Background: an optimization exercise with open tools, aiming at small area and a short achievable clock period. Do not read the settings as production practice. At most, simulation tests tie the RTL to the original design; equivalence was not proved. Some runs may be left out. An edit can pass the tests and still lose a function that they never use. For run 3, only the layout was checked, not whether the RTL still works.

==> run_1/met1.png <==
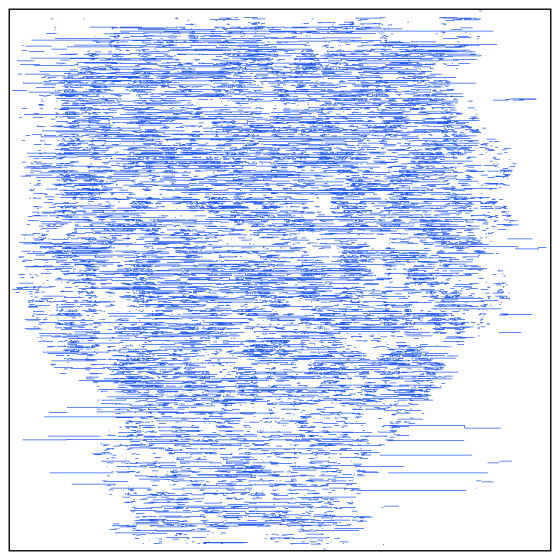
==> run_1/met2.png <==
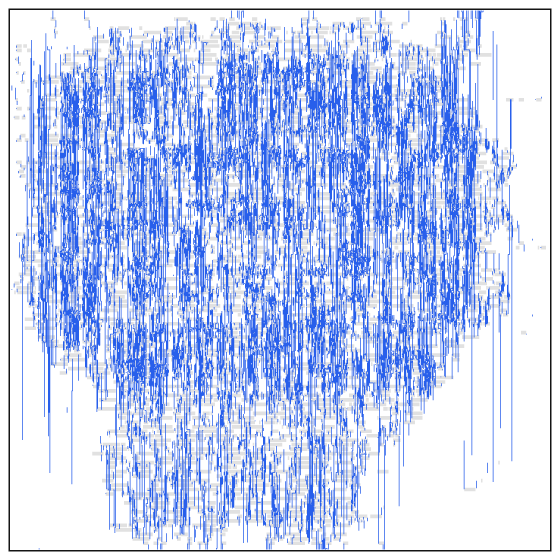
==> run_1/met3.png <==
The bar under the picture is 100 um long.
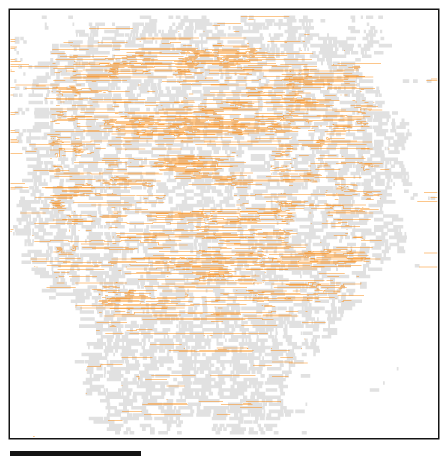
File: flow/design.v
module OneClauseChecker (
  input  [19:0] coef_int,    
  input  [7:0]  coef_bool,   
  input         valid,       
  input  [3:0]  x,           
  input  [14:0] pos0,        
  input  [14:0] pos1,        
  input  [14:0] neg0,        
  input  [14:0] neg1,        
  output [6:0]  cs,          
  output        pass         
);
  wire [3:0] c0 = coef_int[3:0], c1 = coef_int[7:4], c2 = coef_int[11:8], c3 = coef_int[15:12];
  wire [3:0] bq = coef_int[19:16];
  wire sa00 = c0[0] & ~c1[0];
  wire sb00 = ~c0[0] & c1[0];
  wire sab00 = c0[0] & c1[0];
  wire [4:0] rn00;   
  aoi222 u_rn00_0 (.a1(sa00), .a2(pos0[0]), .b1(sb00), .b2(pos0[5]), .c1(sab00), .c2(pos0[10]), .y(rn00[0]));
  aoi222 u_rn00_1 (.a1(sa00), .a2(pos0[1]), .b1(sb00), .b2(pos0[6]), .c1(sab00), .c2(pos0[11]), .y(rn00[1]));
  aoi222 u_rn00_2 (.a1(sa00), .a2(pos0[2]), .b1(sb00), .b2(pos0[7]), .c1(sab00), .c2(pos0[12]), .y(rn00[2]));
  aoi222 u_rn00_3 (.a1(sa00), .a2(pos0[3]), .b1(sb00), .b2(pos0[8]), .c1(sab00), .c2(pos0[13]), .y(rn00[3]));
  aoi222 u_rn00_4 (.a1(sa00), .a2(pos0[4]), .b1(sb00), .b2(pos0[9]), .c1(sab00), .c2(pos0[14]), .y(rn00[4]));
  wire sg1 = ~rn00[4];
  wire sa01 = c0[1] & ~c1[1];
  wire sb01 = ~c0[1] & c1[1];
  wire sab01 = c0[1] & c1[1];
  wire [4:0] rn01;   
  aoi222 u_rn01_0 (.a1(sa01), .a2(pos0[0]), .b1(sb01), .b2(pos0[5]), .c1(sab01), .c2(pos0[10]), .y(rn01[0]));
  aoi222 u_rn01_1 (.a1(sa01), .a2(pos0[1]), .b1(sb01), .b2(pos0[6]), .c1(sab01), .c2(pos0[11]), .y(rn01[1]));
  aoi222 u_rn01_2 (.a1(sa01), .a2(pos0[2]), .b1(sb01), .b2(pos0[7]), .c1(sab01), .c2(pos0[12]), .y(rn01[2]));
  aoi222 u_rn01_3 (.a1(sa01), .a2(pos0[3]), .b1(sb01), .b2(pos0[8]), .c1(sab01), .c2(pos0[13]), .y(rn01[3]));
  aoi222 u_rn01_4 (.a1(sa01), .a2(pos0[4]), .b1(sb01), .b2(pos0[9]), .c1(sab01), .c2(pos0[14]), .y(rn01[4]));
  wire sg2 = ~rn01[4];
  wire sa02 = c0[2] & ~c1[2];
  wire sb02 = ~c0[2] & c1[2];
  wire sab02 = c0[2] & c1[2];
  wire [4:0] rn02;   
  aoi222 u_rn02_0 (.a1(sa02), .a2(pos0[0]), .b1(sb02), .b2(pos0[5]), .c1(sab02), .c2(pos0[10]), .y(rn02[0]));
  aoi222 u_rn02_1 (.a1(sa02), .a2(pos0[1]), .b1(sb02), .b2(pos0[6]), .c1(sab02), .c2(pos0[11]), .y(rn02[1]));
  aoi222 u_rn02_2 (.a1(sa02), .a2(pos0[2]), .b1(sb02), .b2(pos0[7]), .c1(sab02), .c2(pos0[12]), .y(rn02[2]));
  aoi222 u_rn02_3 (.a1(sa02), .a2(pos0[3]), .b1(sb02), .b2(pos0[8]), .c1(sab02), .c2(pos0[13]), .y(rn02[3]));
  aoi222 u_rn02_4 (.a1(sa02), .a2(pos0[4]), .b1(sb02), .b2(pos0[9]), .c1(sab02), .c2(pos0[14]), .y(rn02[4]));
  wire sg3 = ~rn02[4];
  wire sa03 = c0[3] & ~c1[3];
  wire sb03 = ~c0[3] & c1[3];
  wire sab03 = c0[3] & c1[3];
  wire [4:0] rn03;   
  aoi222 u_rn03_0 (.a1(sa03), .a2(neg0[0]), .b1(sb03), .b2(neg0[5]), .c1(sab03), .c2(neg0[10]), .y(rn03[0]));
  aoi222 u_rn03_1 (.a1(sa03), .a2(neg0[1]), .b1(sb03), .b2(neg0[6]), .c1(sab03), .c2(neg0[11]), .y(rn03[1]));
  aoi222 u_rn03_2 (.a1(sa03), .a2(neg0[2]), .b1(sb03), .b2(neg0[7]), .c1(sab03), .c2(neg0[12]), .y(rn03[2]));
  aoi222 u_rn03_3 (.a1(sa03), .a2(neg0[3]), .b1(sb03), .b2(neg0[8]), .c1(sab03), .c2(neg0[13]), .y(rn03[3]));
  aoi222 u_rn03_4 (.a1(sa03), .a2(neg0[4]), .b1(sb03), .b2(neg0[9]), .c1(sab03), .c2(neg0[14]), .y(rn03[4]));
  wire nsel0 = ~(c0[3] | c1[3]);
  wire sa10 = c2[0] & ~c3[0];
  wire sb10 = ~c2[0] & c3[0];
  wire sab10 = c2[0] & c3[0];
  wire [4:0] rn10;   
  aoi222 u_rn10_0 (.a1(sa10), .a2(pos1[0]), .b1(sb10), .b2(pos1[5]), .c1(sab10), .c2(pos1[10]), .y(rn10[0]));
  aoi222 u_rn10_1 (.a1(sa10), .a2(pos1[1]), .b1(sb10), .b2(pos1[6]), .c1(sab10), .c2(pos1[11]), .y(rn10[1]));
  aoi222 u_rn10_2 (.a1(sa10), .a2(pos1[2]), .b1(sb10), .b2(pos1[7]), .c1(sab10), .c2(pos1[12]), .y(rn10[2]));
  aoi222 u_rn10_3 (.a1(sa10), .a2(pos1[3]), .b1(sb10), .b2(pos1[8]), .c1(sab10), .c2(pos1[13]), .y(rn10[3]));
  aoi222 u_rn10_4 (.a1(sa10), .a2(pos1[4]), .b1(sb10), .b2(pos1[9]), .c1(sab10), .c2(pos1[14]), .y(rn10[4]));
  wire sg4 = ~rn10[4];
  wire sa11 = c2[1] & ~c3[1];
  wire sb11 = ~c2[1] & c3[1];
  wire sab11 = c2[1] & c3[1];
  wire [4:0] rn11;   
  aoi222 u_rn11_0 (.a1(sa11), .a2(pos1[0]), .b1(sb11), .b2(pos1[5]), .c1(sab11), .c2(pos1[10]), .y(rn11[0]));
  aoi222 u_rn11_1 (.a1(sa11), .a2(pos1[1]), .b1(sb11), .b2(pos1[6]), .c1(sab11), .c2(pos1[11]), .y(rn11[1]));
  aoi222 u_rn11_2 (.a1(sa11), .a2(pos1[2]), .b1(sb11), .b2(pos1[7]), .c1(sab11), .c2(pos1[12]), .y(rn11[2]));
  aoi222 u_rn11_3 (.a1(sa11), .a2(pos1[3]), .b1(sb11), .b2(pos1[8]), .c1(sab11), .c2(pos1[13]), .y(rn11[3]));
  aoi222 u_rn11_4 (.a1(sa11), .a2(pos1[4]), .b1(sb11), .b2(pos1[9]), .c1(sab11), .c2(pos1[14]), .y(rn11[4]));
  wire sg5 = ~rn11[4];
  wire sa12 = c2[2] & ~c3[2];
  wire sb12 = ~c2[2] & c3[2];
  wire sab12 = c2[2] & c3[2];
  wire [4:0] rn12;   
  aoi222 u_rn12_0 (.a1(sa12), .a2(pos1[0]), .b1(sb12), .b2(pos1[5]), .c1(sab12), .c2(pos1[10]), .y(rn12[0]));
  aoi222 u_rn12_1 (.a1(sa12), .a2(pos1[1]), .b1(sb12), .b2(pos1[6]), .c1(sab12), .c2(pos1[11]), .y(rn12[1]));
  aoi222 u_rn12_2 (.a1(sa12), .a2(pos1[2]), .b1(sb12), .b2(pos1[7]), .c1(sab12), .c2(pos1[12]), .y(rn12[2]));
  aoi222 u_rn12_3 (.a1(sa12), .a2(pos1[3]), .b1(sb12), .b2(pos1[8]), .c1(sab12), .c2(pos1[13]), .y(rn12[3]));
  aoi222 u_rn12_4 (.a1(sa12), .a2(pos1[4]), .b1(sb12), .b2(pos1[9]), .c1(sab12), .c2(pos1[14]), .y(rn12[4]));
  wire sg6 = ~rn12[4];
  wire sa13 = c2[3] & ~c3[3];
  wire sb13 = ~c2[3] & c3[3];
  wire sab13 = c2[3] & c3[3];
  wire [4:0] rn13;   
  aoi222 u_rn13_0 (.a1(sa13), .a2(neg1[0]), .b1(sb13), .b2(neg1[5]), .c1(sab13), .c2(neg1[10]), .y(rn13[0]));
  aoi222 u_rn13_1 (.a1(sa13), .a2(neg1[1]), .b1(sb13), .b2(neg1[6]), .c1(sab13), .c2(neg1[11]), .y(rn13[1]));
  aoi222 u_rn13_2 (.a1(sa13), .a2(neg1[2]), .b1(sb13), .b2(neg1[7]), .c1(sab13), .c2(neg1[12]), .y(rn13[2]));
  aoi222 u_rn13_3 (.a1(sa13), .a2(neg1[3]), .b1(sb13), .b2(neg1[8]), .c1(sab13), .c2(neg1[13]), .y(rn13[3]));
  aoi222 u_rn13_4 (.a1(sa13), .a2(neg1[4]), .b1(sb13), .b2(neg1[9]), .c1(sab13), .c2(neg1[14]), .y(rn13[4]));
  wire nsel1 = ~(c2[3] | c3[3]);
  wire fs7, fc8;
  fa u_fs7 (.a(bq[0]), .b(rn00[0]), .c(rn10[0]), .s(fs7), .co(fc8));
  wire fs9, fc10;
  fa u_fs9 (.a(bq[1]), .b(rn01[0]), .c(rn11[0]), .s(fs9), .co(fc10));
  wire fs11, fc12;
  fa u_fs11 (.a(rn00[1]), .b(rn10[1]), .c(fc8), .s(fs11), .co(fc12));
  wire fs13, fc14;
  fa u_fs13 (.a(bq[2]), .b(rn02[0]), .c(rn12[0]), .s(fs13), .co(fc14));
  wire fs15, fc16;
  fa u_fs15 (.a(rn01[1]), .b(rn11[1]), .c(rn00[2]), .s(fs15), .co(fc16));
  wire fs17, fc18;
  fa u_fs17 (.a(rn10[2]), .b(fc10), .c(fs13), .s(fs17), .co(fc18));
  wire fs19, fc20;
  fa u_fs19 (.a(fc12), .b(fs15), .c(fs17), .s(fs19), .co(fc20));
  wire fs21, fc22;
  fa u_fs21 (.a(bq[3]), .b(nsel0), .c(nsel1), .s(fs21), .co(fc22));
  wire fs23, fc24;
  fa u_fs23 (.a(fs21), .b(rn03[0]), .c(rn13[0]), .s(fs23), .co(fc24));
  wire fs25, fc26;
  fa u_fs25 (.a(rn02[1]), .b(rn12[1]), .c(rn01[2]), .s(fs25), .co(fc26));
  wire fs27, fc28;
  fa u_fs27 (.a(rn11[2]), .b(fc14), .c(fs23), .s(fs27), .co(fc28));
  wire fs29, fc30;
  fa u_fs29 (.a(rn00[3]), .b(rn10[3]), .c(fc16), .s(fs29), .co(fc30));
  wire fs31, fc32;
  fa u_fs31 (.a(fs25), .b(fc18), .c(fs27), .s(fs31), .co(fc32));
  wire fs33, fc34;
  fa u_fs33 (.a(fs29), .b(fc20), .c(fs31), .s(fs33), .co(fc34));
  wire fs35, fc36;
  fa u_fs35 (.a(fc22), .b(rn03[1]), .c(rn13[1]), .s(fs35), .co(fc36));
  wire fs37, fc38;
  fa u_fs37 (.a(rn02[2]), .b(rn12[2]), .c(fc24), .s(fs37), .co(fc38));
  wire fs39, fc40;
  fa u_fs39 (.a(rn01[3]), .b(rn11[3]), .c(fs35), .s(fs39), .co(fc40));
  wire fs41, fc42;
  fa u_fs41 (.a(fc26), .b(sg1), .c(sg4), .s(fs41), .co(fc42));
  wire fs43, fc44;
  fa u_fs43 (.a(fs37), .b(fc28), .c(fs39), .s(fs43), .co(fc44));
  wire fs45, fc46;
  fa u_fs45 (.a(fc30), .b(fs41), .c(fc32), .s(fs45), .co(fc46));
  wire fs47, fc48;
  fa u_fs47 (.a(fs43), .b(fc34), .c(fs45), .s(fs47), .co(fc48));
  wire fs49, fc50;
  fa u_fs49 (.a(rn03[2]), .b(rn13[2]), .c(rn02[3]), .s(fs49), .co(fc50));
  wire fs51, fc52;
  fa u_fs51 (.a(rn12[3]), .b(fc36), .c(fc38), .s(fs51), .co(fc52));
  wire fs53, fc54;
  fa u_fs53 (.a(sg2), .b(sg5), .c(fs49), .s(fs53), .co(fc54));
  wire fs55, fc56;
  fa u_fs55 (.a(fc40), .b(fc42), .c(fs51), .s(fs55), .co(fc56));
  wire fs57, fc58;
  fa u_fs57 (.a(fs53), .b(fc44), .c(fc46), .s(fs57), .co(fc58));
  wire fs59, fc60;
  fa u_fs59 (.a(fs55), .b(fc48), .c(fs57), .s(fs59), .co(fc60));
  wire fs61, fc62;
  fa u_fs61 (.a(rn03[3]), .b(rn13[3]), .c(sg3), .s(fs61), .co(fc62));
  wire fs63, fc64;
  fa u_fs63 (.a(sg6), .b(fc50), .c(fc52), .s(fs63), .co(fc64));
  wire fs65, fc66;
  fa u_fs65 (.a(fs61), .b(fc54), .c(fc56), .s(fs65), .co(fc66));
  wire fs67, fc68;
  fa u_fs67 (.a(fs63), .b(fc58), .c(fs65), .s(fs67), .co(fc68));
  wire px69 = rn03[4] ^ rn13[4];
  wire px70 = px69 ^ fc62;
  wire px71 = px70 ^ fc64;
  wire px72 = px71 ^ fc66;
  wire px73 = px72 ^ fc68;
  wire hs74, hc75;
  fa1 u_hs74 (.a(fs9), .b(fs11), .s(hs74), .co(hc75));
  wire hs76, hc77;
  fa1 u_hs76 (.a(hc75), .b(fs19), .s(hs76), .co(hc77));
  wire hs78, hc79;
  ha u_hs78 (.a(hc77), .b(fs33), .s(hs78), .co(hc79));
  wire hs80, hc81;
  ha u_hs80 (.a(fs47), .b(hc79), .s(hs80), .co(hc81));
  wire [4:0] slo = {~hs80, ~hs78, ~hs76, ~hs74, ~fs7};
  wire zlo = (slo == 5'd0);
  assign cs = {hc81, px73, fs67, fc60, 1'b0, fs59, zlo};
  assign pass = (coef_bool[1] & (coef_bool[0] == x[0])) | (coef_bool[3] & (coef_bool[2] == x[1]))
              | (coef_bool[5] & (coef_bool[4] == x[2])) | (coef_bool[7] & (coef_bool[6] == x[3])) | ~valid;
endmodule
module ClauseResult (input [6:0] cs, input pass, input en, output sat);
  wire [6:0] v = cs ^ 7'b1011010;
  wire zlo = v[0];
  wire [2:0] h0 = {v[5], v[3], v[1]} + {1'b0, v[4], v[2]};
  wire [2:0] h1 = {v[5], v[3], v[1]} + {1'b0, v[4], v[2]} + 3'd1;
  wire ok0 = h0[2] | (zlo & (h0[1:0] == 2'd0));
  wire ok1 = h1[2] | (zlo & (h1[1:0] == 2'd0));
  assign sat = en & (pass | (v[6] ? ok1 : ok0));
endmodule
module fa (input a, b, c, output s, co);
  assign s = a ^ b ^ c;
  assign co = (a & b) | (a & c) | (b & c);
endmodule
module ha (input a, b, output s, co);
  assign s = a ^ b;
  assign co = a & b;
endmodule
module fa1 (input a, b, output s, co);
  xnor2m u_s (.a(a), .b(b), .y(s));
  or2m u_c (.a(a), .b(b), .y(co));
endmodule
module xnor2m (input a, b, output y);
  assign y = ~(a ^ b);
endmodule
module or2m (input a, b, output y);
  assign y = a | b;
endmodule
module aoi222 (input a1, a2, b1, b2, c1, c2, output y);
  assign y = ~((a1 & a2) | (b1 & b2) | (c1 & c2));
endmodule
module ClauseIndexDecoder (
  input  [3:0]  in_clause_index,
  output [15:0] we
);
  assign we = 16'd1 << in_clause_index;
endmodule
module formulaChecker (
  input         in_clk,
  input         in_reset,
  input  [15:0] in_clause_enable,
  input  [19:0] in_clause_coefficients_integer,
  input  [7:0]  in_clause_coefficients_boolean,
  input  [3:0]  in_clause_index,
  input  [15:0] in_integer_assignment_after_move,
  input  [3:0]  in_boolean_assignment_after_move,
  input         in_enable,
  output [15:0] all_satisfied,
  output        satisfied
);
  wire [3:0] y0 = in_integer_assignment_after_move[3:0];
  wire [3:0] y1 = in_integer_assignment_after_move[7:4];
  wire [3:0] y2 = in_integer_assignment_after_move[11:8];
  wire [3:0] y3 = in_integer_assignment_after_move[15:12];
  wire [4:0] a0 = {y0[3], y0}, b0 = {y1[3], y1}, s0 = a0 + b0;
  wire [4:0] a1 = {y2[3], y2}, b1 = {y3[3], y3}, s1 = a1 + b1;
  wire [14:0] pos0 = {s0, b0, a0};
  wire [14:0] pos1 = {s1, b1, a1};
  wire [14:0] neg0 = ~pos0;
  wire [14:0] neg1 = ~pos1;
  wire [27:0] wdata = {in_clause_coefficients_boolean,
                       in_clause_coefficients_integer[19], ~in_clause_coefficients_integer[18:16],
                       in_clause_coefficients_integer[15:0]};
  wire [15:0] we;
  ClauseIndexDecoder dec (.in_clause_index(in_clause_index), .we(we));
  reg  [15:0] valid;
  reg  [15:0] en_r;
  wire [15:0] gate = in_clause_enable & {16{in_enable & ~in_reset}};
  always @(posedge in_clk) begin
    if (in_reset)
      valid <= 16'd0;
    else
      valid <= valid | we;
    en_r <= gate;    
  end
  genvar k;
  generate
    for (k = 0; k < 16; k = k + 1) begin : clause
      reg [27:0] q;
      reg  [6:0] cs_r;
      reg        pass_r;
      wire [6:0] cs;
      wire       pass;
      always @(posedge in_clk) begin
        if (we[k]) q <= wdata;
        cs_r   <= cs;
        pass_r <= pass;
      end
      OneClauseChecker check (
        .coef_int(q[19:0]), .coef_bool(q[27:20]),
        .valid(valid[k]),
        .x(in_boolean_assignment_after_move),
        .pos0(pos0), .pos1(pos1), .neg0(neg0), .neg1(neg1),
        .cs(cs), .pass(pass));
      ClauseResult res (.cs(cs_r), .pass(pass_r), .en(en_r[k]), .sat(all_satisfied[k]));
    end
  endgenerate
  assign satisfied = &(all_satisfied | ~in_clause_enable);
endmodule
File: flow/run.sh
#!/bin/bash
# synth_recipe.tcl (not shown) runs the flow's synth.tcl, then flattens the netlist and writes it again
# the make line also repeats each setting of config.mk as NAME=value (left out here)
make -C /OpenROAD-flow-scripts/flow DESIGN_CONFIG=/design/flow/config.mk WORK_HOME=/design/flow/orfs CLKGATE_MAP_FILE= SYNTH_SCRIPT=/design/flow/synth_recipe.tcl finish
File: flow/config.mk
export PLATFORM = sky130hd
export DESIGN_NAME = formulaChecker
export DESIGN_NICKNAME = formulaChecker
export VERILOG_FILES = /design/flow/design.v
export SDC_FILE = /design/flow/constraint.sdc
export NUM_CORES = 4
export LEC_CHECK = 0
export CAP_MARGIN = 20
export CORE_MARGIN = 2
export CORE_UTILIZATION = 40
export CTS_BUF_LIST = sky130_fd_sc_hd__clkbuf_8
export SETUP_SLACK_MARGIN = 1.0
export SLEW_MARGIN = 20
export SYNTH_HIERARCHICAL = 1
File: flow/constraint.sdc
create_clock -name core_clock -period 6.0 [get_ports {in_clk}]
set_input_delay 1.2000 -clock core_clock [delete_from_list [all_inputs] [get_ports {in_clk}]]
set_output_delay 1.2000 -clock core_clock [all_outputs]
set_load 0.01 [all_outputs]
==> flow_summary.ini, run 1 <==
[die]
dieWidth_um = 328
initial_core_util = 0.404
die_y_um = 328
io_pins = 88

[logic_synthesis]
synth_edf_count = 448
synth_compound_area_frac = 0.168
synth_adder_area_share = 0.262
synth_area_leaders = edfxtp_1 32%, fa_1 25%, a222oi_1 16%, dfxtp_1 7.6%, nor2b_1 3.8%
syn_area_mm2 = 0.0419
post-synth-top-area-fraction = 0.321
synth_xor_area_frac = 0.0413
syn_avg_cell_area_um2 = 13.6
synth_top_cell_by_area = edfxtp_1
async_flop_share = 0
ys_warn_count = 7
synth_cells = 3088
synth_top_family_by_area = adder cells
syn_nets = 3729

[placement]
port_buffers = 87
gp_congestion = 0.893
dp_hpwl_mm = 89.9

[worst_setup_path]
rr_worst_depth = 11
r2r_slack_ns = 1.61
reg2reg_to = clause[4].cs_r[5]$_DFF_P_
timing.critical_path.to = clause[0].cs_r[5]$_DFF_P_
startpoint = in_integer_assignment_after_move[4]
worst_ep_arrival_time_ns = 5.69
crit_type = in -> reg
cp-start-kind = input pin
worstPathRequired_ns = 6.72
reg2reg_from = clause[4].q[11]$_DFFE_PP_
cp_max_fo = 25

[global_route]
grt-ovfl-total = 0
antenna_found_initial = 7
grt_max_degree = 98
grt_pass1_wl_mm = 209
grt_pass1_vias = 31124
grt_usage = 0.269

[routing]
avgRoutedWirePerCell_um = 31.1
drc = 0
final_antenna_net_count = 0
routedLengthMet1_mm = 53.6
first_pass_iters = 13
wl_met3_mm = 21.3
dr.max_layer_used = met5

[timing]
drv_slew = 0
fin_crit_sh = 0.830
worst_pin_slew_ns = 1.29
holdWs_ns = 0.381
rsz0062_at_grt = yes
relSlewSlack = 0.142
min_period_ns = 4.98
finalSetupViolations = 0
finClkSkew_ns = 0.0633
setup-tns-final_ns = 0
timing.fmax_mhz = 201

[hold_path]
holdPathStages = 1
hold_path_class = reg -> reg
hold_end = clause[14].pass_r$_DFF_P_

[cts]
holdBufCountCts = 0
path_clk_slew_ns = 0.06
cts_tree = yes
h-tree-depth = 3
cts_buffer_depth = 3

[cells_and_area]
multiInputGateArea_mm2 = 0.0241
final_nets = 3927
layout-drive-gt1-share = 0.118
syn_to_final_growth_pct = 14.0
regArea_mm2 = 0.0167
fill_cells = 9261

[status]
outcome = timing/DRC/antenna clean

[flow_run]
drv_cap = 0
Notes on met1.png above:
longest straight run	116 um
nets with wire on the layer	3646
share of all routed wire	36%
main direction	horizontal
M1 GR Usage: 0.355
Routed WL: 148 mm
routed vias: 31594

Notes on met2.png above:
nets with wire on the layer	3483
longest straight run	149 um
wire length on this layer	64.9 mm
met2 usage: 0.402

Notes on met3.png above:
wire length on this layer	21.3 mm
longest straight run	131 um
share of all routed wire	14%
main direction	horizontal
met3 GRT Util: 0.0789

-- run 1: logic make-up (layout without fill, tap and decap cells) --
| logic type | after synthesis | in the layout |
|---|---|---|
| simple gates | 638 | 638 |
| mux | 2 | 2 |
| flops | 608 | 608 |
| fa+ha+maj | 570 | 570 |
| buf+inv | 326 | 617 |
| xor+xnor | 198 | 198 |
| other cells | 16 | 25 |
| compound gates | 730 | 730 |
-- run 1: critical path, stage by stage --
cell      delay [ns]
buf_4           0.18
ha_4            0.19
fa_2            0.52
buf_4           0.17
buf_12          0.19
a222oi_1        0.58
fa_1            0.54
fa_1            0.46
fa_1            0.39
fa_1            0.40
fa_2            0.39
xnor2_2         0.15
xnor2_1         0.17
xnor2_1         0.15
-- run 1: final cells by class --
| class | instances | share of cell area |
|---|---|---|
| diodes | 9 | 0.000471 |
| repair buffers | 208 | 0.0447 |
| clock buffers | 126 | 0.0363 |
| inverters | 207 | 0.0166 |
| well taps | 1380 | 0.0361 |
| multi-input cells | 2154 | 0.505 |
| flip-flops and latches | 608 | 0.348 |
| clock inverters | 76 | 0.0124 |
-- run 1: per-stage QoR --
stage / setup slack, ns / area [um2] / instances / utilization
5_1_grt: 0.982 / 47800 / 4760 / 0.460
4_1_cts: 1.01 / 47300 / 4743 / 0.456
2_1_floorplan: 0.178 / 42000 / 3088 / -
3_5_place_dp: 0.198 / 44800 / 4541 / 0.432
6_report: 1.02 / 47800 / 4768 / 0.461
3_3_place_gp: 0.270 / 44800 / 4539 / 0.432
-- run 1: placed cells by master, fill, tap and decap left out, types with 10 or more instances in the layout --
cell	count
xor2_1	30
buf_2	15
or2_1	32
a222oi_1	656
clkdlybuf4s50_1	66
o31a_1	16
clkinv_2	13
clkinvlp_4	10
xnor2_2	13
nand2_1	48
nor2b_1	256
edfxtp_1	448
buf_12	28
nand3_1	32
xnor2_1	147
nor3b_1	16
o21ai_0	32
ha_1	54
dfxtp_1	160
and2_1	144
nor2_1	80
clkbuf_8	126
fa_1	482
inv_1	239
buf_4	90
conb_1	16
fa_2	32
-- run 1: flip-flops by register name (all words and copies together) (netlist names) --
signal         flops
en_r              16
clause.pass_r     16
clause.q         448
clause.cs_r      112
valid             16
-- run 1: repair_timing --
item                       4_1_cts  5_1_grt
pin swaps                        0       48
setup buffers                    0       14
resized for setup               31       60
gates cloned                     0        2
setup endpoints to repair        1       17
==> run_1/final_routing.png <==
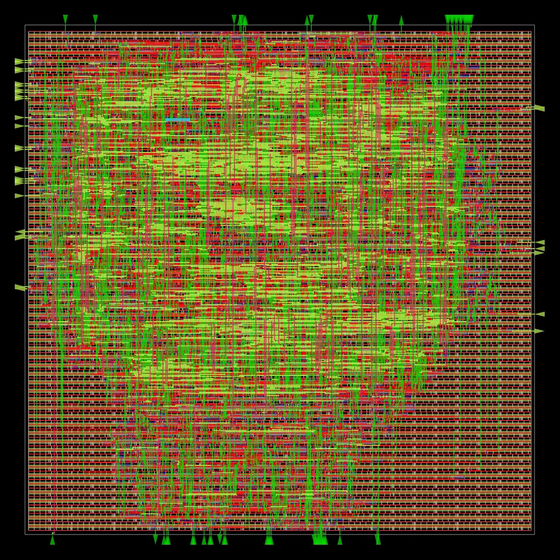

==> run 1 -> run 2 <==
--- a/flow/config.mk
+++ b/flow/config.mk
@@ -9,6 +9,4 @@
 export CORE_MARGIN = 2
 export CORE_UTILIZATION = 40
-export CTS_BUF_LIST = sky130_fd_sc_hd__clkbuf_8
-export SETUP_SLACK_MARGIN = 1.0
 export SLEW_MARGIN = 20
 export SYNTH_HIERARCHICAL = 1
==> run_2/final_routing.png <==
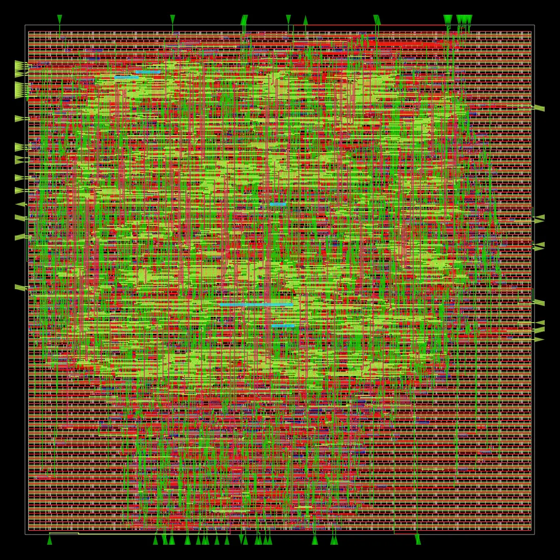
Total GRT Usage: 0.277
Met2 Wirelength: 65.8 mm

==> run 2 against run 1 <==
Still clean on timing, DRC and antenna. Setup slack got worse by 0.79 ns. Routed wire length rose by 1.7%. Sequential cell count did not move. Via count fell by 0.50%. Synthesized cell count did not move. Clock-buffer cell count fell by 27. Hold slack improved by 0.011 ns. Critical endpoint is now satisfied.
==> flow_summary.ini, run 2 <==
[cells_and_area]
layout_common_cells = 656 x a222oi_1, 512 x fa_1, 448 x edfxtp_1
largestRegisters = clause.q: 448 flops, clause.cs_r: 112 flops
final_nets = 3881
layout_commonest_cell = a222oi_1
largest_reg_flops = 448
regArea_mm2 = 0.0167
layout-drive-gt1-share = 0.0848
multiInputGateArea_mm2 = 0.0238
syn_to_final_growth_pct = 12.4
fill_cells = 9218

[routing]
final_antenna_net_count = 0
first_pass_iters = 15
routedLengthMet1_mm = 54.6
dr.max_layer_used = met5
avgRoutedWirePerCell_um = 32.2
drc = 0
wl_met3_mm = 21.4

[logic_synthesis]
synth_area_leaders = edfxtp_1 32%, fa_1 25%, a222oi_1 16%, dfxtp_1 7.6%, nor2b_1 3.8%
syn_area_mm2 = 0.0419
async_flop_share = 0
synth_compound_area_frac = 0.168
syn_avg_cell_area_um2 = 13.6
post-synth-top-area-fraction = 0.321
synth_xor_area_frac = 0.0413
ys_warn_count = 7
syn_nets = 3729
synth_top_cell_by_area = edfxtp_1
synth_top_family_by_area = adder cells
synth_adder_area_share = 0.262

[worst_setup_path]
timing.critical_path.to = satisfied
cp_max_fo = 3
reg2reg_from = clause[9].q[3]$_DFFE_PP_
worst_ep_arrival_time_ns = 4.57
crit_type = reg -> out
cp-start-kind = flop
r2r_slack_ns = 1.65
startpoint = clause[15].cs_r[1]$_DFF_P_
rr_worst_depth = 11
reg2reg_to = clause[9].cs_r[5]$_DFF_P_
worstPathRequired_ns = 4.80

[timing]
worst_pin_slew_ns = 1.33
finalSetupViolations = 0
drv_slew = 0
timing.fmax_mhz = 173
finClkSkew_ns = 0.0192
relSlewSlack = 0.115
min_period_ns = 5.77
rsz0062_at_grt = no
fin_crit_sh = 0.962
setup-tns-final_ns = 0
holdWs_ns = 0.392

[global_route]
grt_max_degree = 98
antenna_found_initial = 13
gr-usage-met3 = 0.0769
grt-ovfl-total = 0
grt_pass1_wl_mm = 214

[cts]
cts_tree = yes
post-cts-setup-buffers = 0
path_clk_slew_ns = 0.06
cts_buffer_depth = 3
ctsResizeCount = 0
h-tree-depth = 3
holdBufCountCts = 0

[flow_run]
drv_cap = 0

[die]
initial_core_util = 0.404
io_pins = 88

[placement]
port_buffers = 87
gp_congestion = 0.890

[status]
outcome = timing/DRC/antenna clean

[hold_path]
hold_end = clause[13].pass_r$_DFF_P_
holdPathStages = 1
==> run_2/met2.png <==
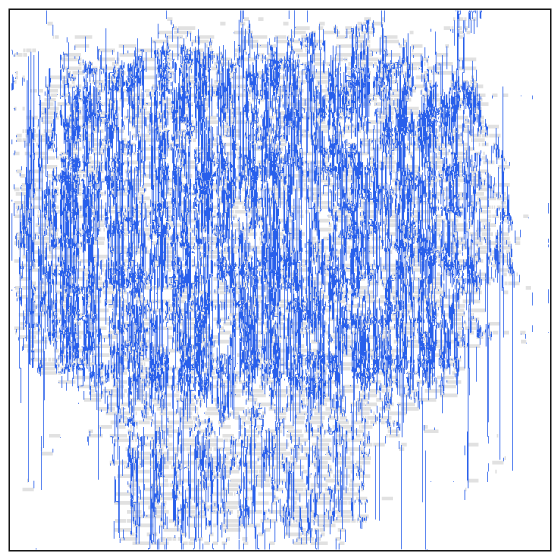
wire length on this layer	65.8 mm
share of all routed wire	44%
nets with wire on the layer	3448
main direction	vertical
met2 usage: 0.417
Routed WL: 151 mm
routed vias: 31436

[run 2: changes by cell type in the layout (fill, tap and decap cells not counted), moves of 9 or more]
cell,delta
xnor2_2,-13
xnor2_1,+13
inv_1,-36
clkbuf_16,+77
buf_4,+9
clkbuf_1,+12
fa_2,-30
clkbuf_8,-118
nand2b_1,+9
buf_12,-13
fa_1,+30
[run 2: stage by stage]
stage / area [um2] / instances / setup WS [ns] / util
global placement: 44700 / 4546 / 0.239 / 0.431
floorplan: 42000 / 3088 / 0.105 / -
finish: 47200 / 4681 / 0.227 / 0.454
CTS: 47200 / 4680 / 0.249 / 0.454
detailed placement: 44700 / 4546 / 0.180 / 0.431
global route: 47200 / 4680 / 0.200 / 0.454
[run 2: worst max-delay path, cell delays in order, from the launching register on]
cell and delay, ns:
dfxtp_1 0.31, inv_1 0.04, ha_1 0.19, fa_1 0.37
xor2_1 0.19, o31a_1 0.28, a31oi_1 0.47, nand2b_1 0.54
o2111ai_1 0.39, nor4_2 0.51, clkdlybuf4s50_1 0.63
[run 2: Yosys stat by module, one instance, submodules excluded, a selection]
| module | flip-flops and latches | cells | times used | area [um2] |
|---|---|---|---|---|
| ha | 0 | 1 | 32 | 12.5 |
| or2m | 0 | 1 | 32 | 6.26 |
| ClauseResult | 0 | 14 | 16 | 96.3 |
| fa | 0 | 1 | 496 | 20.0 |
| aoi222 | 0 | 1 | 640 | 10.0 |
| OneClauseChecker | 0 | 55 | 16 | 347 |
| formulaChecker | 608 | 732 | 1 | 17400 |
| xnor2m | 0 | 1 | 32 | 8.76 |
| ClauseIndexDecoder | 0 | 20 | 1 | 226 |
[run 2: cells by family (layout without fill, tap and decap cells)]
group                    count (synthesis)  in the layout
flip-flops                             608            608
buffers and inverters                  326            538
AO/OA/AOI/OAI                          730            730
XOR/XNOR                               198            198
other                                   16             17
multiplexers                             2              2
AND/OR/NAND/NOR                        638            638
adder cells (fa/ha/maj)                570            570
[run 2: layout make-up]
| type | count | area share |
|---|---|---|
| Inverter | 207 | 0.0165 |
| Multi-Input combinational cell | 2154 | 0.504 |
| Clock buffer | 99 | 0.0452 |
| Antenna cell | 1 | 0.0000531 |
| Sequential cell | 608 | 0.353 |
| Clock inverter | 35 | 0.00684 |
| Timing Repair Buffer | 197 | 0.0378 |
| Tap cell | 1380 | 0.0366 |
==> run_2/final_worst_path.png <==
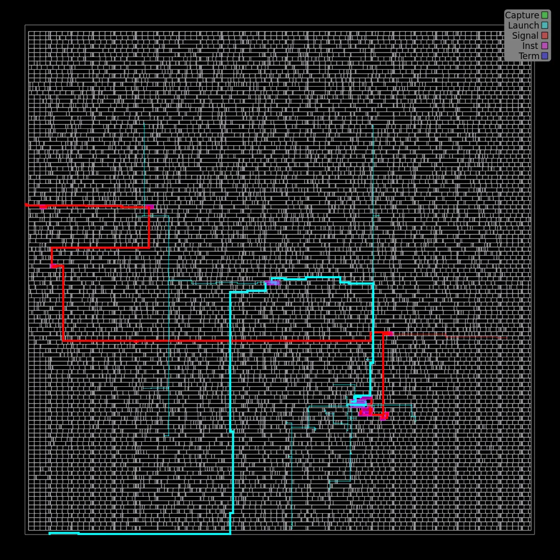

--- run 3 (changed files replaced; the others as in run 2) ---
==> flow/design.v <==
module OneClauseChecker (
  input  [19:0] coef_int,    
  input  [7:0]  coef_bool,   
  input         valid,       
  input         gate,        
  input  [3:0]  x,           
  input  [14:0] pos0,        
  input  [14:0] pos1,        
  output d                   
);
  wire [3:0] c0 = coef_int[3:0], c1 = coef_int[7:4], c2 = coef_int[11:8], c3 = coef_int[15:12];
  wire [3:0] bq = coef_int[19:16];
  wire sa00 = c0[0] & ~c1[0];
  wire sb00 = ~c0[0] & c1[0];
  wire sab00 = c0[0] & c1[0];
  wire [4:0] rn00;   
  aoi222 u_rn00_0 (.a1(sa00), .a2(pos0[0]), .b1(sb00), .b2(pos0[5]), .c1(sab00), .c2(pos0[10]), .y(rn00[0]));
  aoi222 u_rn00_1 (.a1(sa00), .a2(pos0[1]), .b1(sb00), .b2(pos0[6]), .c1(sab00), .c2(pos0[11]), .y(rn00[1]));
  aoi222 u_rn00_2 (.a1(sa00), .a2(pos0[2]), .b1(sb00), .b2(pos0[7]), .c1(sab00), .c2(pos0[12]), .y(rn00[2]));
  aoi222 u_rn00_3 (.a1(sa00), .a2(pos0[3]), .b1(sb00), .b2(pos0[8]), .c1(sab00), .c2(pos0[13]), .y(rn00[3]));
  aoi222 u_rn00_4 (.a1(sa00), .a2(pos0[4]), .b1(sb00), .b2(pos0[9]), .c1(sab00), .c2(pos0[14]), .y(rn00[4]));
  wire sa01 = c0[1] & ~c1[1];
  wire sb01 = ~c0[1] & c1[1];
  wire sab01 = c0[1] & c1[1];
  wire [4:0] rn01;   
  aoi222 u_rn01_0 (.a1(sa01), .a2(pos0[0]), .b1(sb01), .b2(pos0[5]), .c1(sab01), .c2(pos0[10]), .y(rn01[0]));
  aoi222 u_rn01_1 (.a1(sa01), .a2(pos0[1]), .b1(sb01), .b2(pos0[6]), .c1(sab01), .c2(pos0[11]), .y(rn01[1]));
  aoi222 u_rn01_2 (.a1(sa01), .a2(pos0[2]), .b1(sb01), .b2(pos0[7]), .c1(sab01), .c2(pos0[12]), .y(rn01[2]));
  aoi222 u_rn01_3 (.a1(sa01), .a2(pos0[3]), .b1(sb01), .b2(pos0[8]), .c1(sab01), .c2(pos0[13]), .y(rn01[3]));
  aoi222 u_rn01_4 (.a1(sa01), .a2(pos0[4]), .b1(sb01), .b2(pos0[9]), .c1(sab01), .c2(pos0[14]), .y(rn01[4]));
  wire sa02 = c0[2] & ~c1[2];
  wire sb02 = ~c0[2] & c1[2];
  wire sab02 = c0[2] & c1[2];
  wire [4:0] rn02;   
  aoi222 u_rn02_0 (.a1(sa02), .a2(pos0[0]), .b1(sb02), .b2(pos0[5]), .c1(sab02), .c2(pos0[10]), .y(rn02[0]));
  aoi222 u_rn02_1 (.a1(sa02), .a2(pos0[1]), .b1(sb02), .b2(pos0[6]), .c1(sab02), .c2(pos0[11]), .y(rn02[1]));
  aoi222 u_rn02_2 (.a1(sa02), .a2(pos0[2]), .b1(sb02), .b2(pos0[7]), .c1(sab02), .c2(pos0[12]), .y(rn02[2]));
  aoi222 u_rn02_3 (.a1(sa02), .a2(pos0[3]), .b1(sb02), .b2(pos0[8]), .c1(sab02), .c2(pos0[13]), .y(rn02[3]));
  aoi222 u_rn02_4 (.a1(sa02), .a2(pos0[4]), .b1(sb02), .b2(pos0[9]), .c1(sab02), .c2(pos0[14]), .y(rn02[4]));
  wire sa03 = c0[3] & ~c1[3];
  wire sb03 = ~c0[3] & c1[3];
  wire sab03 = c0[3] & c1[3];
  wire [4:0] rn03;   
  aoi222 u_rn03_0 (.a1(sa03), .a2(pos0[0]), .b1(sb03), .b2(pos0[5]), .c1(sab03), .c2(pos0[10]), .y(rn03[0]));
  aoi222 u_rn03_1 (.a1(sa03), .a2(pos0[1]), .b1(sb03), .b2(pos0[6]), .c1(sab03), .c2(pos0[11]), .y(rn03[1]));
  aoi222 u_rn03_2 (.a1(sa03), .a2(pos0[2]), .b1(sb03), .b2(pos0[7]), .c1(sab03), .c2(pos0[12]), .y(rn03[2]));
  aoi222 u_rn03_3 (.a1(sa03), .a2(pos0[3]), .b1(sb03), .b2(pos0[8]), .c1(sab03), .c2(pos0[13]), .y(rn03[3]));
  aoi222 u_rn03_4 (.a1(sa03), .a2(pos0[4]), .b1(sb03), .b2(pos0[9]), .c1(sab03), .c2(pos0[14]), .y(rn03[4]));
  wire sa10 = c2[0] & ~c3[0];
  wire sb10 = ~c2[0] & c3[0];
  wire sab10 = c2[0] & c3[0];
  wire [4:0] rn10;   
  aoi222 u_rn10_0 (.a1(sa10), .a2(pos1[0]), .b1(sb10), .b2(pos1[5]), .c1(sab10), .c2(pos1[10]), .y(rn10[0]));
  aoi222 u_rn10_1 (.a1(sa10), .a2(pos1[1]), .b1(sb10), .b2(pos1[6]), .c1(sab10), .c2(pos1[11]), .y(rn10[1]));
  aoi222 u_rn10_2 (.a1(sa10), .a2(pos1[2]), .b1(sb10), .b2(pos1[7]), .c1(sab10), .c2(pos1[12]), .y(rn10[2]));
  aoi222 u_rn10_3 (.a1(sa10), .a2(pos1[3]), .b1(sb10), .b2(pos1[8]), .c1(sab10), .c2(pos1[13]), .y(rn10[3]));
  aoi222 u_rn10_4 (.a1(sa10), .a2(pos1[4]), .b1(sb10), .b2(pos1[9]), .c1(sab10), .c2(pos1[14]), .y(rn10[4]));
  wire sa11 = c2[1] & ~c3[1];
  wire sb11 = ~c2[1] & c3[1];
  wire sab11 = c2[1] & c3[1];
  wire [4:0] rn11;   
  aoi222 u_rn11_0 (.a1(sa11), .a2(pos1[0]), .b1(sb11), .b2(pos1[5]), .c1(sab11), .c2(pos1[10]), .y(rn11[0]));
  aoi222 u_rn11_1 (.a1(sa11), .a2(pos1[1]), .b1(sb11), .b2(pos1[6]), .c1(sab11), .c2(pos1[11]), .y(rn11[1]));
  aoi222 u_rn11_2 (.a1(sa11), .a2(pos1[2]), .b1(sb11), .b2(pos1[7]), .c1(sab11), .c2(pos1[12]), .y(rn11[2]));
  aoi222 u_rn11_3 (.a1(sa11), .a2(pos1[3]), .b1(sb11), .b2(pos1[8]), .c1(sab11), .c2(pos1[13]), .y(rn11[3]));
  aoi222 u_rn11_4 (.a1(sa11), .a2(pos1[4]), .b1(sb11), .b2(pos1[9]), .c1(sab11), .c2(pos1[14]), .y(rn11[4]));
  wire sa12 = c2[2] & ~c3[2];
  wire sb12 = ~c2[2] & c3[2];
  wire sab12 = c2[2] & c3[2];
  wire [4:0] rn12;   
  aoi222 u_rn12_0 (.a1(sa12), .a2(pos1[0]), .b1(sb12), .b2(pos1[5]), .c1(sab12), .c2(pos1[10]), .y(rn12[0]));
  aoi222 u_rn12_1 (.a1(sa12), .a2(pos1[1]), .b1(sb12), .b2(pos1[6]), .c1(sab12), .c2(pos1[11]), .y(rn12[1]));
  aoi222 u_rn12_2 (.a1(sa12), .a2(pos1[2]), .b1(sb12), .b2(pos1[7]), .c1(sab12), .c2(pos1[12]), .y(rn12[2]));
  aoi222 u_rn12_3 (.a1(sa12), .a2(pos1[3]), .b1(sb12), .b2(pos1[8]), .c1(sab12), .c2(pos1[13]), .y(rn12[3]));
  aoi222 u_rn12_4 (.a1(sa12), .a2(pos1[4]), .b1(sb12), .b2(pos1[9]), .c1(sab12), .c2(pos1[14]), .y(rn12[4]));
  wire sa13 = c2[3] & ~c3[3];
  wire sb13 = ~c2[3] & c3[3];
  wire sab13 = c2[3] & c3[3];
  wire [4:0] rn13;   
  aoi222 u_rn13_0 (.a1(sa13), .a2(pos1[0]), .b1(sb13), .b2(pos1[5]), .c1(sab13), .c2(pos1[10]), .y(rn13[0]));
  aoi222 u_rn13_1 (.a1(sa13), .a2(pos1[1]), .b1(sb13), .b2(pos1[6]), .c1(sab13), .c2(pos1[11]), .y(rn13[1]));
  aoi222 u_rn13_2 (.a1(sa13), .a2(pos1[2]), .b1(sb13), .b2(pos1[7]), .c1(sab13), .c2(pos1[12]), .y(rn13[2]));
  aoi222 u_rn13_3 (.a1(sa13), .a2(pos1[3]), .b1(sb13), .b2(pos1[8]), .c1(sab13), .c2(pos1[13]), .y(rn13[3]));
  aoi222 u_rn13_4 (.a1(sa13), .a2(pos1[4]), .b1(sb13), .b2(pos1[9]), .c1(sab13), .c2(pos1[14]), .y(rn13[4]));
  wire fs1, fc2;
  fa u_fs1 (.a(bq[0]), .b(rn00[0]), .c(rn10[0]), .s(fs1), .co(fc2));
  wire fs3, fc4;
  fa u_fs3 (.a(bq[1]), .b(rn01[0]), .c(rn11[0]), .s(fs3), .co(fc4));
  wire fs5, fc6;
  fa u_fs5 (.a(rn00[1]), .b(rn10[1]), .c(fc2), .s(fs5), .co(fc6));
  wire fs7, fc8;
  fa u_fs7 (.a(bq[2]), .b(rn02[0]), .c(rn12[0]), .s(fs7), .co(fc8));
  wire fs9, fc10;
  fa u_fs9 (.a(rn01[1]), .b(rn11[1]), .c(rn00[2]), .s(fs9), .co(fc10));
  wire fs11, fc12;
  fa u_fs11 (.a(rn10[2]), .b(fc4), .c(fs7), .s(fs11), .co(fc12));
  wire fs13, fc14;
  fa u_fs13 (.a(fc6), .b(fs9), .c(fs11), .s(fs13), .co(fc14));
  wire ni15 = ~bq[3];
  wire fs16, fc17;
  fa u_fs16 (.a(ni15), .b(rn03[0]), .c(rn13[0]), .s(fs16), .co(fc17));
  wire fs18, fc19;
  fa u_fs18 (.a(rn02[1]), .b(rn12[1]), .c(rn01[2]), .s(fs18), .co(fc19));
  wire fs20, fc21;
  fa u_fs20 (.a(rn11[2]), .b(fc8), .c(rn00[3]), .s(fs20), .co(fc21));
  wire fs22, fc23;
  fa u_fs22 (.a(rn10[3]), .b(fc10), .c(fs18), .s(fs22), .co(fc23));
  wire ni24 = ~fs16;
  wire fs25, fc26;
  fa u_fs25 (.a(ni24), .b(fc12), .c(fs20), .s(fs25), .co(fc26));
  wire fs27, fc28;
  fa u_fs27 (.a(fs22), .b(fc14), .c(fs25), .s(fs27), .co(fc28));
  wire fs29, fc30;
  fa u_fs29 (.a(rn03[1]), .b(rn13[1]), .c(fc17), .s(fs29), .co(fc30));
  wire fs31, fc32;
  fa u_fs31 (.a(rn02[2]), .b(rn12[2]), .c(rn01[3]), .s(fs31), .co(fc32));
  wire fs33, fc34;
  fa u_fs33 (.a(rn00[4]), .b(rn10[4]), .c(fs29), .s(fs33), .co(fc34));
  wire fs35, fc36;
  fa u_fs35 (.a(rn11[3]), .b(fc19), .c(fc21), .s(fs35), .co(fc36));
  wire fs37, fc38;
  fa u_fs37 (.a(fs31), .b(fc23), .c(fc26), .s(fs37), .co(fc38));
  wire fs39, fc40;
  fa u_fs39 (.a(fs35), .b(fc28), .c(fs37), .s(fs39), .co(fc40));
  wire ni41 = ~rn02[3];
  wire fs42, fc43;
  fa u_fs42 (.a(rn03[2]), .b(rn13[2]), .c(ni41), .s(fs42), .co(fc43));
  wire fs44, fc45;
  fa u_fs44 (.a(rn01[4]), .b(rn11[4]), .c(fc30), .s(fs44), .co(fc45));
  wire ni46 = ~fs42;
  wire fs47, fc48;
  fa u_fs47 (.a(rn12[3]), .b(fc32), .c(ni46), .s(fs47), .co(fc48));
  wire ni49 = ~fc36;
  wire fs50, fc51;
  fa u_fs50 (.a(fc34), .b(fs44), .c(ni49), .s(fs50), .co(fc51));
  wire ni52 = ~fs50;
  wire fs53, fc54;
  fa u_fs53 (.a(fs47), .b(fc38), .c(ni52), .s(fs53), .co(fc54));
  wire hs55, hc56;
  ha u_hs55 (.a(fc40), .b(fs53), .s(hs55), .co(hc56));
  wire fs57, fc58;
  fa u_fs57 (.a(rn03[3]), .b(rn13[3]), .c(rn02[4]), .s(fs57), .co(fc58));
  wire fs59, fc60;
  fa u_fs59 (.a(rn12[4]), .b(fc43), .c(fs57), .s(fs59), .co(fc60));
  wire ni61 = ~fc48;
  wire fs62, fc63;
  fa u_fs62 (.a(fc45), .b(ni61), .c(fs59), .s(fs62), .co(fc63));
  wire ni64 = ~fc54;
  wire fs65, fc66;
  fa u_fs65 (.a(fc51), .b(fs62), .c(ni64), .s(fs65), .co(fc66));
  wire px67 = rn03[4] ^ rn13[4];
  wire px68 = px67 ^ fc58;
  wire px69 = px68 ^ fc60;
  wire px70 = px69 ^ fc63;
  wire px71 = px70 ^ fc66;
  wire hs72, hc73;
  fa1 u_hs72 (.a(fs3), .b(fs5), .s(hs72), .co(hc73));
  wire hs74, hc75;
  fa1 u_hs74 (.a(hc73), .b(fs13), .s(hs74), .co(hc75));
  wire hs76, hc77;
  ha u_hs76 (.a(hc75), .b(fs27), .s(hs76), .co(hc77));
  wire ni78 = ~fs33;
  wire fs79, fc80;
  fa u_fs79 (.a(ni78), .b(fs39), .c(hc77), .s(fs79), .co(fc80));
  wire [4:0] slo = {~fs79, ~hs76, ~hs74, ~hs72, ~fs1};
  wire zlo = (slo == 5'd0);
  wire ok_hi;
  top_le0 u_top (.a5(~hs55), .b5(1'b0), .a6(~hc56), .b6(fs65), .x7(px71), .zlo(zlo), .cin(~fc80), .ok(ok_hi));
  wire bool_ok = (coef_bool[1] & (coef_bool[0] == x[0])) | (coef_bool[3] & (coef_bool[2] == x[1]))
               | (coef_bool[5] & (coef_bool[4] == x[2])) | (coef_bool[7] & (coef_bool[6] == x[3]));
  assign d = gate & (ok_hi | bool_ok | ~valid);
endmodule
module top_le0 (input a5, b5, a6, b6, x7, zlo, cin, output ok);
  wire [2:0] h0 = {x7, a6, a5} + {1'b0, b6, b5};
  wire [2:0] h1 = {x7, a6, a5} + {1'b0, b6, b5} + 3'd1;
  wire ok0 = h0[2] | (zlo & (h0[1:0] == 2'd0));
  wire ok1 = h1[2] | (zlo & (h1[1:0] == 2'd0));
  assign ok = cin ? ok1 : ok0;
endmodule
module fa (input a, b, c, output s, co);
  assign s = a ^ b ^ c;
  assign co = (a & b) | (a & c) | (b & c);
endmodule
module ha (input a, b, output s, co);
  assign s = a ^ b;
  assign co = a & b;
endmodule
module fa1 (input a, b, output s, co);
  xnor2m u_s (.a(a), .b(b), .y(s));
  or2m u_c (.a(a), .b(b), .y(co));
endmodule
module xnor2m (input a, b, output y);
  assign y = ~(a ^ b);
endmodule
module or2m (input a, b, output y);
  assign y = a | b;
endmodule
module aoi222 (input a1, a2, b1, b2, c1, c2, output y);
  assign y = ~((a1 & a2) | (b1 & b2) | (c1 & c2));
endmodule
module ClauseIndexDecoder (
  input  [3:0]  in_clause_index,
  output [15:0] we
);
  assign we = 16'd1 << in_clause_index;
endmodule
module formulaChecker (
  input         in_clk,
  input         in_reset,
  input  [15:0] in_clause_enable,
  input  [19:0] in_clause_coefficients_integer,
  input  [7:0]  in_clause_coefficients_boolean,
  input  [3:0]  in_clause_index,
  input  [15:0] in_integer_assignment_after_move,
  input  [3:0]  in_boolean_assignment_after_move,
  input         in_enable,
  output [15:0] all_satisfied,
  output        satisfied
);
  wire [3:0] y0 = in_integer_assignment_after_move[3:0];
  wire [3:0] y1 = in_integer_assignment_after_move[7:4];
  wire [3:0] y2 = in_integer_assignment_after_move[11:8];
  wire [3:0] y3 = in_integer_assignment_after_move[15:12];
  wire [4:0] a0 = {y0[3], y0}, b0 = {y1[3], y1}, s0 = a0 + b0;
  wire [4:0] a1 = {y2[3], y2}, b1 = {y3[3], y3}, s1 = a1 + b1;
  wire [14:0] pos0 = {s0, b0, a0};
  wire [14:0] pos1 = {s1, b1, a1};
  wire [27:0] wdata = {in_clause_coefficients_boolean,
                       in_clause_coefficients_integer[19], ~in_clause_coefficients_integer[18:16],
                       in_clause_coefficients_integer[15:0]};
  wire [15:0] we;
  ClauseIndexDecoder dec (.in_clause_index(in_clause_index), .we(we));
  reg  [15:0] valid;
  reg  [15:0] result;
  wire [15:0] d;
  wire [15:0] gate = in_clause_enable & {16{in_enable & ~in_reset}};
  always @(posedge in_clk) begin
    if (in_reset)
      valid <= 16'd0;
    else
      valid <= valid | we;
    result <= d;    
  end
  genvar k;
  generate
    for (k = 0; k < 16; k = k + 1) begin : clause
      reg [27:0] q;
      always @(posedge in_clk)
        if (we[k]) q <= wdata;
      OneClauseChecker check (
        .coef_int(q[19:0]), .coef_bool(q[27:20]),
        .valid(valid[k]), .gate(gate[k]),
        .x(in_boolean_assignment_after_move),
        .pos0(pos0), .pos1(pos1),
        .d(d[k]));
    end
  endgenerate
  assign all_satisfied = result;
  assign satisfied = &(result | ~in_clause_enable);
endmodule
==> run_3/final_worst_path.png <==
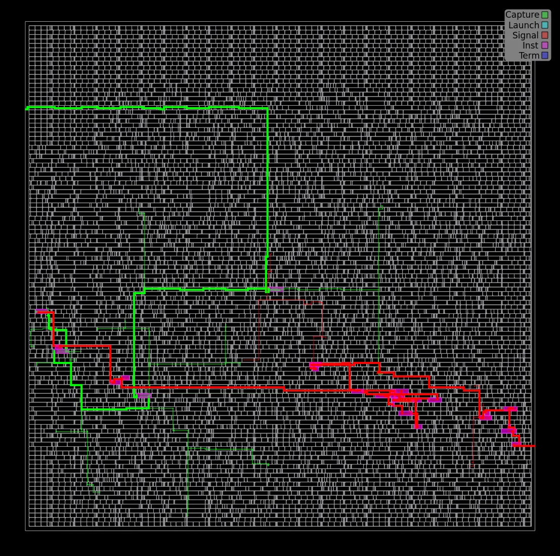
min Tclk post-route: 6.20 ns
fin cells: 4673
Setup TNS Final: -0.577 ns
setup slack after layout: -0.201 ns
Layout Utilization: 0.498

==> run 3 against run 2 <==
The layout now fails its checks (negative setup slack). Synthesized cell count shrank 8.2%. Via count decreased by 0.91%. Utilization grew 4.4 points. First-iteration DRC count decreased by 1.3%. Clock-buffer cell count fell by 34. Non-clock buffer count up 272. Critical path depth increased by 13. Setup slack worse by 0.43 ns. Critical path type is now in -> reg. Highest routed layer unchanged.
==> flow_summary.ini, run 3 <==
[worst_setup_path]
cp-start-kind = input pin
worstPathRequired_ns = 6.54
max_stage_delay_ns = 0.59
cpMostUsedCell = fa_2
cp_cell_sequence = buf_8, ha_4, inv_2, fa_2, clkinvlp_4, buf_12, buf_12, a222oi_1, fa_1, fa_2, fa_1, inv_1, fa_2, inv_2, fa_2, inv_2, fa_2, nor3b_2, o221ai_2, buf_6, nand2b_4, a21oi_4, a21boi_2
worst_ep_arrival_time_ns = 6.74
crit_type = in -> reg
cp_slowest_cell = fa_1

[die]
die_y_um = 313
io_pins = 88
initial_core_util = 0.402
dieWidth_um = 313

[placement]
dpl-instance-area_mm2 = 0.0437
pre_cts_ws_ns = -1.16
dpl.cell_count = 4528
dp_hpwl_mm = 86.7

[routing]
routedLengthMet1_mm = 51.8
first_pass_iters = 14
final_antenna_net_count = 0
avgRoutedWirePerCell_um = 29.1
wl_met2_mm = 59.1
dr.max_layer_used = met5
wl_met3_mm = 20.0

[cts]
h-tree-depth = 2
cts_buffer_depth = 3
cts_num_sinks = 480
path_clk_slew_ns = 0.06
holdBufCountCts = 0

[cells_and_area]
final_nets = 3963
layout_common_cells = 656 x a222oi_1, 448 x edfxtp_1, 395 x fa_1
largestRegisters = clause.q: 448 flops, result: 16 flops, valid: 16 flops
finalInstanceArea_mm2 = 0.0472
syn_to_final_growth_pct = 23.8
layout_commonest_cell = a222oi_1
layout-drive-gt1-share = 0.223
largest_register = clause.q
largest_reg_flops = 448

[timing]
worst_pin_slew_ns = 1.02
relSlewSlack = 0.318
holdWs_ns = 0.469
finClkSkew_ns = 0.0158
fin_ws_ns = -0.201
rsz0062_at_grt = yes
finalSetupViolations = 10
drv_slew = 0
timing.fmax_mhz = 161

[global_route]
antenna_found_initial = 9
gr-usage-met2 = 0.405
grt_pass1_wl_mm = 202
grt-ovfl-total = 0
grtUsageMet1 = 0.390
grt_usage = 0.275
grt_max_degree = 82
gr-usage-met3 = 0.0732
grt_pass1_vias = 31937

[logic_synthesis]
syn_area_mm2 = 0.0381
ys_types = 37
synth_edf_count = 448
synth_cells = 2834
ys_warn_count = 7
syn_avg_cell_area_um2 = 13.4
syn_nets = 3443
async_flop_share = 0
synth_area_leaders = edfxtp_1 35%, fa_1 25%, a222oi_1 17%, nor2b_1 4.2%, xnor2_1 3.8%

[status]
outcome = complete, but fails checks
violations = negative setup slack

[hold_path]
hold_path_class = reg -> reg
==> run_3/met4.png <==
The bar under the picture is 100 um long.
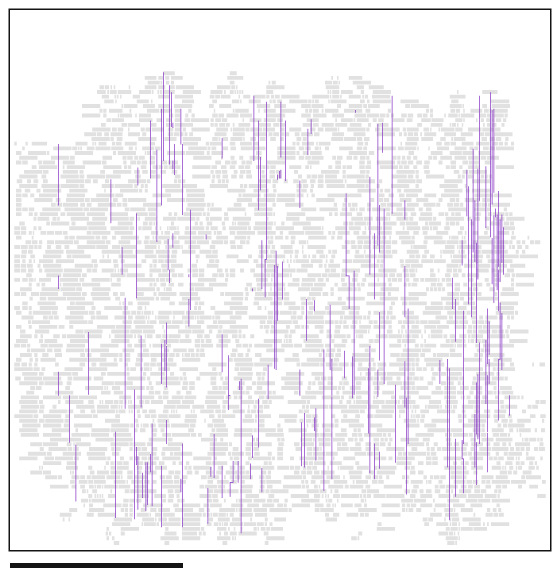
longest straight run	101 um
main direction	vertical
wire length on this layer	5240 um
Routed WL: 136 mm
routed vias: 31150

-- run 3: final cells by class --
cell class                      count  area (um2)
Antenna cell                        6        15.0
Clock buffer                       65        1480
Clock inverter                     41         633
Fill cell                        8178       47500
Inverter                          256         968
Multi-Input combinational cell   2091       24100
Sequential cell                   480       14100
Tap cell                         1265        1580
Timing Repair Buffer              469        4310
-- run 3: per-module statistics from Yosys, one instance, submodules excluded, a selection --
module              times used  cells
top_le0                     16     11
OneClauseChecker            16     53
or2m                        32      1
xnor2m                      32      1
ha                          32      1
aoi222                     640      1
fa                         464      1
formulaChecker               1    590
ClauseIndexDecoder           1     20
-- run 3: final timing paths --
path,startpoint,end,slack [ns],cells after the start
worst min-delay path,valid[1]$_SDFF_PP0_,valid[1]$_SDFF_PP0_,0.47,2
worst max register to register,clause[13].q[6]$_DFFE_PP_,result[13]$_DFF_P_,0.52,16
worst min register to register,valid[1]$_SDFF_PP0_,valid[1]$_SDFF_PP0_,0.47,2
worst max-delay path,in_integer_assignment_after_move[12],result[5]$_DFF_P_,-0.20,23
-- run 3: worst max-delay path, delay by kind of cell --
family / cells / cell delay (ns)
fa+ha+maj: 8 / 3.38
buf+inv: 9 / 0.90
compound gates: 4 / 0.89
simple gates: 2 / 0.35
-- run 3: what timing repair did --
| item | in CTS | in global routing |
|---|---|---|
| endpoints found under the hold margin | 0 | 0 |
| endpoints found under the setup margin | 15 | 16 |
| gates cloned | 0 | 0 |
| gates resized for setup | 125 | 115 |
| pin swaps | 107 | 139 |
| buffers inserted | 19 | 18 |
-- run 3: cell families (layout without fill, tap and decap cells) --
group,count (synthesis),in the layout,share of synthesized area
multiplexers,1,1,0.000295
AO/OA/AOI/OAI,729,729,0.186
other,16,22,0.00158
XOR/XNOR,196,196,0.0450
flip-flops,480,480,0.370
buffers and inverters,263,831,0.0267
adder cells (fa/ha/maj),538,538,0.272
AND/OR/NAND/NOR,611,611,0.0989
==> run_3/final_routing.png <==
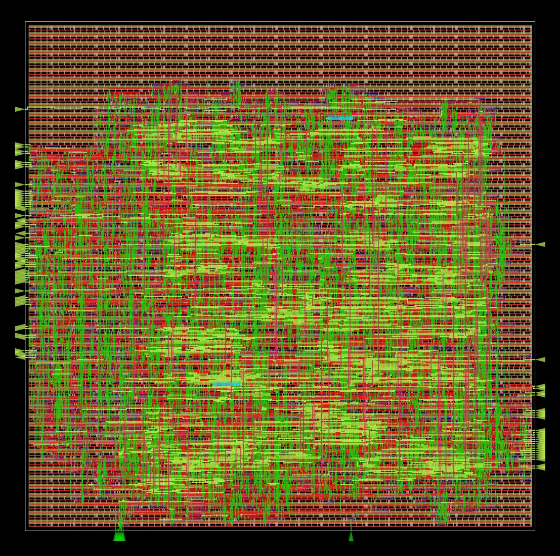

## Run 4: files that changed since run 3, shown whole
==> flow/design.v <==
module OneClauseChecker (
  input  [19:0] coef_int,    
  input  [7:0]  coef_bool,   
  input         valid,       
  input  [3:0]  x,           
  input  [14:0] pos0,        
  input  [14:0] pos1,        
  input  [14:0] neg0,        
  input  [14:0] neg1,        
  output [7:0] cs,        
  output        pass         
);
  wire [3:0] c0 = coef_int[3:0], c1 = coef_int[7:4], c2 = coef_int[11:8], c3 = coef_int[15:12];
  wire [3:0] bq = coef_int[19:16];
  wire sa00 = c0[0] & ~c1[0];
  wire sb00 = ~c0[0] & c1[0];
  wire sab00 = c0[0] & c1[0];
  wire [4:0] rn00;   
  aoi222 u_rn00_0 (.a1(sa00), .a2(pos0[0]), .b1(sb00), .b2(pos0[5]), .c1(sab00), .c2(pos0[10]), .y(rn00[0]));
  aoi222 u_rn00_1 (.a1(sa00), .a2(pos0[1]), .b1(sb00), .b2(pos0[6]), .c1(sab00), .c2(pos0[11]), .y(rn00[1]));
  aoi222 u_rn00_2 (.a1(sa00), .a2(pos0[2]), .b1(sb00), .b2(pos0[7]), .c1(sab00), .c2(pos0[12]), .y(rn00[2]));
  aoi222 u_rn00_3 (.a1(sa00), .a2(pos0[3]), .b1(sb00), .b2(pos0[8]), .c1(sab00), .c2(pos0[13]), .y(rn00[3]));
  aoi222 u_rn00_4 (.a1(sa00), .a2(pos0[4]), .b1(sb00), .b2(pos0[9]), .c1(sab00), .c2(pos0[14]), .y(rn00[4]));
  wire sg1 = ~rn00[4];
  wire sa01 = c0[1] & ~c1[1];
  wire sb01 = ~c0[1] & c1[1];
  wire sab01 = c0[1] & c1[1];
  wire [4:0] rn01;   
  aoi222 u_rn01_0 (.a1(sa01), .a2(pos0[0]), .b1(sb01), .b2(pos0[5]), .c1(sab01), .c2(pos0[10]), .y(rn01[0]));
  aoi222 u_rn01_1 (.a1(sa01), .a2(pos0[1]), .b1(sb01), .b2(pos0[6]), .c1(sab01), .c2(pos0[11]), .y(rn01[1]));
  aoi222 u_rn01_2 (.a1(sa01), .a2(pos0[2]), .b1(sb01), .b2(pos0[7]), .c1(sab01), .c2(pos0[12]), .y(rn01[2]));
  aoi222 u_rn01_3 (.a1(sa01), .a2(pos0[3]), .b1(sb01), .b2(pos0[8]), .c1(sab01), .c2(pos0[13]), .y(rn01[3]));
  aoi222 u_rn01_4 (.a1(sa01), .a2(pos0[4]), .b1(sb01), .b2(pos0[9]), .c1(sab01), .c2(pos0[14]), .y(rn01[4]));
  wire sg2 = ~rn01[4];
  wire sa02 = c0[2] & ~c1[2];
  wire sb02 = ~c0[2] & c1[2];
  wire sab02 = c0[2] & c1[2];
  wire [4:0] rn02;   
  aoi222 u_rn02_0 (.a1(sa02), .a2(pos0[0]), .b1(sb02), .b2(pos0[5]), .c1(sab02), .c2(pos0[10]), .y(rn02[0]));
  aoi222 u_rn02_1 (.a1(sa02), .a2(pos0[1]), .b1(sb02), .b2(pos0[6]), .c1(sab02), .c2(pos0[11]), .y(rn02[1]));
  aoi222 u_rn02_2 (.a1(sa02), .a2(pos0[2]), .b1(sb02), .b2(pos0[7]), .c1(sab02), .c2(pos0[12]), .y(rn02[2]));
  aoi222 u_rn02_3 (.a1(sa02), .a2(pos0[3]), .b1(sb02), .b2(pos0[8]), .c1(sab02), .c2(pos0[13]), .y(rn02[3]));
  aoi222 u_rn02_4 (.a1(sa02), .a2(pos0[4]), .b1(sb02), .b2(pos0[9]), .c1(sab02), .c2(pos0[14]), .y(rn02[4]));
  wire sg3 = ~rn02[4];
  wire sa03 = c0[3] & ~c1[3];
  wire sb03 = ~c0[3] & c1[3];
  wire sab03 = c0[3] & c1[3];
  wire [4:0] rn03;   
  aoi222 u_rn03_0 (.a1(sa03), .a2(neg0[0]), .b1(sb03), .b2(neg0[5]), .c1(sab03), .c2(neg0[10]), .y(rn03[0]));
  aoi222 u_rn03_1 (.a1(sa03), .a2(neg0[1]), .b1(sb03), .b2(neg0[6]), .c1(sab03), .c2(neg0[11]), .y(rn03[1]));
  aoi222 u_rn03_2 (.a1(sa03), .a2(neg0[2]), .b1(sb03), .b2(neg0[7]), .c1(sab03), .c2(neg0[12]), .y(rn03[2]));
  aoi222 u_rn03_3 (.a1(sa03), .a2(neg0[3]), .b1(sb03), .b2(neg0[8]), .c1(sab03), .c2(neg0[13]), .y(rn03[3]));
  aoi222 u_rn03_4 (.a1(sa03), .a2(neg0[4]), .b1(sb03), .b2(neg0[9]), .c1(sab03), .c2(neg0[14]), .y(rn03[4]));
  wire nsel0 = ~(c0[3] | c1[3]);
  wire sa10 = c2[0] & ~c3[0];
  wire sb10 = ~c2[0] & c3[0];
  wire sab10 = c2[0] & c3[0];
  wire [4:0] rn10;   
  aoi222 u_rn10_0 (.a1(sa10), .a2(pos1[0]), .b1(sb10), .b2(pos1[5]), .c1(sab10), .c2(pos1[10]), .y(rn10[0]));
  aoi222 u_rn10_1 (.a1(sa10), .a2(pos1[1]), .b1(sb10), .b2(pos1[6]), .c1(sab10), .c2(pos1[11]), .y(rn10[1]));
  aoi222 u_rn10_2 (.a1(sa10), .a2(pos1[2]), .b1(sb10), .b2(pos1[7]), .c1(sab10), .c2(pos1[12]), .y(rn10[2]));
  aoi222 u_rn10_3 (.a1(sa10), .a2(pos1[3]), .b1(sb10), .b2(pos1[8]), .c1(sab10), .c2(pos1[13]), .y(rn10[3]));
  aoi222 u_rn10_4 (.a1(sa10), .a2(pos1[4]), .b1(sb10), .b2(pos1[9]), .c1(sab10), .c2(pos1[14]), .y(rn10[4]));
  wire sg4 = ~rn10[4];
  wire sa11 = c2[1] & ~c3[1];
  wire sb11 = ~c2[1] & c3[1];
  wire sab11 = c2[1] & c3[1];
  wire [4:0] rn11;   
  aoi222 u_rn11_0 (.a1(sa11), .a2(pos1[0]), .b1(sb11), .b2(pos1[5]), .c1(sab11), .c2(pos1[10]), .y(rn11[0]));
  aoi222 u_rn11_1 (.a1(sa11), .a2(pos1[1]), .b1(sb11), .b2(pos1[6]), .c1(sab11), .c2(pos1[11]), .y(rn11[1]));
  aoi222 u_rn11_2 (.a1(sa11), .a2(pos1[2]), .b1(sb11), .b2(pos1[7]), .c1(sab11), .c2(pos1[12]), .y(rn11[2]));
  aoi222 u_rn11_3 (.a1(sa11), .a2(pos1[3]), .b1(sb11), .b2(pos1[8]), .c1(sab11), .c2(pos1[13]), .y(rn11[3]));
  aoi222 u_rn11_4 (.a1(sa11), .a2(pos1[4]), .b1(sb11), .b2(pos1[9]), .c1(sab11), .c2(pos1[14]), .y(rn11[4]));
  wire sg5 = ~rn11[4];
  wire sa12 = c2[2] & ~c3[2];
  wire sb12 = ~c2[2] & c3[2];
  wire sab12 = c2[2] & c3[2];
  wire [4:0] rn12;   
  aoi222 u_rn12_0 (.a1(sa12), .a2(pos1[0]), .b1(sb12), .b2(pos1[5]), .c1(sab12), .c2(pos1[10]), .y(rn12[0]));
  aoi222 u_rn12_1 (.a1(sa12), .a2(pos1[1]), .b1(sb12), .b2(pos1[6]), .c1(sab12), .c2(pos1[11]), .y(rn12[1]));
  aoi222 u_rn12_2 (.a1(sa12), .a2(pos1[2]), .b1(sb12), .b2(pos1[7]), .c1(sab12), .c2(pos1[12]), .y(rn12[2]));
  aoi222 u_rn12_3 (.a1(sa12), .a2(pos1[3]), .b1(sb12), .b2(pos1[8]), .c1(sab12), .c2(pos1[13]), .y(rn12[3]));
  aoi222 u_rn12_4 (.a1(sa12), .a2(pos1[4]), .b1(sb12), .b2(pos1[9]), .c1(sab12), .c2(pos1[14]), .y(rn12[4]));
  wire sg6 = ~rn12[4];
  wire sa13 = c2[3] & ~c3[3];
  wire sb13 = ~c2[3] & c3[3];
  wire sab13 = c2[3] & c3[3];
  wire [4:0] rn13;   
  aoi222 u_rn13_0 (.a1(sa13), .a2(neg1[0]), .b1(sb13), .b2(neg1[5]), .c1(sab13), .c2(neg1[10]), .y(rn13[0]));
  aoi222 u_rn13_1 (.a1(sa13), .a2(neg1[1]), .b1(sb13), .b2(neg1[6]), .c1(sab13), .c2(neg1[11]), .y(rn13[1]));
  aoi222 u_rn13_2 (.a1(sa13), .a2(neg1[2]), .b1(sb13), .b2(neg1[7]), .c1(sab13), .c2(neg1[12]), .y(rn13[2]));
  aoi222 u_rn13_3 (.a1(sa13), .a2(neg1[3]), .b1(sb13), .b2(neg1[8]), .c1(sab13), .c2(neg1[13]), .y(rn13[3]));
  aoi222 u_rn13_4 (.a1(sa13), .a2(neg1[4]), .b1(sb13), .b2(neg1[9]), .c1(sab13), .c2(neg1[14]), .y(rn13[4]));
  wire nsel1 = ~(c2[3] | c3[3]);
  wire fs7, fc8;
  fa u_fs7 (.a(bq[0]), .b(rn00[0]), .c(rn10[0]), .s(fs7), .co(fc8));
  wire fs9, fc10;
  fa u_fs9 (.a(bq[1]), .b(rn01[0]), .c(rn11[0]), .s(fs9), .co(fc10));
  wire fs11, fc12;
  fa u_fs11 (.a(rn00[1]), .b(rn10[1]), .c(fc8), .s(fs11), .co(fc12));
  wire fs13, fc14;
  fa u_fs13 (.a(bq[2]), .b(rn02[0]), .c(rn12[0]), .s(fs13), .co(fc14));
  wire fs15, fc16;
  fa u_fs15 (.a(rn01[1]), .b(rn11[1]), .c(fc10), .s(fs15), .co(fc16));
  wire fs17, fc18;
  fa u_fs17 (.a(rn00[2]), .b(rn10[2]), .c(fs13), .s(fs17), .co(fc18));
  wire fs19, fc20;
  fa u_fs19 (.a(fc12), .b(fs15), .c(fs17), .s(fs19), .co(fc20));
  wire fs21, fc22;
  fa u_fs21 (.a(bq[3]), .b(nsel0), .c(nsel1), .s(fs21), .co(fc22));
  wire fs23, fc24;
  fa u_fs23 (.a(fs21), .b(rn03[0]), .c(rn13[0]), .s(fs23), .co(fc24));
  wire fs25, fc26;
  fa u_fs25 (.a(rn02[1]), .b(rn12[1]), .c(fc14), .s(fs25), .co(fc26));
  wire fs27, fc28;
  fa u_fs27 (.a(rn01[2]), .b(rn11[2]), .c(fs23), .s(fs27), .co(fc28));
  wire fs29, fc30;
  fa u_fs29 (.a(rn00[3]), .b(rn10[3]), .c(fc16), .s(fs29), .co(fc30));
  wire fs31, fc32;
  fa u_fs31 (.a(fc18), .b(fs25), .c(fs27), .s(fs31), .co(fc32));
  wire fs33, fc34;
  fa u_fs33 (.a(fs29), .b(fc20), .c(fs31), .s(fs33), .co(fc34));
  wire fs35, fc36;
  fa u_fs35 (.a(fc22), .b(rn03[1]), .c(rn13[1]), .s(fs35), .co(fc36));
  wire fs37, fc38;
  fa u_fs37 (.a(fc24), .b(rn02[2]), .c(rn12[2]), .s(fs37), .co(fc38));
  wire fs39, fc40;
  fa u_fs39 (.a(rn01[3]), .b(rn11[3]), .c(fc26), .s(fs39), .co(fc40));
  wire fs41, fc42;
  fa u_fs41 (.a(fs35), .b(fc28), .c(sg1), .s(fs41), .co(fc42));
  wire fs43, fc44;
  fa u_fs43 (.a(sg4), .b(fs37), .c(fc30), .s(fs43), .co(fc44));
  wire fs45, fc46;
  fa u_fs45 (.a(fs39), .b(fc32), .c(fs41), .s(fs45), .co(fc46));
  wire fs47, fc48;
  fa u_fs47 (.a(fs43), .b(fc34), .c(fs45), .s(fs47), .co(fc48));
  wire fs49, fc50;
  fa u_fs49 (.a(rn03[2]), .b(rn13[2]), .c(fc36), .s(fs49), .co(fc50));
  wire fs51, fc52;
  fa u_fs51 (.a(rn02[3]), .b(rn12[3]), .c(fc38), .s(fs51), .co(fc52));
  wire fs53, fc54;
  fa u_fs53 (.a(sg2), .b(sg5), .c(fc40), .s(fs53), .co(fc54));
  wire fs55, fc56;
  fa u_fs55 (.a(fs49), .b(fc42), .c(fs51), .s(fs55), .co(fc56));
  wire fs57, fc58;
  fa u_fs57 (.a(fc44), .b(fs53), .c(fc46), .s(fs57), .co(fc58));
  wire fs59, fc60;
  fa u_fs59 (.a(fs55), .b(fc48), .c(fs57), .s(fs59), .co(fc60));
  wire fs61, fc62;
  fa u_fs61 (.a(rn03[3]), .b(rn13[3]), .c(sg3), .s(fs61), .co(fc62));
  wire fs63, fc64;
  fa u_fs63 (.a(sg6), .b(fc50), .c(fc52), .s(fs63), .co(fc64));
  wire fs65, fc66;
  fa u_fs65 (.a(fs61), .b(fc54), .c(fc56), .s(fs65), .co(fc66));
  wire fs67, fc68;
  fa u_fs67 (.a(fs63), .b(fc58), .c(fs65), .s(fs67), .co(fc68));
  wire px69 = rn03[4] ^ rn13[4];
  wire px70 = px69 ^ fc62;
  wire px71 = px70 ^ fc64;
  wire px72 = px71 ^ fc66;
  wire zlo, cin5;
  lo_part u_lo (.a0_in(fs7), .a1_in(fs9), .b1_in(fs11), .a2_in(fs19), .b3_in(fs33), .zlo(zlo), .cin(cin5));
  assign cs = {zlo, cin5, px72, fc68, fs67, fc60, fs59, fs47};    
  assign pass = (coef_bool[1] & (coef_bool[0] == x[0])) | (coef_bool[3] & (coef_bool[2] == x[1]))
              | (coef_bool[5] & (coef_bool[4] == x[2])) | (coef_bool[7] & (coef_bool[6] == x[3])) | ~valid;
endmodule
module ClauseResult (input [7:0] cs, input pass, input en, output sat);
  reg ok;
  always @* begin
    case (cs)
      8'd0: ok = 1'b1;
      8'd1: ok = 1'b1;
      8'd2: ok = 1'b1;
      8'd3: ok = 1'b1;
      8'd4: ok = 1'b1;
      8'd5: ok = 1'b0;
      8'd6: ok = 1'b0;
      8'd7: ok = 1'b0;
      8'd8: ok = 1'b1;
      8'd9: ok = 1'b0;
      8'd10: ok = 1'b0;
      8'd11: ok = 1'b0;
      8'd12: ok = 1'b0;
      8'd13: ok = 1'b0;
      8'd14: ok = 1'b0;
      8'd15: ok = 1'b0;
      8'd16: ok = 1'b0;
      8'd17: ok = 1'b0;
      8'd18: ok = 1'b0;
      8'd19: ok = 1'b0;
      8'd20: ok = 1'b0;
      8'd21: ok = 1'b1;
      8'd22: ok = 1'b1;
      8'd23: ok = 1'b1;
      8'd24: ok = 1'b0;
      8'd25: ok = 1'b1;
      8'd26: ok = 1'b1;
      8'd27: ok = 1'b1;
      8'd28: ok = 1'b1;
      8'd29: ok = 1'b1;
      8'd30: ok = 1'b1;
      8'd31: ok = 1'b1;
      8'd32: ok = 1'b0;
      8'd33: ok = 1'b0;
      8'd34: ok = 1'b0;
      8'd35: ok = 1'b0;
      8'd36: ok = 1'b0;
      8'd37: ok = 1'b1;
      8'd38: ok = 1'b1;
      8'd39: ok = 1'b1;
      8'd40: ok = 1'b0;
      8'd41: ok = 1'b1;
      8'd42: ok = 1'b1;
      8'd43: ok = 1'b1;
      8'd44: ok = 1'b1;
      8'd45: ok = 1'b1;
      8'd46: ok = 1'b1;
      8'd47: ok = 1'b1;
      8'd48: ok = 1'b1;
      8'd49: ok = 1'b1;
      8'd50: ok = 1'b1;
      8'd51: ok = 1'b1;
      8'd52: ok = 1'b1;
      8'd53: ok = 1'b0;
      8'd54: ok = 1'b0;
      8'd55: ok = 1'b0;
      8'd56: ok = 1'b1;
      8'd57: ok = 1'b0;
      8'd58: ok = 1'b0;
      8'd59: ok = 1'b0;
      8'd60: ok = 1'b0;
      8'd61: ok = 1'b0;
      8'd62: ok = 1'b0;
      8'd63: ok = 1'b0;
      8'd64: ok = 1'b1;
      8'd65: ok = 1'b1;
      8'd66: ok = 1'b1;
      8'd67: ok = 1'b1;
      8'd68: ok = 1'b1;
      8'd69: ok = 1'b1;
      8'd70: ok = 1'b0;
      8'd71: ok = 1'b0;
      8'd72: ok = 1'b1;
      8'd73: ok = 1'b1;
      8'd74: ok = 1'b0;
      8'd75: ok = 1'b0;
      8'd76: ok = 1'b0;
      8'd77: ok = 1'b0;
      8'd78: ok = 1'b0;
      8'd79: ok = 1'b0;
      8'd80: ok = 1'b0;
      8'd81: ok = 1'b0;
      8'd82: ok = 1'b0;
      8'd83: ok = 1'b0;
      8'd84: ok = 1'b0;
      8'd85: ok = 1'b0;
      8'd86: ok = 1'b1;
      8'd87: ok = 1'b1;
      8'd88: ok = 1'b0;
      8'd89: ok = 1'b0;
      8'd90: ok = 1'b1;
      8'd91: ok = 1'b1;
      8'd92: ok = 1'b1;
      8'd93: ok = 1'b1;
      8'd94: ok = 1'b1;
      8'd95: ok = 1'b1;
      8'd96: ok = 1'b0;
      8'd97: ok = 1'b0;
      8'd98: ok = 1'b0;
      8'd99: ok = 1'b0;
      8'd100: ok = 1'b0;
      8'd101: ok = 1'b0;
      8'd102: ok = 1'b1;
      8'd103: ok = 1'b1;
      8'd104: ok = 1'b0;
      8'd105: ok = 1'b0;
      8'd106: ok = 1'b1;
      8'd107: ok = 1'b1;
      8'd108: ok = 1'b1;
      8'd109: ok = 1'b1;
      8'd110: ok = 1'b1;
      8'd111: ok = 1'b1;
      8'd112: ok = 1'b1;
      8'd113: ok = 1'b1;
      8'd114: ok = 1'b1;
      8'd115: ok = 1'b1;
      8'd116: ok = 1'b1;
      8'd117: ok = 1'b1;
      8'd118: ok = 1'b0;
      8'd119: ok = 1'b0;
      8'd120: ok = 1'b1;
      8'd121: ok = 1'b1;
      8'd122: ok = 1'b0;
      8'd123: ok = 1'b0;
      8'd124: ok = 1'b0;
      8'd125: ok = 1'b0;
      8'd126: ok = 1'b0;
      8'd127: ok = 1'b0;
      8'd128: ok = 1'b1;
      8'd129: ok = 1'b1;
      8'd130: ok = 1'b1;
      8'd131: ok = 1'b1;
      8'd132: ok = 1'b1;
      8'd133: ok = 1'b0;
      8'd134: ok = 1'b0;
      8'd135: ok = 1'b0;
      8'd136: ok = 1'b1;
      8'd137: ok = 1'b0;
      8'd138: ok = 1'b0;
      8'd139: ok = 1'b0;
      8'd140: ok = 1'b0;
      8'd141: ok = 1'b0;
      8'd142: ok = 1'b0;
      8'd143: ok = 1'b0;
      8'd144: ok = 1'b0;
      8'd145: ok = 1'b0;
      8'd146: ok = 1'b0;
      8'd147: ok = 1'b0;
      8'd148: ok = 1'b1;
      8'd149: ok = 1'b1;
      8'd150: ok = 1'b1;
      8'd151: ok = 1'b1;
      8'd152: ok = 1'b1;
      8'd153: ok = 1'b1;
      8'd154: ok = 1'b1;
      8'd155: ok = 1'b1;
      8'd156: ok = 1'b1;
      8'd157: ok = 1'b1;
      8'd158: ok = 1'b1;
      8'd159: ok = 1'b1;
      8'd160: ok = 1'b0;
      8'd161: ok = 1'b0;
      8'd162: ok = 1'b0;
      8'd163: ok = 1'b0;
      8'd164: ok = 1'b1;
      8'd165: ok = 1'b1;
      8'd166: ok = 1'b1;
      8'd167: ok = 1'b1;
      8'd168: ok = 1'b1;
      8'd169: ok = 1'b1;
      8'd170: ok = 1'b1;
      8'd171: ok = 1'b1;
      8'd172: ok = 1'b1;
      8'd173: ok = 1'b1;
      8'd174: ok = 1'b1;
      8'd175: ok = 1'b1;
      8'd176: ok = 1'b1;
      8'd177: ok = 1'b1;
      8'd178: ok = 1'b1;
      8'd179: ok = 1'b1;
      8'd180: ok = 1'b1;
      8'd181: ok = 1'b0;
      8'd182: ok = 1'b0;
      8'd183: ok = 1'b0;
      8'd184: ok = 1'b1;
      8'd185: ok = 1'b0;
      8'd186: ok = 1'b0;
      8'd187: ok = 1'b0;
      8'd188: ok = 1'b0;
      8'd189: ok = 1'b0;
      8'd190: ok = 1'b0;
      8'd191: ok = 1'b0;
      8'd192: ok = 1'b1;
      8'd193: ok = 1'b1;
      8'd194: ok = 1'b1;
      8'd195: ok = 1'b1;
      8'd196: ok = 1'b1;
      8'd197: ok = 1'b1;
      8'd198: ok = 1'b0;
      8'd199: ok = 1'b0;
      8'd200: ok = 1'b1;
      8'd201: ok = 1'b1;
      8'd202: ok = 1'b0;
      8'd203: ok = 1'b0;
      8'd204: ok = 1'b0;
      8'd205: ok = 1'b0;
      8'd206: ok = 1'b0;
      8'd207: ok = 1'b0;
      8'd208: ok = 1'b0;
      8'd209: ok = 1'b0;
      8'd210: ok = 1'b0;
      8'd211: ok = 1'b0;
      8'd212: ok = 1'b0;
      8'd213: ok = 1'b1;
      8'd214: ok = 1'b1;
      8'd215: ok = 1'b1;
      8'd216: ok = 1'b0;
      8'd217: ok = 1'b1;
      8'd218: ok = 1'b1;
      8'd219: ok = 1'b1;
      8'd220: ok = 1'b1;
      8'd221: ok = 1'b1;
      8'd222: ok = 1'b1;
      8'd223: ok = 1'b1;
      8'd224: ok = 1'b0;
      8'd225: ok = 1'b0;
      8'd226: ok = 1'b0;
      8'd227: ok = 1'b0;
      8'd228: ok = 1'b0;
      8'd229: ok = 1'b1;
      8'd230: ok = 1'b1;
      8'd231: ok = 1'b1;
      8'd232: ok = 1'b0;
      8'd233: ok = 1'b1;
      8'd234: ok = 1'b1;
      8'd235: ok = 1'b1;
      8'd236: ok = 1'b1;
      8'd237: ok = 1'b1;
      8'd238: ok = 1'b1;
      8'd239: ok = 1'b1;
      8'd240: ok = 1'b1;
      8'd241: ok = 1'b1;
      8'd242: ok = 1'b1;
      8'd243: ok = 1'b1;
      8'd244: ok = 1'b1;
      8'd245: ok = 1'b1;
      8'd246: ok = 1'b0;
      8'd247: ok = 1'b0;
      8'd248: ok = 1'b1;
      8'd249: ok = 1'b1;
      8'd250: ok = 1'b0;
      8'd251: ok = 1'b0;
      8'd252: ok = 1'b0;
      8'd253: ok = 1'b0;
      8'd254: ok = 1'b0;
      8'd255: ok = 1'b0;
      default: ok = 1'b0;
    endcase
  end
  assign sat = en & (pass | ok);
endmodule
module lo_part (input a0_in, a1_in, b1_in, a2_in, b3_in, output zlo, output cin);
  wire a0 = ~a0_in;
  wire b0 = 1'b0;
  wire a1 = ~a1_in;
  wire b1 = ~b1_in;
  wire a2 = ~a2_in;
  wire b2 = 1'b0;
  wire a3 = 1'b1;
  wire b3 = ~b3_in;
  wire [3:0] a = {a3, a2, a1, a0};
  wire [3:0] b = {b3, b2, b1, b0};
  wire [3:0] p = a ^ b, g = a & b, k = a | b;
  wire [4:0] c;
  assign c[0] = 1'b0;
  genvar i;
  for (i = 0; i < 4; i = i + 1) begin : carry
    assign c[i + 1] = g[i] | (k[i] & c[i]);
  end
  assign cin = c[4];
  assign zlo = ~p[0] & (p[3:1] == k[2:0]);
endmodule
module fa (input a, b, c, output s, co);
  assign s = a ^ b ^ c;
  assign co = (a & b) | (a & c) | (b & c);
endmodule
module ha (input a, b, output s, co);
  assign s = a ^ b;
  assign co = a & b;
endmodule
module fa1 (input a, b, output s, co);
  xnor2m u_s (.a(a), .b(b), .y(s));
  or2m u_c (.a(a), .b(b), .y(co));
endmodule
module xnor2m (input a, b, output y);
  assign y = ~(a ^ b);
endmodule
module or2m (input a, b, output y);
  assign y = a | b;
endmodule
module aoi222 (input a1, a2, b1, b2, c1, c2, output y);
  assign y = ~((a1 & a2) | (b1 & b2) | (c1 & c2));
endmodule
module ClauseIndexDecoder (
  input  [3:0]  in_clause_index,
  output [15:0] we
);
  assign we = 16'd1 << in_clause_index;
endmodule
module formulaChecker (
  input         in_clk,
  input         in_reset,
  input  [15:0] in_clause_enable,
  input  [19:0] in_clause_coefficients_integer,
  input  [7:0]  in_clause_coefficients_boolean,
  input  [3:0]  in_clause_index,
  input  [15:0] in_integer_assignment_after_move,
  input  [3:0]  in_boolean_assignment_after_move,
  input         in_enable,
  output [15:0] all_satisfied,
  output        satisfied
);
  wire [3:0] y0 = in_integer_assignment_after_move[3:0];
  wire [3:0] y1 = in_integer_assignment_after_move[7:4];
  wire [3:0] y2 = in_integer_assignment_after_move[11:8];
  wire [3:0] y3 = in_integer_assignment_after_move[15:12];
  wire [4:0] a0 = {y0[3], y0}, b0 = {y1[3], y1}, s0 = a0 + b0;
  wire [4:0] a1 = {y2[3], y2}, b1 = {y3[3], y3}, s1 = a1 + b1;
  wire [14:0] pos0 = {s0, b0, a0};
  wire [14:0] pos1 = {s1, b1, a1};
  wire [14:0] neg0 = ~pos0;
  wire [14:0] neg1 = ~pos1;
  wire [27:0] wdata = {in_clause_coefficients_boolean,
                       in_clause_coefficients_integer[19], ~in_clause_coefficients_integer[18:16],
                       in_clause_coefficients_integer[15:0]};
  wire [15:0] we;
  ClauseIndexDecoder dec (.in_clause_index(in_clause_index), .we(we));
  reg  [15:0] valid;
  reg  [15:0] en_r;
  wire [15:0] gate = in_clause_enable & {16{in_enable & ~in_reset}};
  always @(posedge in_clk) begin
    if (in_reset)
      valid <= 16'd0;
    else
      valid <= valid | we;
    en_r <= gate;    
  end
  genvar k;
  generate
    for (k = 0; k < 16; k = k + 1) begin : clause
      reg [27:0] q;
      reg  [7:0] cs_r;
      reg        pass_r;
      wire [7:0] cs;
      wire       pass;
      always @(posedge in_clk) begin
        if (we[k]) q <= wdata;
        cs_r   <= cs;
        pass_r <= pass;
      end
      OneClauseChecker check (
        .coef_int(q[19:0]), .coef_bool(q[27:20]),
        .valid(valid[k]),
        .x(in_boolean_assignment_after_move),
        .pos0(pos0), .pos1(pos1), .neg0(neg0), .neg1(neg1),
        .cs(cs), .pass(pass));
      ClauseResult res (.cs(cs_r), .pass(pass_r), .en(en_r[k]), .sat(all_satisfied[k]));
    end
  endgenerate
  assign satisfied = &(all_satisfied | ~in_clause_enable);
endmodule
==> flow/config.mk <==
export PLATFORM = sky130hd
export DESIGN_NAME = formulaChecker
export DESIGN_NICKNAME = formulaChecker
export VERILOG_FILES = /design/flow/design.v
export SDC_FILE = /design/flow/constraint.sdc
export NUM_CORES = 4
export LEC_CHECK = 0
export CAP_MARGIN = 20
export CORE_MARGIN = 2
export CORE_UTILIZATION = 40
export SETUP_SLACK_MARGIN = 1.0
export SLEW_MARGIN = 20
export SYNTH_HIERARCHICAL = 1
==> run_4/final_routing.png <==
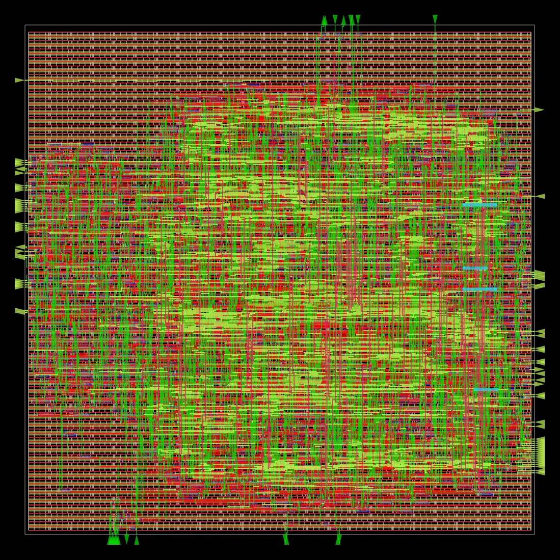
Routed WL: 149 mm
WL per Instance: 32.0 um
WL met3: 21.6 mm
max layer used: met5

==> run 4 against run 3 <==
Now clean on timing, DRC and antenna. Global-route usage down 0.23 points. Critical path type unchanged. Non-clock buffer count down 272. Clock skew up 0.0092 ns. Setup slack better by 1.3 ns. Die area up 10%. Critical path depth down 13. Via count up 0.62%. Fmax up 26%. Routed wire length up 9.1%.
==> flow_summary.ini, run 4 <==
[hold_path]
hold_path_class = reg -> reg
hold_end = clause[10].pass_r$_DFF_P_
holdPathStages = 1
hp-start = valid[10]$_SDFF_PP0_

[cts]
post-cts-setup-buffers = 0
cts_tree = yes
holdBufCountCts = 0
h-tree-depth = 3
ctsResizeCount = 2
cts_buffer_depth = 3
path_clk_slew_ns = 0.06
cts_num_sinks = 624

[placement]
gp_congestion = 0.912
dpl.cell_count = 4498
port_buffers = 87
dpl-instance-area_mm2 = 0.0448
dp_hpwl_mm = 90.1
pre_cts_ws_ns = 0.387

[routing]
final_antenna_net_count = 0
drc = 0
wl_met2_mm = 65.2
vias = 31343
routedLengthMet1_mm = 54.5
first_pass_iters = 13

[logic_synthesis]
syn_area_mm2 = 0.0421
post-synth-top-area-fraction = 0.320
synth_top_cell_by_area = edfxtp_1
synth_cells = 3060
syn_avg_cell_area_um2 = 13.8
synth_area_leaders = edfxtp_1 32%, fa_1 24%, a222oi_1 16%, dfxtp_1 8.4%, nor2b_1 3.8%
async_flop_share = 0
ys_warn_count = 8
syn_nets = 3669
synth_edf_count = 448

[worst_setup_path]
reg2reg_to = clause[10].cs_r[1]$_DFF_P_
worstPathRequired_ns = 6.51
cp_slowest_cell = fa_1
path_buf_inv = 3
cp_cell_sequence = buf_2, buf_4, buf_4, a222oi_1, fa_1, fa_1, fa_2, fa_2, fa_1, fa_1
reg2reg_from = clause[10].q[3]$_DFFE_PP_
max_stage_delay_ns = 0.61
cp_top_family = adder cells
worst_ep_arrival_time_ns = 5.45
rr_worst_depth = 8
r2r_slack_ns = 1.92
cp-start-kind = input pin
crit_type = in -> reg
cpMostUsedCell = fa_1
cp_max_fo = 25

[timing]
worst_pin_slew_ns = 1.17
finClkSkew_ns = 0.0250
fin_ws_ns = 1.06
timing.fmax_mhz = 203
drv_slew = 0
min_period_ns = 4.94
relSlewSlack = 0.222
hold_viol = 0
holdWs_ns = 0.391
rsz0062_at_grt = yes
setup-tns-final_ns = 0
finalSetupViolations = 0

[cells_and_area]
regArea_mm2 = 0.0170
largestRegisters = clause.q: 448 flops, clause.cs_r: 128 flops
finalInstanceArea_mm2 = 0.0473
syn_to_final_growth_pct = 12.3
fill_cells = 9384
layout_commonest_cell = a222oi_1
layout_common_cells = 656 x a222oi_1, 449 x fa_1, 448 x edfxtp_1
final_nets = 3806
multiInputGateArea_mm2 = 0.0236
largest_register = clause.q
layout-drive-gt1-share = 0.111

[die]
io_pins = 88
initial_core_util = 0.405
die_y_um = 328

[global_route]
grt-ovfl-total = 0
gr-usage-met2 = 0.411
grt_max_degree = 98
antenna_found_initial = 12
grt_pass1_wl_mm = 213
grt_usage = 0.272
gr-usage-met3 = 0.0888
grt_pass1_vias = 31226
grtUsageMet1 = 0.356

[status]
outcome = timing/DRC/antenna clean

[flow_run]
drv_cap = 0
==> run_4/final_worst_path.png <==
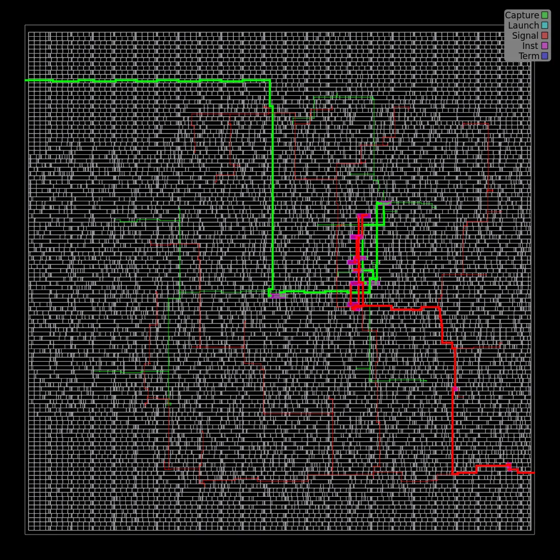
Layout Utilization: 0.455
fin cells: 4639

==> run 4: cell count changes after synthesis, moves of 17 or more <==
cell / before / now
xnor2_1: 164 / 131
a21oi_2: 0 / 18
dfxtp_1: 32 / 176
buf_4: 4 / 128
or2_1: 32 / 0
inv_1: 256 / 191
nand3b_1: 0 / 17
nor2_1: 49 / 96
==> run 4: how the worst max path moves through the flow <==
stage | endpoint | slack, ns | depth (start not counted) | from
2_1_floorplan | clause[0].cs_r[1]$_DFF_P_ | 0.44 | 10 | in_integer_assignment_after_move[8]
3_3_place_gp | clause[10].cs_r[5]$_DFF_P_ | 0.39 | 13 | in_integer_assignment_after_move[8]
3_5_place_dp | clause[4].cs_r[3]$_DFF_P_ | 0.39 | 11 | in_integer_assignment_after_move[8]
4_1_cts | clause[10].cs_r[5]$_DFF_P_ | 1.04 | 13 | in_integer_assignment_after_move[8]
5_1_grt | clause[10].cs_r[5]$_DFF_P_ | 0.98 | 13 | in_integer_assignment_after_move[8]
6_report | clause[9].cs_r[1]$_DFF_P_ | 1.06 | 10 | in_integer_assignment_after_move[12]
==> run 4: Yosys stat by module (local to each module, per instance) <==
module              area [um2]  copies in the design  flip-flops and latches  cells
fa                        20.0                   496                       0      1
OneClauseChecker           329                    16                       0     51
lo_part                   72.6                    16                       0     10
formulaChecker           17800                     1                     624    752
aoi222                    10.0                   640                       0      1
ClauseIndexDecoder         277                     1                       0     20
ClauseResult              80.1                    16                       0     11
==> run 4: area by class of cell <==
cell class	instances	area share
inverters	191	0.0155
clock inverters	34	0.00686
diodes	2	0.000106
multi-input cells	2110	0.500
well taps	1380	0.0365
clock buffers	101	0.0433
flip-flops and latches	624	0.359
repair buffers	197	0.0389
==> run 4: cell families (layout without fill, tap and decap cells) <==
kind of cell,count (synthesis),count (layout),synth area share
AOI/OAI and AO/OA,762,762,0.175
xor gates and xnor gates,150,150,0.0312
adders and majority gates,554,554,0.253
buffers and inverters,326,523,0.0416
DFF,624,624,0.403
muxes,2,2,0.000505
other,0,2,0
and+or+nand+nor,642,642,0.0955
==> run_4/met3.png <==
The bar under the picture is 100 um long.
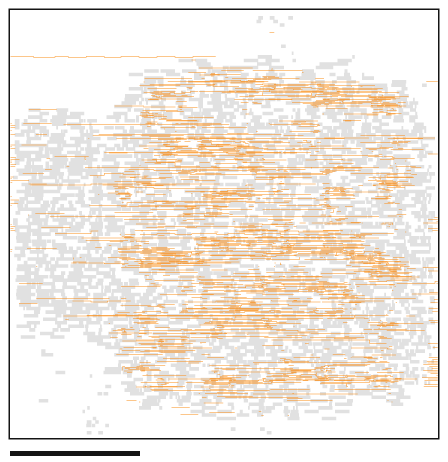

--- run 5: outline of the changes from run 4 ---
flow/design.v: 541 -> 796 lines; modules unchanged: 8
  OneClauseChecker: edited, 166 -> 165 lines
  ClauseResult: edited, 265 -> 521 lines
  formulaChecker: edited, 62 -> 62 lines
==> module formulaChecker as of run 5 <==
module formulaChecker (
  input         in_clk,
  input         in_reset,
  input  [15:0] in_clause_enable,
  input  [19:0] in_clause_coefficients_integer,
  input  [7:0]  in_clause_coefficients_boolean,
  input  [3:0]  in_clause_index,
  input  [15:0] in_integer_assignment_after_move,
  input  [3:0]  in_boolean_assignment_after_move,
  input         in_enable,
  output [15:0] all_satisfied,
  output        satisfied
);
  wire [3:0] y0 = in_integer_assignment_after_move[3:0];
  wire [3:0] y1 = in_integer_assignment_after_move[7:4];
  wire [3:0] y2 = in_integer_assignment_after_move[11:8];
  wire [3:0] y3 = in_integer_assignment_after_move[15:12];
  wire [4:0] a0 = {y0[3], y0}, b0 = {y1[3], y1}, s0 = a0 + b0;
  wire [4:0] a1 = {y2[3], y2}, b1 = {y3[3], y3}, s1 = a1 + b1;
  wire [14:0] pos0 = {s0, b0, a0};
  wire [14:0] pos1 = {s1, b1, a1};
  wire [14:0] neg0 = ~pos0;
  wire [14:0] neg1 = ~pos1;
  wire [27:0] wdata = {in_clause_coefficients_boolean,
                       in_clause_coefficients_integer[19], ~in_clause_coefficients_integer[18:16],
                       ~in_clause_coefficients_integer[15:0]};
  wire [15:0] we;
  ClauseIndexDecoder dec (.in_clause_index(in_clause_index), .we(we));
  reg  [15:0] valid;
  reg  [15:0] en_r;
  wire [15:0] gate = in_clause_enable & {16{in_enable & ~in_reset}};
  always @(posedge in_clk) begin
    if (in_reset)
      valid <= 16'd0;
    else
      valid <= valid | we;
    en_r <= gate;    
  end
  genvar k;
  generate
    for (k = 0; k < 16; k = k + 1) begin : clause
      reg [27:0] q;
      reg  [8:0] cs_r;
      reg        pass_r;
      wire [8:0] cs;
      wire       pass;
      always @(posedge in_clk) begin
        if (we[k]) q <= wdata;
        cs_r   <= cs;
        pass_r <= pass;
      end
      OneClauseChecker check (
        .coef_int(q[19:0]), .coef_bool(q[27:20]),
        .valid(valid[k]),
        .x(in_boolean_assignment_after_move),
        .pos0(pos0), .pos1(pos1), .neg0(neg0), .neg1(neg1),
        .cs(cs), .pass(pass));
      ClauseResult res (.cs(cs_r), .pass(pass_r), .en(en_r[k]), .sat(all_satisfied[k]));
    end
  endgenerate
  assign satisfied = &(all_satisfied | ~in_clause_enable);
endmodule
--- a/flow/config.mk
+++ b/flow/config.mk
@@ -9,5 +9,5 @@
 export CORE_MARGIN = 2
 export CORE_UTILIZATION = 40
-export SETUP_SLACK_MARGIN = 1.0
+export SETUP_SLACK_MARGIN = 1.5
 export SLEW_MARGIN = 20
 export SYNTH_HIERARCHICAL = 1
==> run_5/met3.png <==
The bar under the picture is 100 um long.
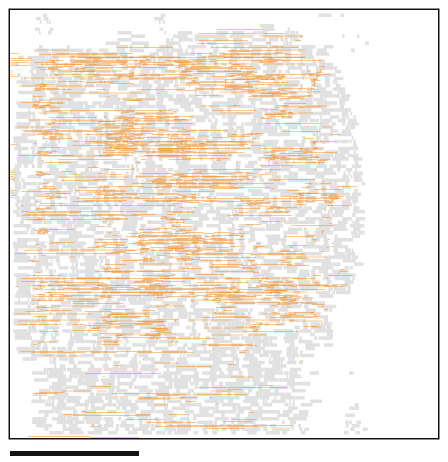
share of all routed wire	13%
main direction	horizontal
wire length on this layer	19700 um
nets with wire on the layer	486
routed vias: 32430
Routed WL: 153 mm
met3 GRT Util: 0.0748

==> run_5/met4.png <==
The bar under the picture is 100 um long.
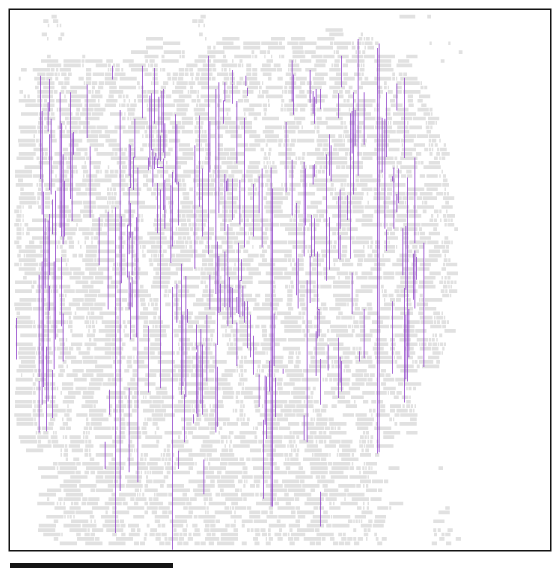
nets with wire on the layer	119
longest straight run	251 um
main direction	vertical

==> run 5 against run 4 <==
Clock-buffer cell count is 6 lower. Routed wire length is 3.2% higher. First-iteration DRC count is 4.3% lower. Clock skew hardly changed. Critical path depth is 1 higher. Critical path type unchanged.
==> flow_summary.ini, run 5 <==
[timing]
drv_slew = 0
finClkSkew_ns = 0.0247
finalSetupViolations = 0
setup-tns-final_ns = 0
min_period_ns = 4.69
timing.fmax_mhz = 213
hold_viol = 0
worst_pin_slew_ns = 1.17
relSlewSlack = 0.215
rsz0062_at_grt = yes

[cells_and_area]
largest_register = clause.q
syn_to_final_growth_pct = 14.8
layout_common_cells = 656 x a222oi_1, 448 x edfxtp_1, 393 x fa_1
finalNonFillerCells = 4850
fill_cells = 9486
largestRegisters = clause.q: 448 flops, clause.cs_r: 144 flops
layout_commonest_cell = a222oi_1
final_nets = 3988
largest_reg_flops = 448
postLayoutCoreUtil = 0.462
layout-drive-gt1-share = 0.143

[worst_setup_path]
crit_cells = 11
cpMostUsedCell = fa_1
cp-start-kind = input pin
cp_slowest_cell = fa_2
worstPathRequired_ns = 6.51
cp_top_family = adder cells
timing.critical_path.to = clause[9].cs_r[1]$_DFF_P_
path_buf_inv = 4
crit_type = in -> reg
rr_worst_depth = 8
worst_ep_arrival_time_ns = 5.20
cp_cell_sequence = buf_4, clkinvlp_4, fa_2, clkinvlp_4, buf_12, a222oi_1, fa_1, fa_2, fa_1, fa_1, fa_1
reg2reg_from = clause[3].q[3]$_DFFE_PP_
startpoint = in_integer_assignment_after_move[5]

[cts]
path_clk_slew_ns = 0.06
holdBufCountCts = 0
ctsResizeCount = 93
cts_tree = yes
cts_num_sinks = 640
h-tree-depth = 3
cts_buffer_depth = 3
post-cts-setup-buffers = 30

[logic_synthesis]
async_flop_share = 0
ys_warn_count = 8
yosys-top-cells-count = 656 x a222oi_1, 498 x fa_1, 448 x edfxtp_1
syn_avg_cell_area_um2 = 13.4
ys_types = 45
synth_top_cell_by_area = edfxtp_1
syn_nets = 3813
post-synth-top-area-fraction = 0.313
synth_area_leaders = edfxtp_1 31%, fa_1 23%, a222oi_1 15%, dfxtp_1 8.9%, nor2b_1 3.7%
syn_area_mm2 = 0.0430

[global_route]
antenna_found_initial = 9
grt_pass1_wl_mm = 216
grt_usage = 0.271
grt_max_degree = 98
grt-ovfl-total = 0
grt_pass1_vias = 31801

[placement]
gp_congestion = 0.885
dpl-instance-area_mm2 = 0.0456
dpl.cell_count = 4654
port_buffers = 87
dp_hpwl_mm = 91.8

[hold_path]
hold_path_class = reg -> reg

[die]
io_pins = 88
dieWidth_um = 332
die_y_um = 332

[status]
outcome = timing/DRC/antenna clean

[routing]
final_antenna_net_count = 0
avgRoutedWirePerCell_um = 31.6
first_pass_iters = 14

[flow_run]
drv_cap = 0
run 5: changes by cell type after synthesis, moves of 32 or more:
cell     before  now
and2_1      144   48
nor2_1       96  177
o21ai_0      16   48
o31ai_1       0   32
xnor2_1     131   99
run 5: per-stage QoR:
| step | hold WS (ns) | worst slack (ns) |
|---|---|---|
| finish | 0.390 | 1.31 |
| global route | 0.409 | 1.23 |
| CTS | 0.394 | 1.35 |
| detailed placement | 0.379 | 0.198 |
| global placement | 0.378 | 0.220 |
| floorplan | 0.368 | 0.441 |
run 5: worst min-delay path by stage:
stage,cells after the start,from,slack (ns),endpoint
5_1_grt,1,valid[9]$_SDFF_PP0_,0.41,clause[9].pass_r$_DFF_P_
4_1_cts,1,valid[3]$_SDFF_PP0_,0.39,clause[3].pass_r$_DFF_P_
6_report,1,valid[3]$_SDFF_PP0_,0.39,clause[3].pass_r$_DFF_P_
3_3_place_gp,1,valid[10]$_SDFF_PP0_,0.38,clause[10].pass_r$_DFF_P_
3_5_place_dp,1,valid[5]$_SDFF_PP0_,0.38,clause[5].pass_r$_DFF_P_
2_1_floorplan,1,valid[0]$_SDFF_PP0_,0.37,clause[0].pass_r$_DFF_P_
run 5: cell type report:
type                    instances  area [um2]  area share
repair buffers                250        2660      0.0538
well taps                    1403        1760      0.0356
diodes                          7        17.5    0.000355
multi-input cells            2206       24300       0.492
clock inverters                42         483     0.00978
clock buffers                  95        2040      0.0413
inverters                     207         815      0.0165
flip-flops and latches        640       17300       0.350
run 5: modules after synthesis, one instance, submodules excluded:
module	flops+latches	cell area, um2
ClauseResult	0	134
fa	0	20.0
OneClauseChecker	0	313
ClauseIndexDecoder	0	277
lo_part	0	68.8
aoi222	0	10.0
formulaChecker	640	18100
run 5: cell families (layout without fill, tap and decap cells):
| logic type | after synthesis | after routing | synth area share |
|---|---|---|---|
| AO/OA/AOI/OAI | 841 | 841 | 0.185 |
| AND/OR/NAND/NOR | 691 | 691 | 0.0908 |
| flip-flops | 640 | 640 | 0.402 |
| adder cells (fa/ha/maj) | 538 | 538 | 0.243 |
| buffers and inverters | 358 | 594 | 0.0449 |
| XOR/XNOR | 134 | 134 | 0.0333 |
| multiplexers | 2 | 2 | 0.000495 |
| other | 0 | 7 | 0 |
run 5: routing by layer:
metal / wire (um) / GRT usage
met4: 9210 / 0.151
met5: 15 / 0
met1: 54200 / 0.338
met2: 70100 / 0.428
met3: 19700 / 0.0748
==> run_5/met1.png <==
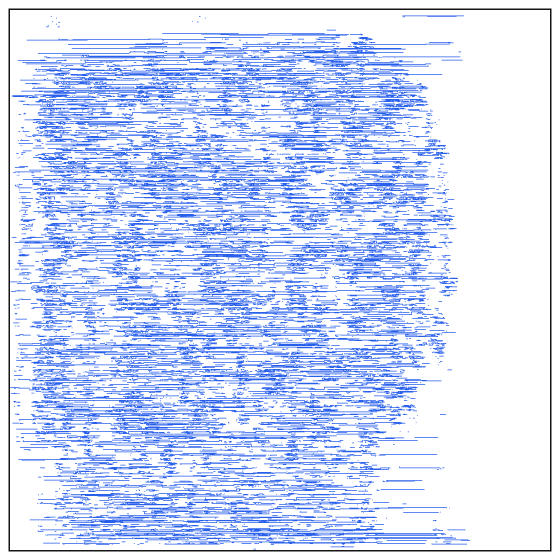

==> run 5 -> run 6 <==
--- a/flow/config.mk
+++ b/flow/config.mk
@@ -9,4 +9,6 @@
 export CORE_MARGIN = 2
 export CORE_UTILIZATION = 40
+export CTS_CLUSTER_DIAMETER = 70
+export CTS_CLUSTER_SIZE = 28
 export SETUP_SLACK_MARGIN = 1.5
 export SLEW_MARGIN = 20
==> run_6/met1.png <==
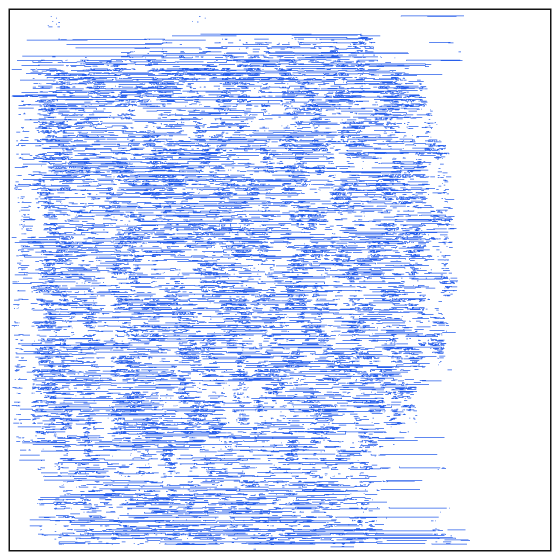
longest straight run	86.9 um
wire length on this layer	53.4 mm
M1 GR Usage: 0.339
routed vias: 32361

==> run_6/met2.png <==
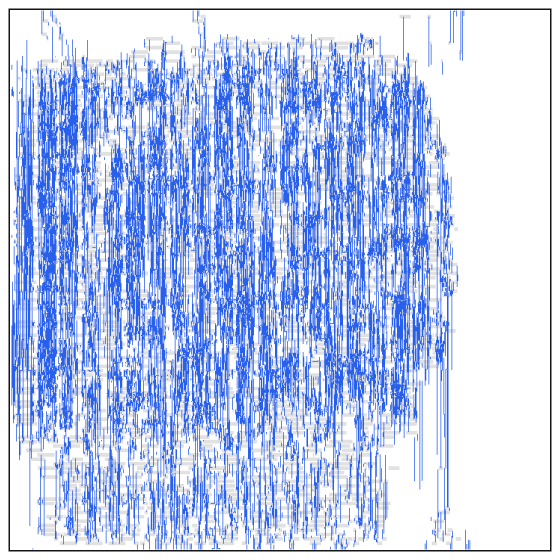
main direction	vertical
longest straight run	196 um
wire length on this layer	69.5 mm
nets with wire on the layer	3502
Routed WL: 153 mm
met2 usage: 0.425

==> run 6 against run 5 <==
Still clean on timing, DRC and antenna. Hold slack improved by 0.0098 ns. Sequential cell count did not move. Die area did not move. Utilization fell by 0.57 points. Fmax fell by 2.2%. Clock-buffer cell count fell by 47. Register-to-register slack got worse by 0.03 ns. Synthesized area did not move. Critical path type unchanged.
==> flow_summary.ini, run 6 <==
[cells_and_area]
largest_register = clause.q
layout_common_cells = 656 x a222oi_1, 448 x edfxtp_1, 352 x fa_1
finalInstanceArea_mm2 = 0.0488
final_nets = 3966
layout_commonest_cell = a222oi_1
largest_reg_flops = 448
layout-drive-gt1-share = 0.150
syn_to_final_growth_pct = 13.4

[hold_path]
hold_path_class = reg -> reg
hp-start = valid[3]$_SDFF_PP0_

[routing]
avgRoutedWirePerCell_um = 32.0
final_antenna_net_count = 0

[timing]
drv_slew = 0
worst_pin_slew_ns = 1.20
finalSetupViolations = 0
timing.fmax_mhz = 209
finClkSkew_ns = 0.0302
hold_viol = 0
fin_crit_sh = 0.799

[logic_synthesis]
synth_area_leaders = edfxtp_1 31%, fa_1 23%, a222oi_1 15%, dfxtp_1 8.9%, nor2b_1 3.7%
ys_types = 45
syn_avg_cell_area_um2 = 13.4
synth_top_cell_by_area = edfxtp_1
yosys-top-cells-count = 656 x a222oi_1, 498 x fa_1, 448 x edfxtp_1
syn_area_mm2 = 0.0430
synth_cells = 3204
syn_nets = 3813
post-synth-top-area-fraction = 0.313

[worst_setup_path]
worst_ep_arrival_time_ns = 5.30
cp_slowest_cell = fa_2
worstPathRequired_ns = 6.51
cp_cell_sequence = buf_12, ha_4, inv_2, fa_2, clkinvlp_4, buf_6, buf_12, a222oi_1, fa_1, fa_2, fa_2, fa_2, fa_2
reg2reg_to = clause[1].cs_r[1]$_DFF_P_
startpoint = in_integer_assignment_after_move[4]

[die]
io_pins = 88
dieWidth_um = 332

[status]
outcome = timing/DRC/antenna clean

[global_route]
antenna_found_initial = 9
grt_pass1_vias = 31425
grt_max_degree = 98
grt-ovfl-total = 0

[cts]
path_clk_slew_ns = 0.10
cts_tree = yes

[placement]
pre_cts_ws_ns = 0.198
port_buffers = 87

[flow_run]
drv_cap = 0
==> run 6: cell counts after synthesis <==
No cell type changed its count.
==> run 6: worst max path at each step <==
| stage | cells past startpoint | to | slack (ns) |
|---|---|---|---|
| 2_1_floorplan | 10 | clause[0].cs_r[1]$_DFF_P_ | 0.44 |
| 3_5_place_dp | 10 | clause[1].cs_r[1]$_DFF_P_ | 0.20 |
| 6_report | 13 | clause[2].cs_r[1]$_DFF_P_ | 1.21 |
| 4_1_cts | 9 | satisfied | 1.27 |
| 5_1_grt | 14 | clause[2].cs_r[1]$_DFF_P_ | 1.21 |
| 3_3_place_gp | 10 | clause[10].cs_r[1]$_DFF_P_ | 0.22 |
==> run 6: final cells by class <==
type | instances | area [um2] | share of cell area
tap | 1403 | 1760 | 0.0360
timing repair buffer | 258 | 2760 | 0.0565
sequential | 640 | 17300 | 0.355
multi-input combinational | 2206 | 24400 | 0.501
inverter | 207 | 815 | 0.0167
clock buffer | 48 | 1160 | 0.0238
clock inverter | 34 | 541 | 0.0111
antenna | 3 | 7.51 | 0.000154
==> run 6: per-layer routing <==
metal  up-vias  GRT usage  share of wire
li1      13277          -              -
met1     16108      0.339           0.35
met2      2430      0.425           0.45
met3       542     0.0659           0.13
met4         4      0.141          0.065
met5         -          0        0.00017
==> run 6: timing repair <==
item / 4_1_cts / 5_1_grt
pin swaps: 80 / 125
hold endpoints to repair: 0 / 0
gates cloned: 6 / 4
gates resized for setup: 95 / 94
hold buffers: 0 / 0
setup buffers: 34 / 16
endpoints found under the setup margin: 102 / 77
==> run 6: worst register-to-register path, cell delays in order, from the launching register on <==
cell and delay (ns):
edfxtp_1 0.42, nor2b_1 0.20, a222oi_1 0.57, fa_1 0.55, fa_2 0.38, fa_2 0.59
fa_2 0.45, fa_2 0.38, fa_2 0.53
==> run 6: logic make-up after synthesis <==
family | count (synthesis) | share of synthesized area
compound gates | 841 | 0.185
simple gates | 691 | 0.0908
flops | 640 | 0.402
fa+ha+maj | 538 | 0.243
buf+inv | 358 | 0.0449
xor+xnor | 134 | 0.0333
mux | 2 | 0.000495
==> run_6/met3.png <==
The bar under the picture is 100 um long.
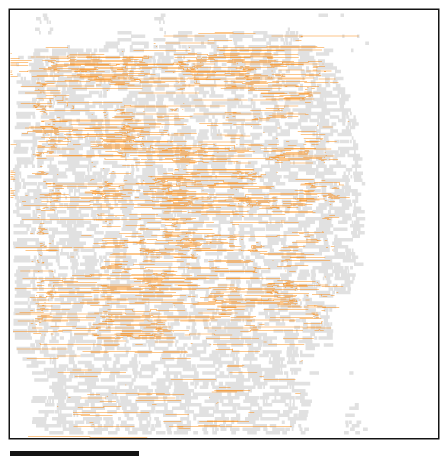

==> run 6 -> run 7 <==
--- a/flow/config.mk
+++ b/flow/config.mk
@@ -9,7 +9,5 @@
 export CORE_MARGIN = 2
 export CORE_UTILIZATION = 40
-export CTS_CLUSTER_DIAMETER = 70
-export CTS_CLUSTER_SIZE = 28
-export SETUP_SLACK_MARGIN = 1.5
+export SETUP_SLACK_MARGIN = 1.25
 export SLEW_MARGIN = 20
 export SYNTH_HIERARCHICAL = 1
==> run_7/met3.png <==
The bar under the picture is 100 um long.
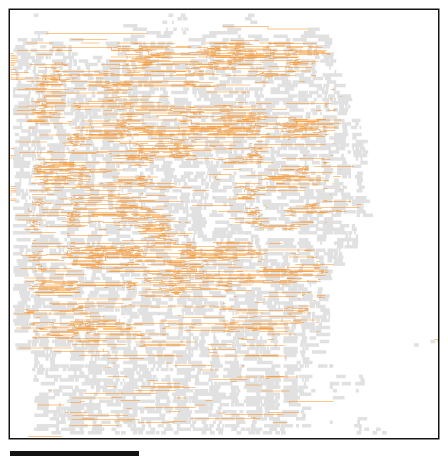
share of all routed wire	14%
longest straight run	123 um
wire length on this layer	21.6 mm
met3 GRT Util: 0.0764
Routed WL: 153 mm
routed vias: 32700

==> run 7 against run 6 <==
Sequential cell count stayed put. Highest routed layer is now met4. Critical path type unchanged. Final cell count is 0.60% higher. Non-clock buffer count is 26 lower. Hold slack worse by 0.012 ns. Sequential share of layout area is 0.15 points lower. Synthesized cell count stayed put.
==> flow_summary.ini, run 7 <==
[timing]
hold_viol = 0
drv_slew = 0
fin_crit_sh = 0.796
relSlewSlack = 0.249
worst_pin_slew_ns = 1.13
finClkSkew_ns = 0.0229
setup-tns-final_ns = 0
timing.fmax_mhz = 209
rsz0062_at_grt = yes
holdWs_ns = 0.388

[cells_and_area]
layout-drive-gt1-share = 0.127
largest_register = clause.q
largestRegisters = clause.q: 448 flops, clause.cs_r: 144 flops
final_nets = 3970
largest_reg_flops = 448
layout_commonest_cell = a222oi_1
regArea_mm2 = 0.0173

[logic_synthesis]
post-synth-top-area-fraction = 0.313
async_flop_share = 0
yosys-top-cells-count = 656 x a222oi_1, 498 x fa_1, 448 x edfxtp_1
syn_nets = 3813
synth_edf_count = 448
synth_area_leaders = edfxtp_1 31%, fa_1 23%, a222oi_1 15%, dfxtp_1 8.9%, nor2b_1 3.7%
synth_top_cell_by_area = edfxtp_1
syn_area_mm2 = 0.0430
synth_cells = 3204
syn_avg_cell_area_um2 = 13.4

[routing]
avgRoutedWirePerCell_um = 31.7
routedLengthMet1_mm = 54.5
wl_met3_mm = 21.6
wl_met2_mm = 67.1
first_pass_iters = 13
drc = 0

[flow_run]
drv_cap = 0

[hold_path]
hp-start = valid[5]$_SDFF_PP0_

[cts]
cts_tree = yes
post-cts-setup-buffers = 9
cts_buffer_depth = 3
cts_num_sinks = 640
holdBufCountCts = 0
path_clk_slew_ns = 0.06

[global_route]
grt_pass1_vias = 31979
grt-ovfl-total = 0
grt_usage = 0.269

[status]
outcome = timing/DRC/antenna clean

[worst_setup_path]
reg2reg_from = clause[12].q[7]$_DFFE_PP_
startpoint = in_integer_assignment_after_move[12]
worstPathRequired_ns = 6.51

[die]
dieWidth_um = 332
io_pins = 88
die_y_um = 332

[placement]
dp_hpwl_mm = 91.3
port_buffers = 87
==> run_7/met2.png <==
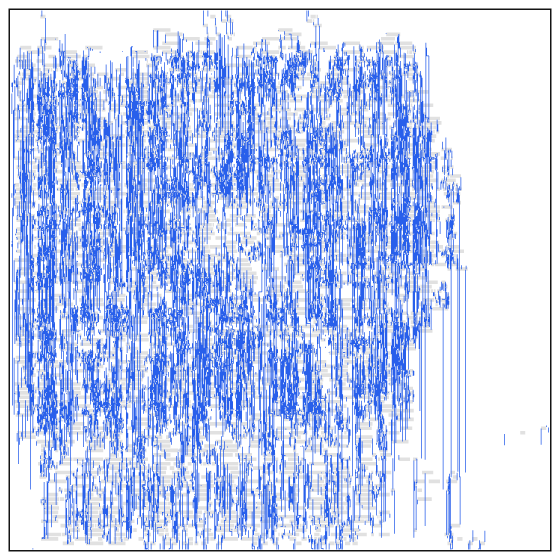
wire length on this layer	67.1 mm
nets with wire on the layer	3497
longest straight run	212 um
share of all routed wire	44%
main direction	vertical
met2 usage: 0.414

run 7: worst max-delay path, stage by stage:
cell	delay, ns
buf_8	0.09
buf_4	0.49
buf_6	0.47
a222oi_1	0.17
fa_1	0.43
fa_1	0.48
fa_1	0.49
fa_1	0.48
fa_1	0.52
fa_1	0.43
run 7: metrics by stage:
stage	cell area (um2)	setup WS [ns]
global placement	45700	0.124
detailed placement	45700	0.361
finish	49000	1.22
global route	48900	1.19
CTS	48600	1.20
floorplan	43200	0.441
run 7: cell families (layout without fill, tap and decap cells):
| kind of cell | after synthesis | after routing | synth area share |
|---|---|---|---|
| AO/OA/AOI/OAI | 841 | 841 | 0.185 |
| AND/OR/NAND/NOR | 691 | 691 | 0.0908 |
| flip-flops | 640 | 640 | 0.402 |
| adder cells (fa/ha/maj) | 538 | 538 | 0.243 |
| buffers and inverters | 358 | 574 | 0.0449 |
| XOR/XNOR | 134 | 134 | 0.0333 |
| multiplexers | 2 | 2 | 0.000495 |
| other | 0 | 5 | 0 |
run 7: final cells by class:
cell class	count	share of cell area
clock inverter	35	0.00984
tap	1403	0.0359
multi-input combinational	2206	0.493
antenna	5	0.000256
clock buffer	100	0.0440
sequential	640	0.353
timing repair buffer	232	0.0471
inverter	207	0.0163
run 7: worst paths after layout:
path | end | slack, ns | depth (start not counted)
worst max-delay path | clause[1].cs_r[1]$_DFF_P_ | 1.22 | 10
worst min-delay path | clause[5].pass_r$_DFF_P_ | 0.39 | 1
worst max register to register | clause[12].cs_r[1]$_DFF_P_ | 1.91 | 8
worst min register to register | clause[5].pass_r$_DFF_P_ | 0.39 | 1
run 7: per-module statistics from Yosys, one instance, submodules excluded:
module,cells inside,flip-flops and latches
OneClauseChecker,51,0
ClauseResult,18,0
fa,1,0
ClauseIndexDecoder,20,0
aoi222,1,0
lo_part,10,0
formulaChecker,784,640
run 7: layer usage:
| metal | GRT usage | vias to the layer above |
|---|---|---|
| met4 | 0.147 | 0 |
| met5 | 0 | - |
| met2 | 0.414 | 2659 |
| met3 | 0.0764 | 576 |
| met1 | 0.344 | 16167 |
| li1 | - | 13298 |

==> port drivers added, routing unchanged <==
No port has a modelled driver above. Below, the same layouts with a new extraction and two added sets of constraints. Step 1 (the two cells are an assumption about what drives the block):
set clk [get_ports {in_clk}]
set_driving_cell -lib_cell sky130_fd_sc_hd__clkbuf_16 $clk
set_driving_cell -lib_cell sky130_fd_sc_hd__buf_2 [delete_from_list [all_inputs] $clk]
Step 2 also shifts input and output timing later by t, the mid clock arrival at the registers, as if the neighbouring blocks saw the same clock. Three values: no drivers, after step 1, after step 2; two values: the first two.
| run | shift t [ns] | setup slack, ns | latest minus earliest clock arrival (ns) | cell pins on the clock port's net |
|---|---|---|---|---|
| run 1 | 0.857 | 1.021 / 1.058 / 0.202 | 0.065 / 0.065 | 1 |
| run 2 | 0.711 | 0.227 / 0.162 / 0.015 | 0.024 / 0.024 | 1 |
| run 3 | 0.718 | -0.201 / -0.194 / -0.911 | 0.035 / 0.035 | 1 |
| run 4 | 0.708 | 1.062 / 1.007 / 0.393 | 0.029 / 0.029 | 1 |
| run 5 | 0.720 | 1.315 / 1.323 / 0.603 | 0.027 / 0.027 | 1 |
| run 6 | 0.701 | 1.208 / 1.201 / 0.501 | 0.033 / 0.033 | 1 |
| run 7 | 0.712 | 1.223 / 1.238 / 0.527 | 0.031 / 0.031 | 1 |
The setup slack of run 1, which loses most, moves by +0.037 ns with the drivers and by -0.819 ns with both steps.
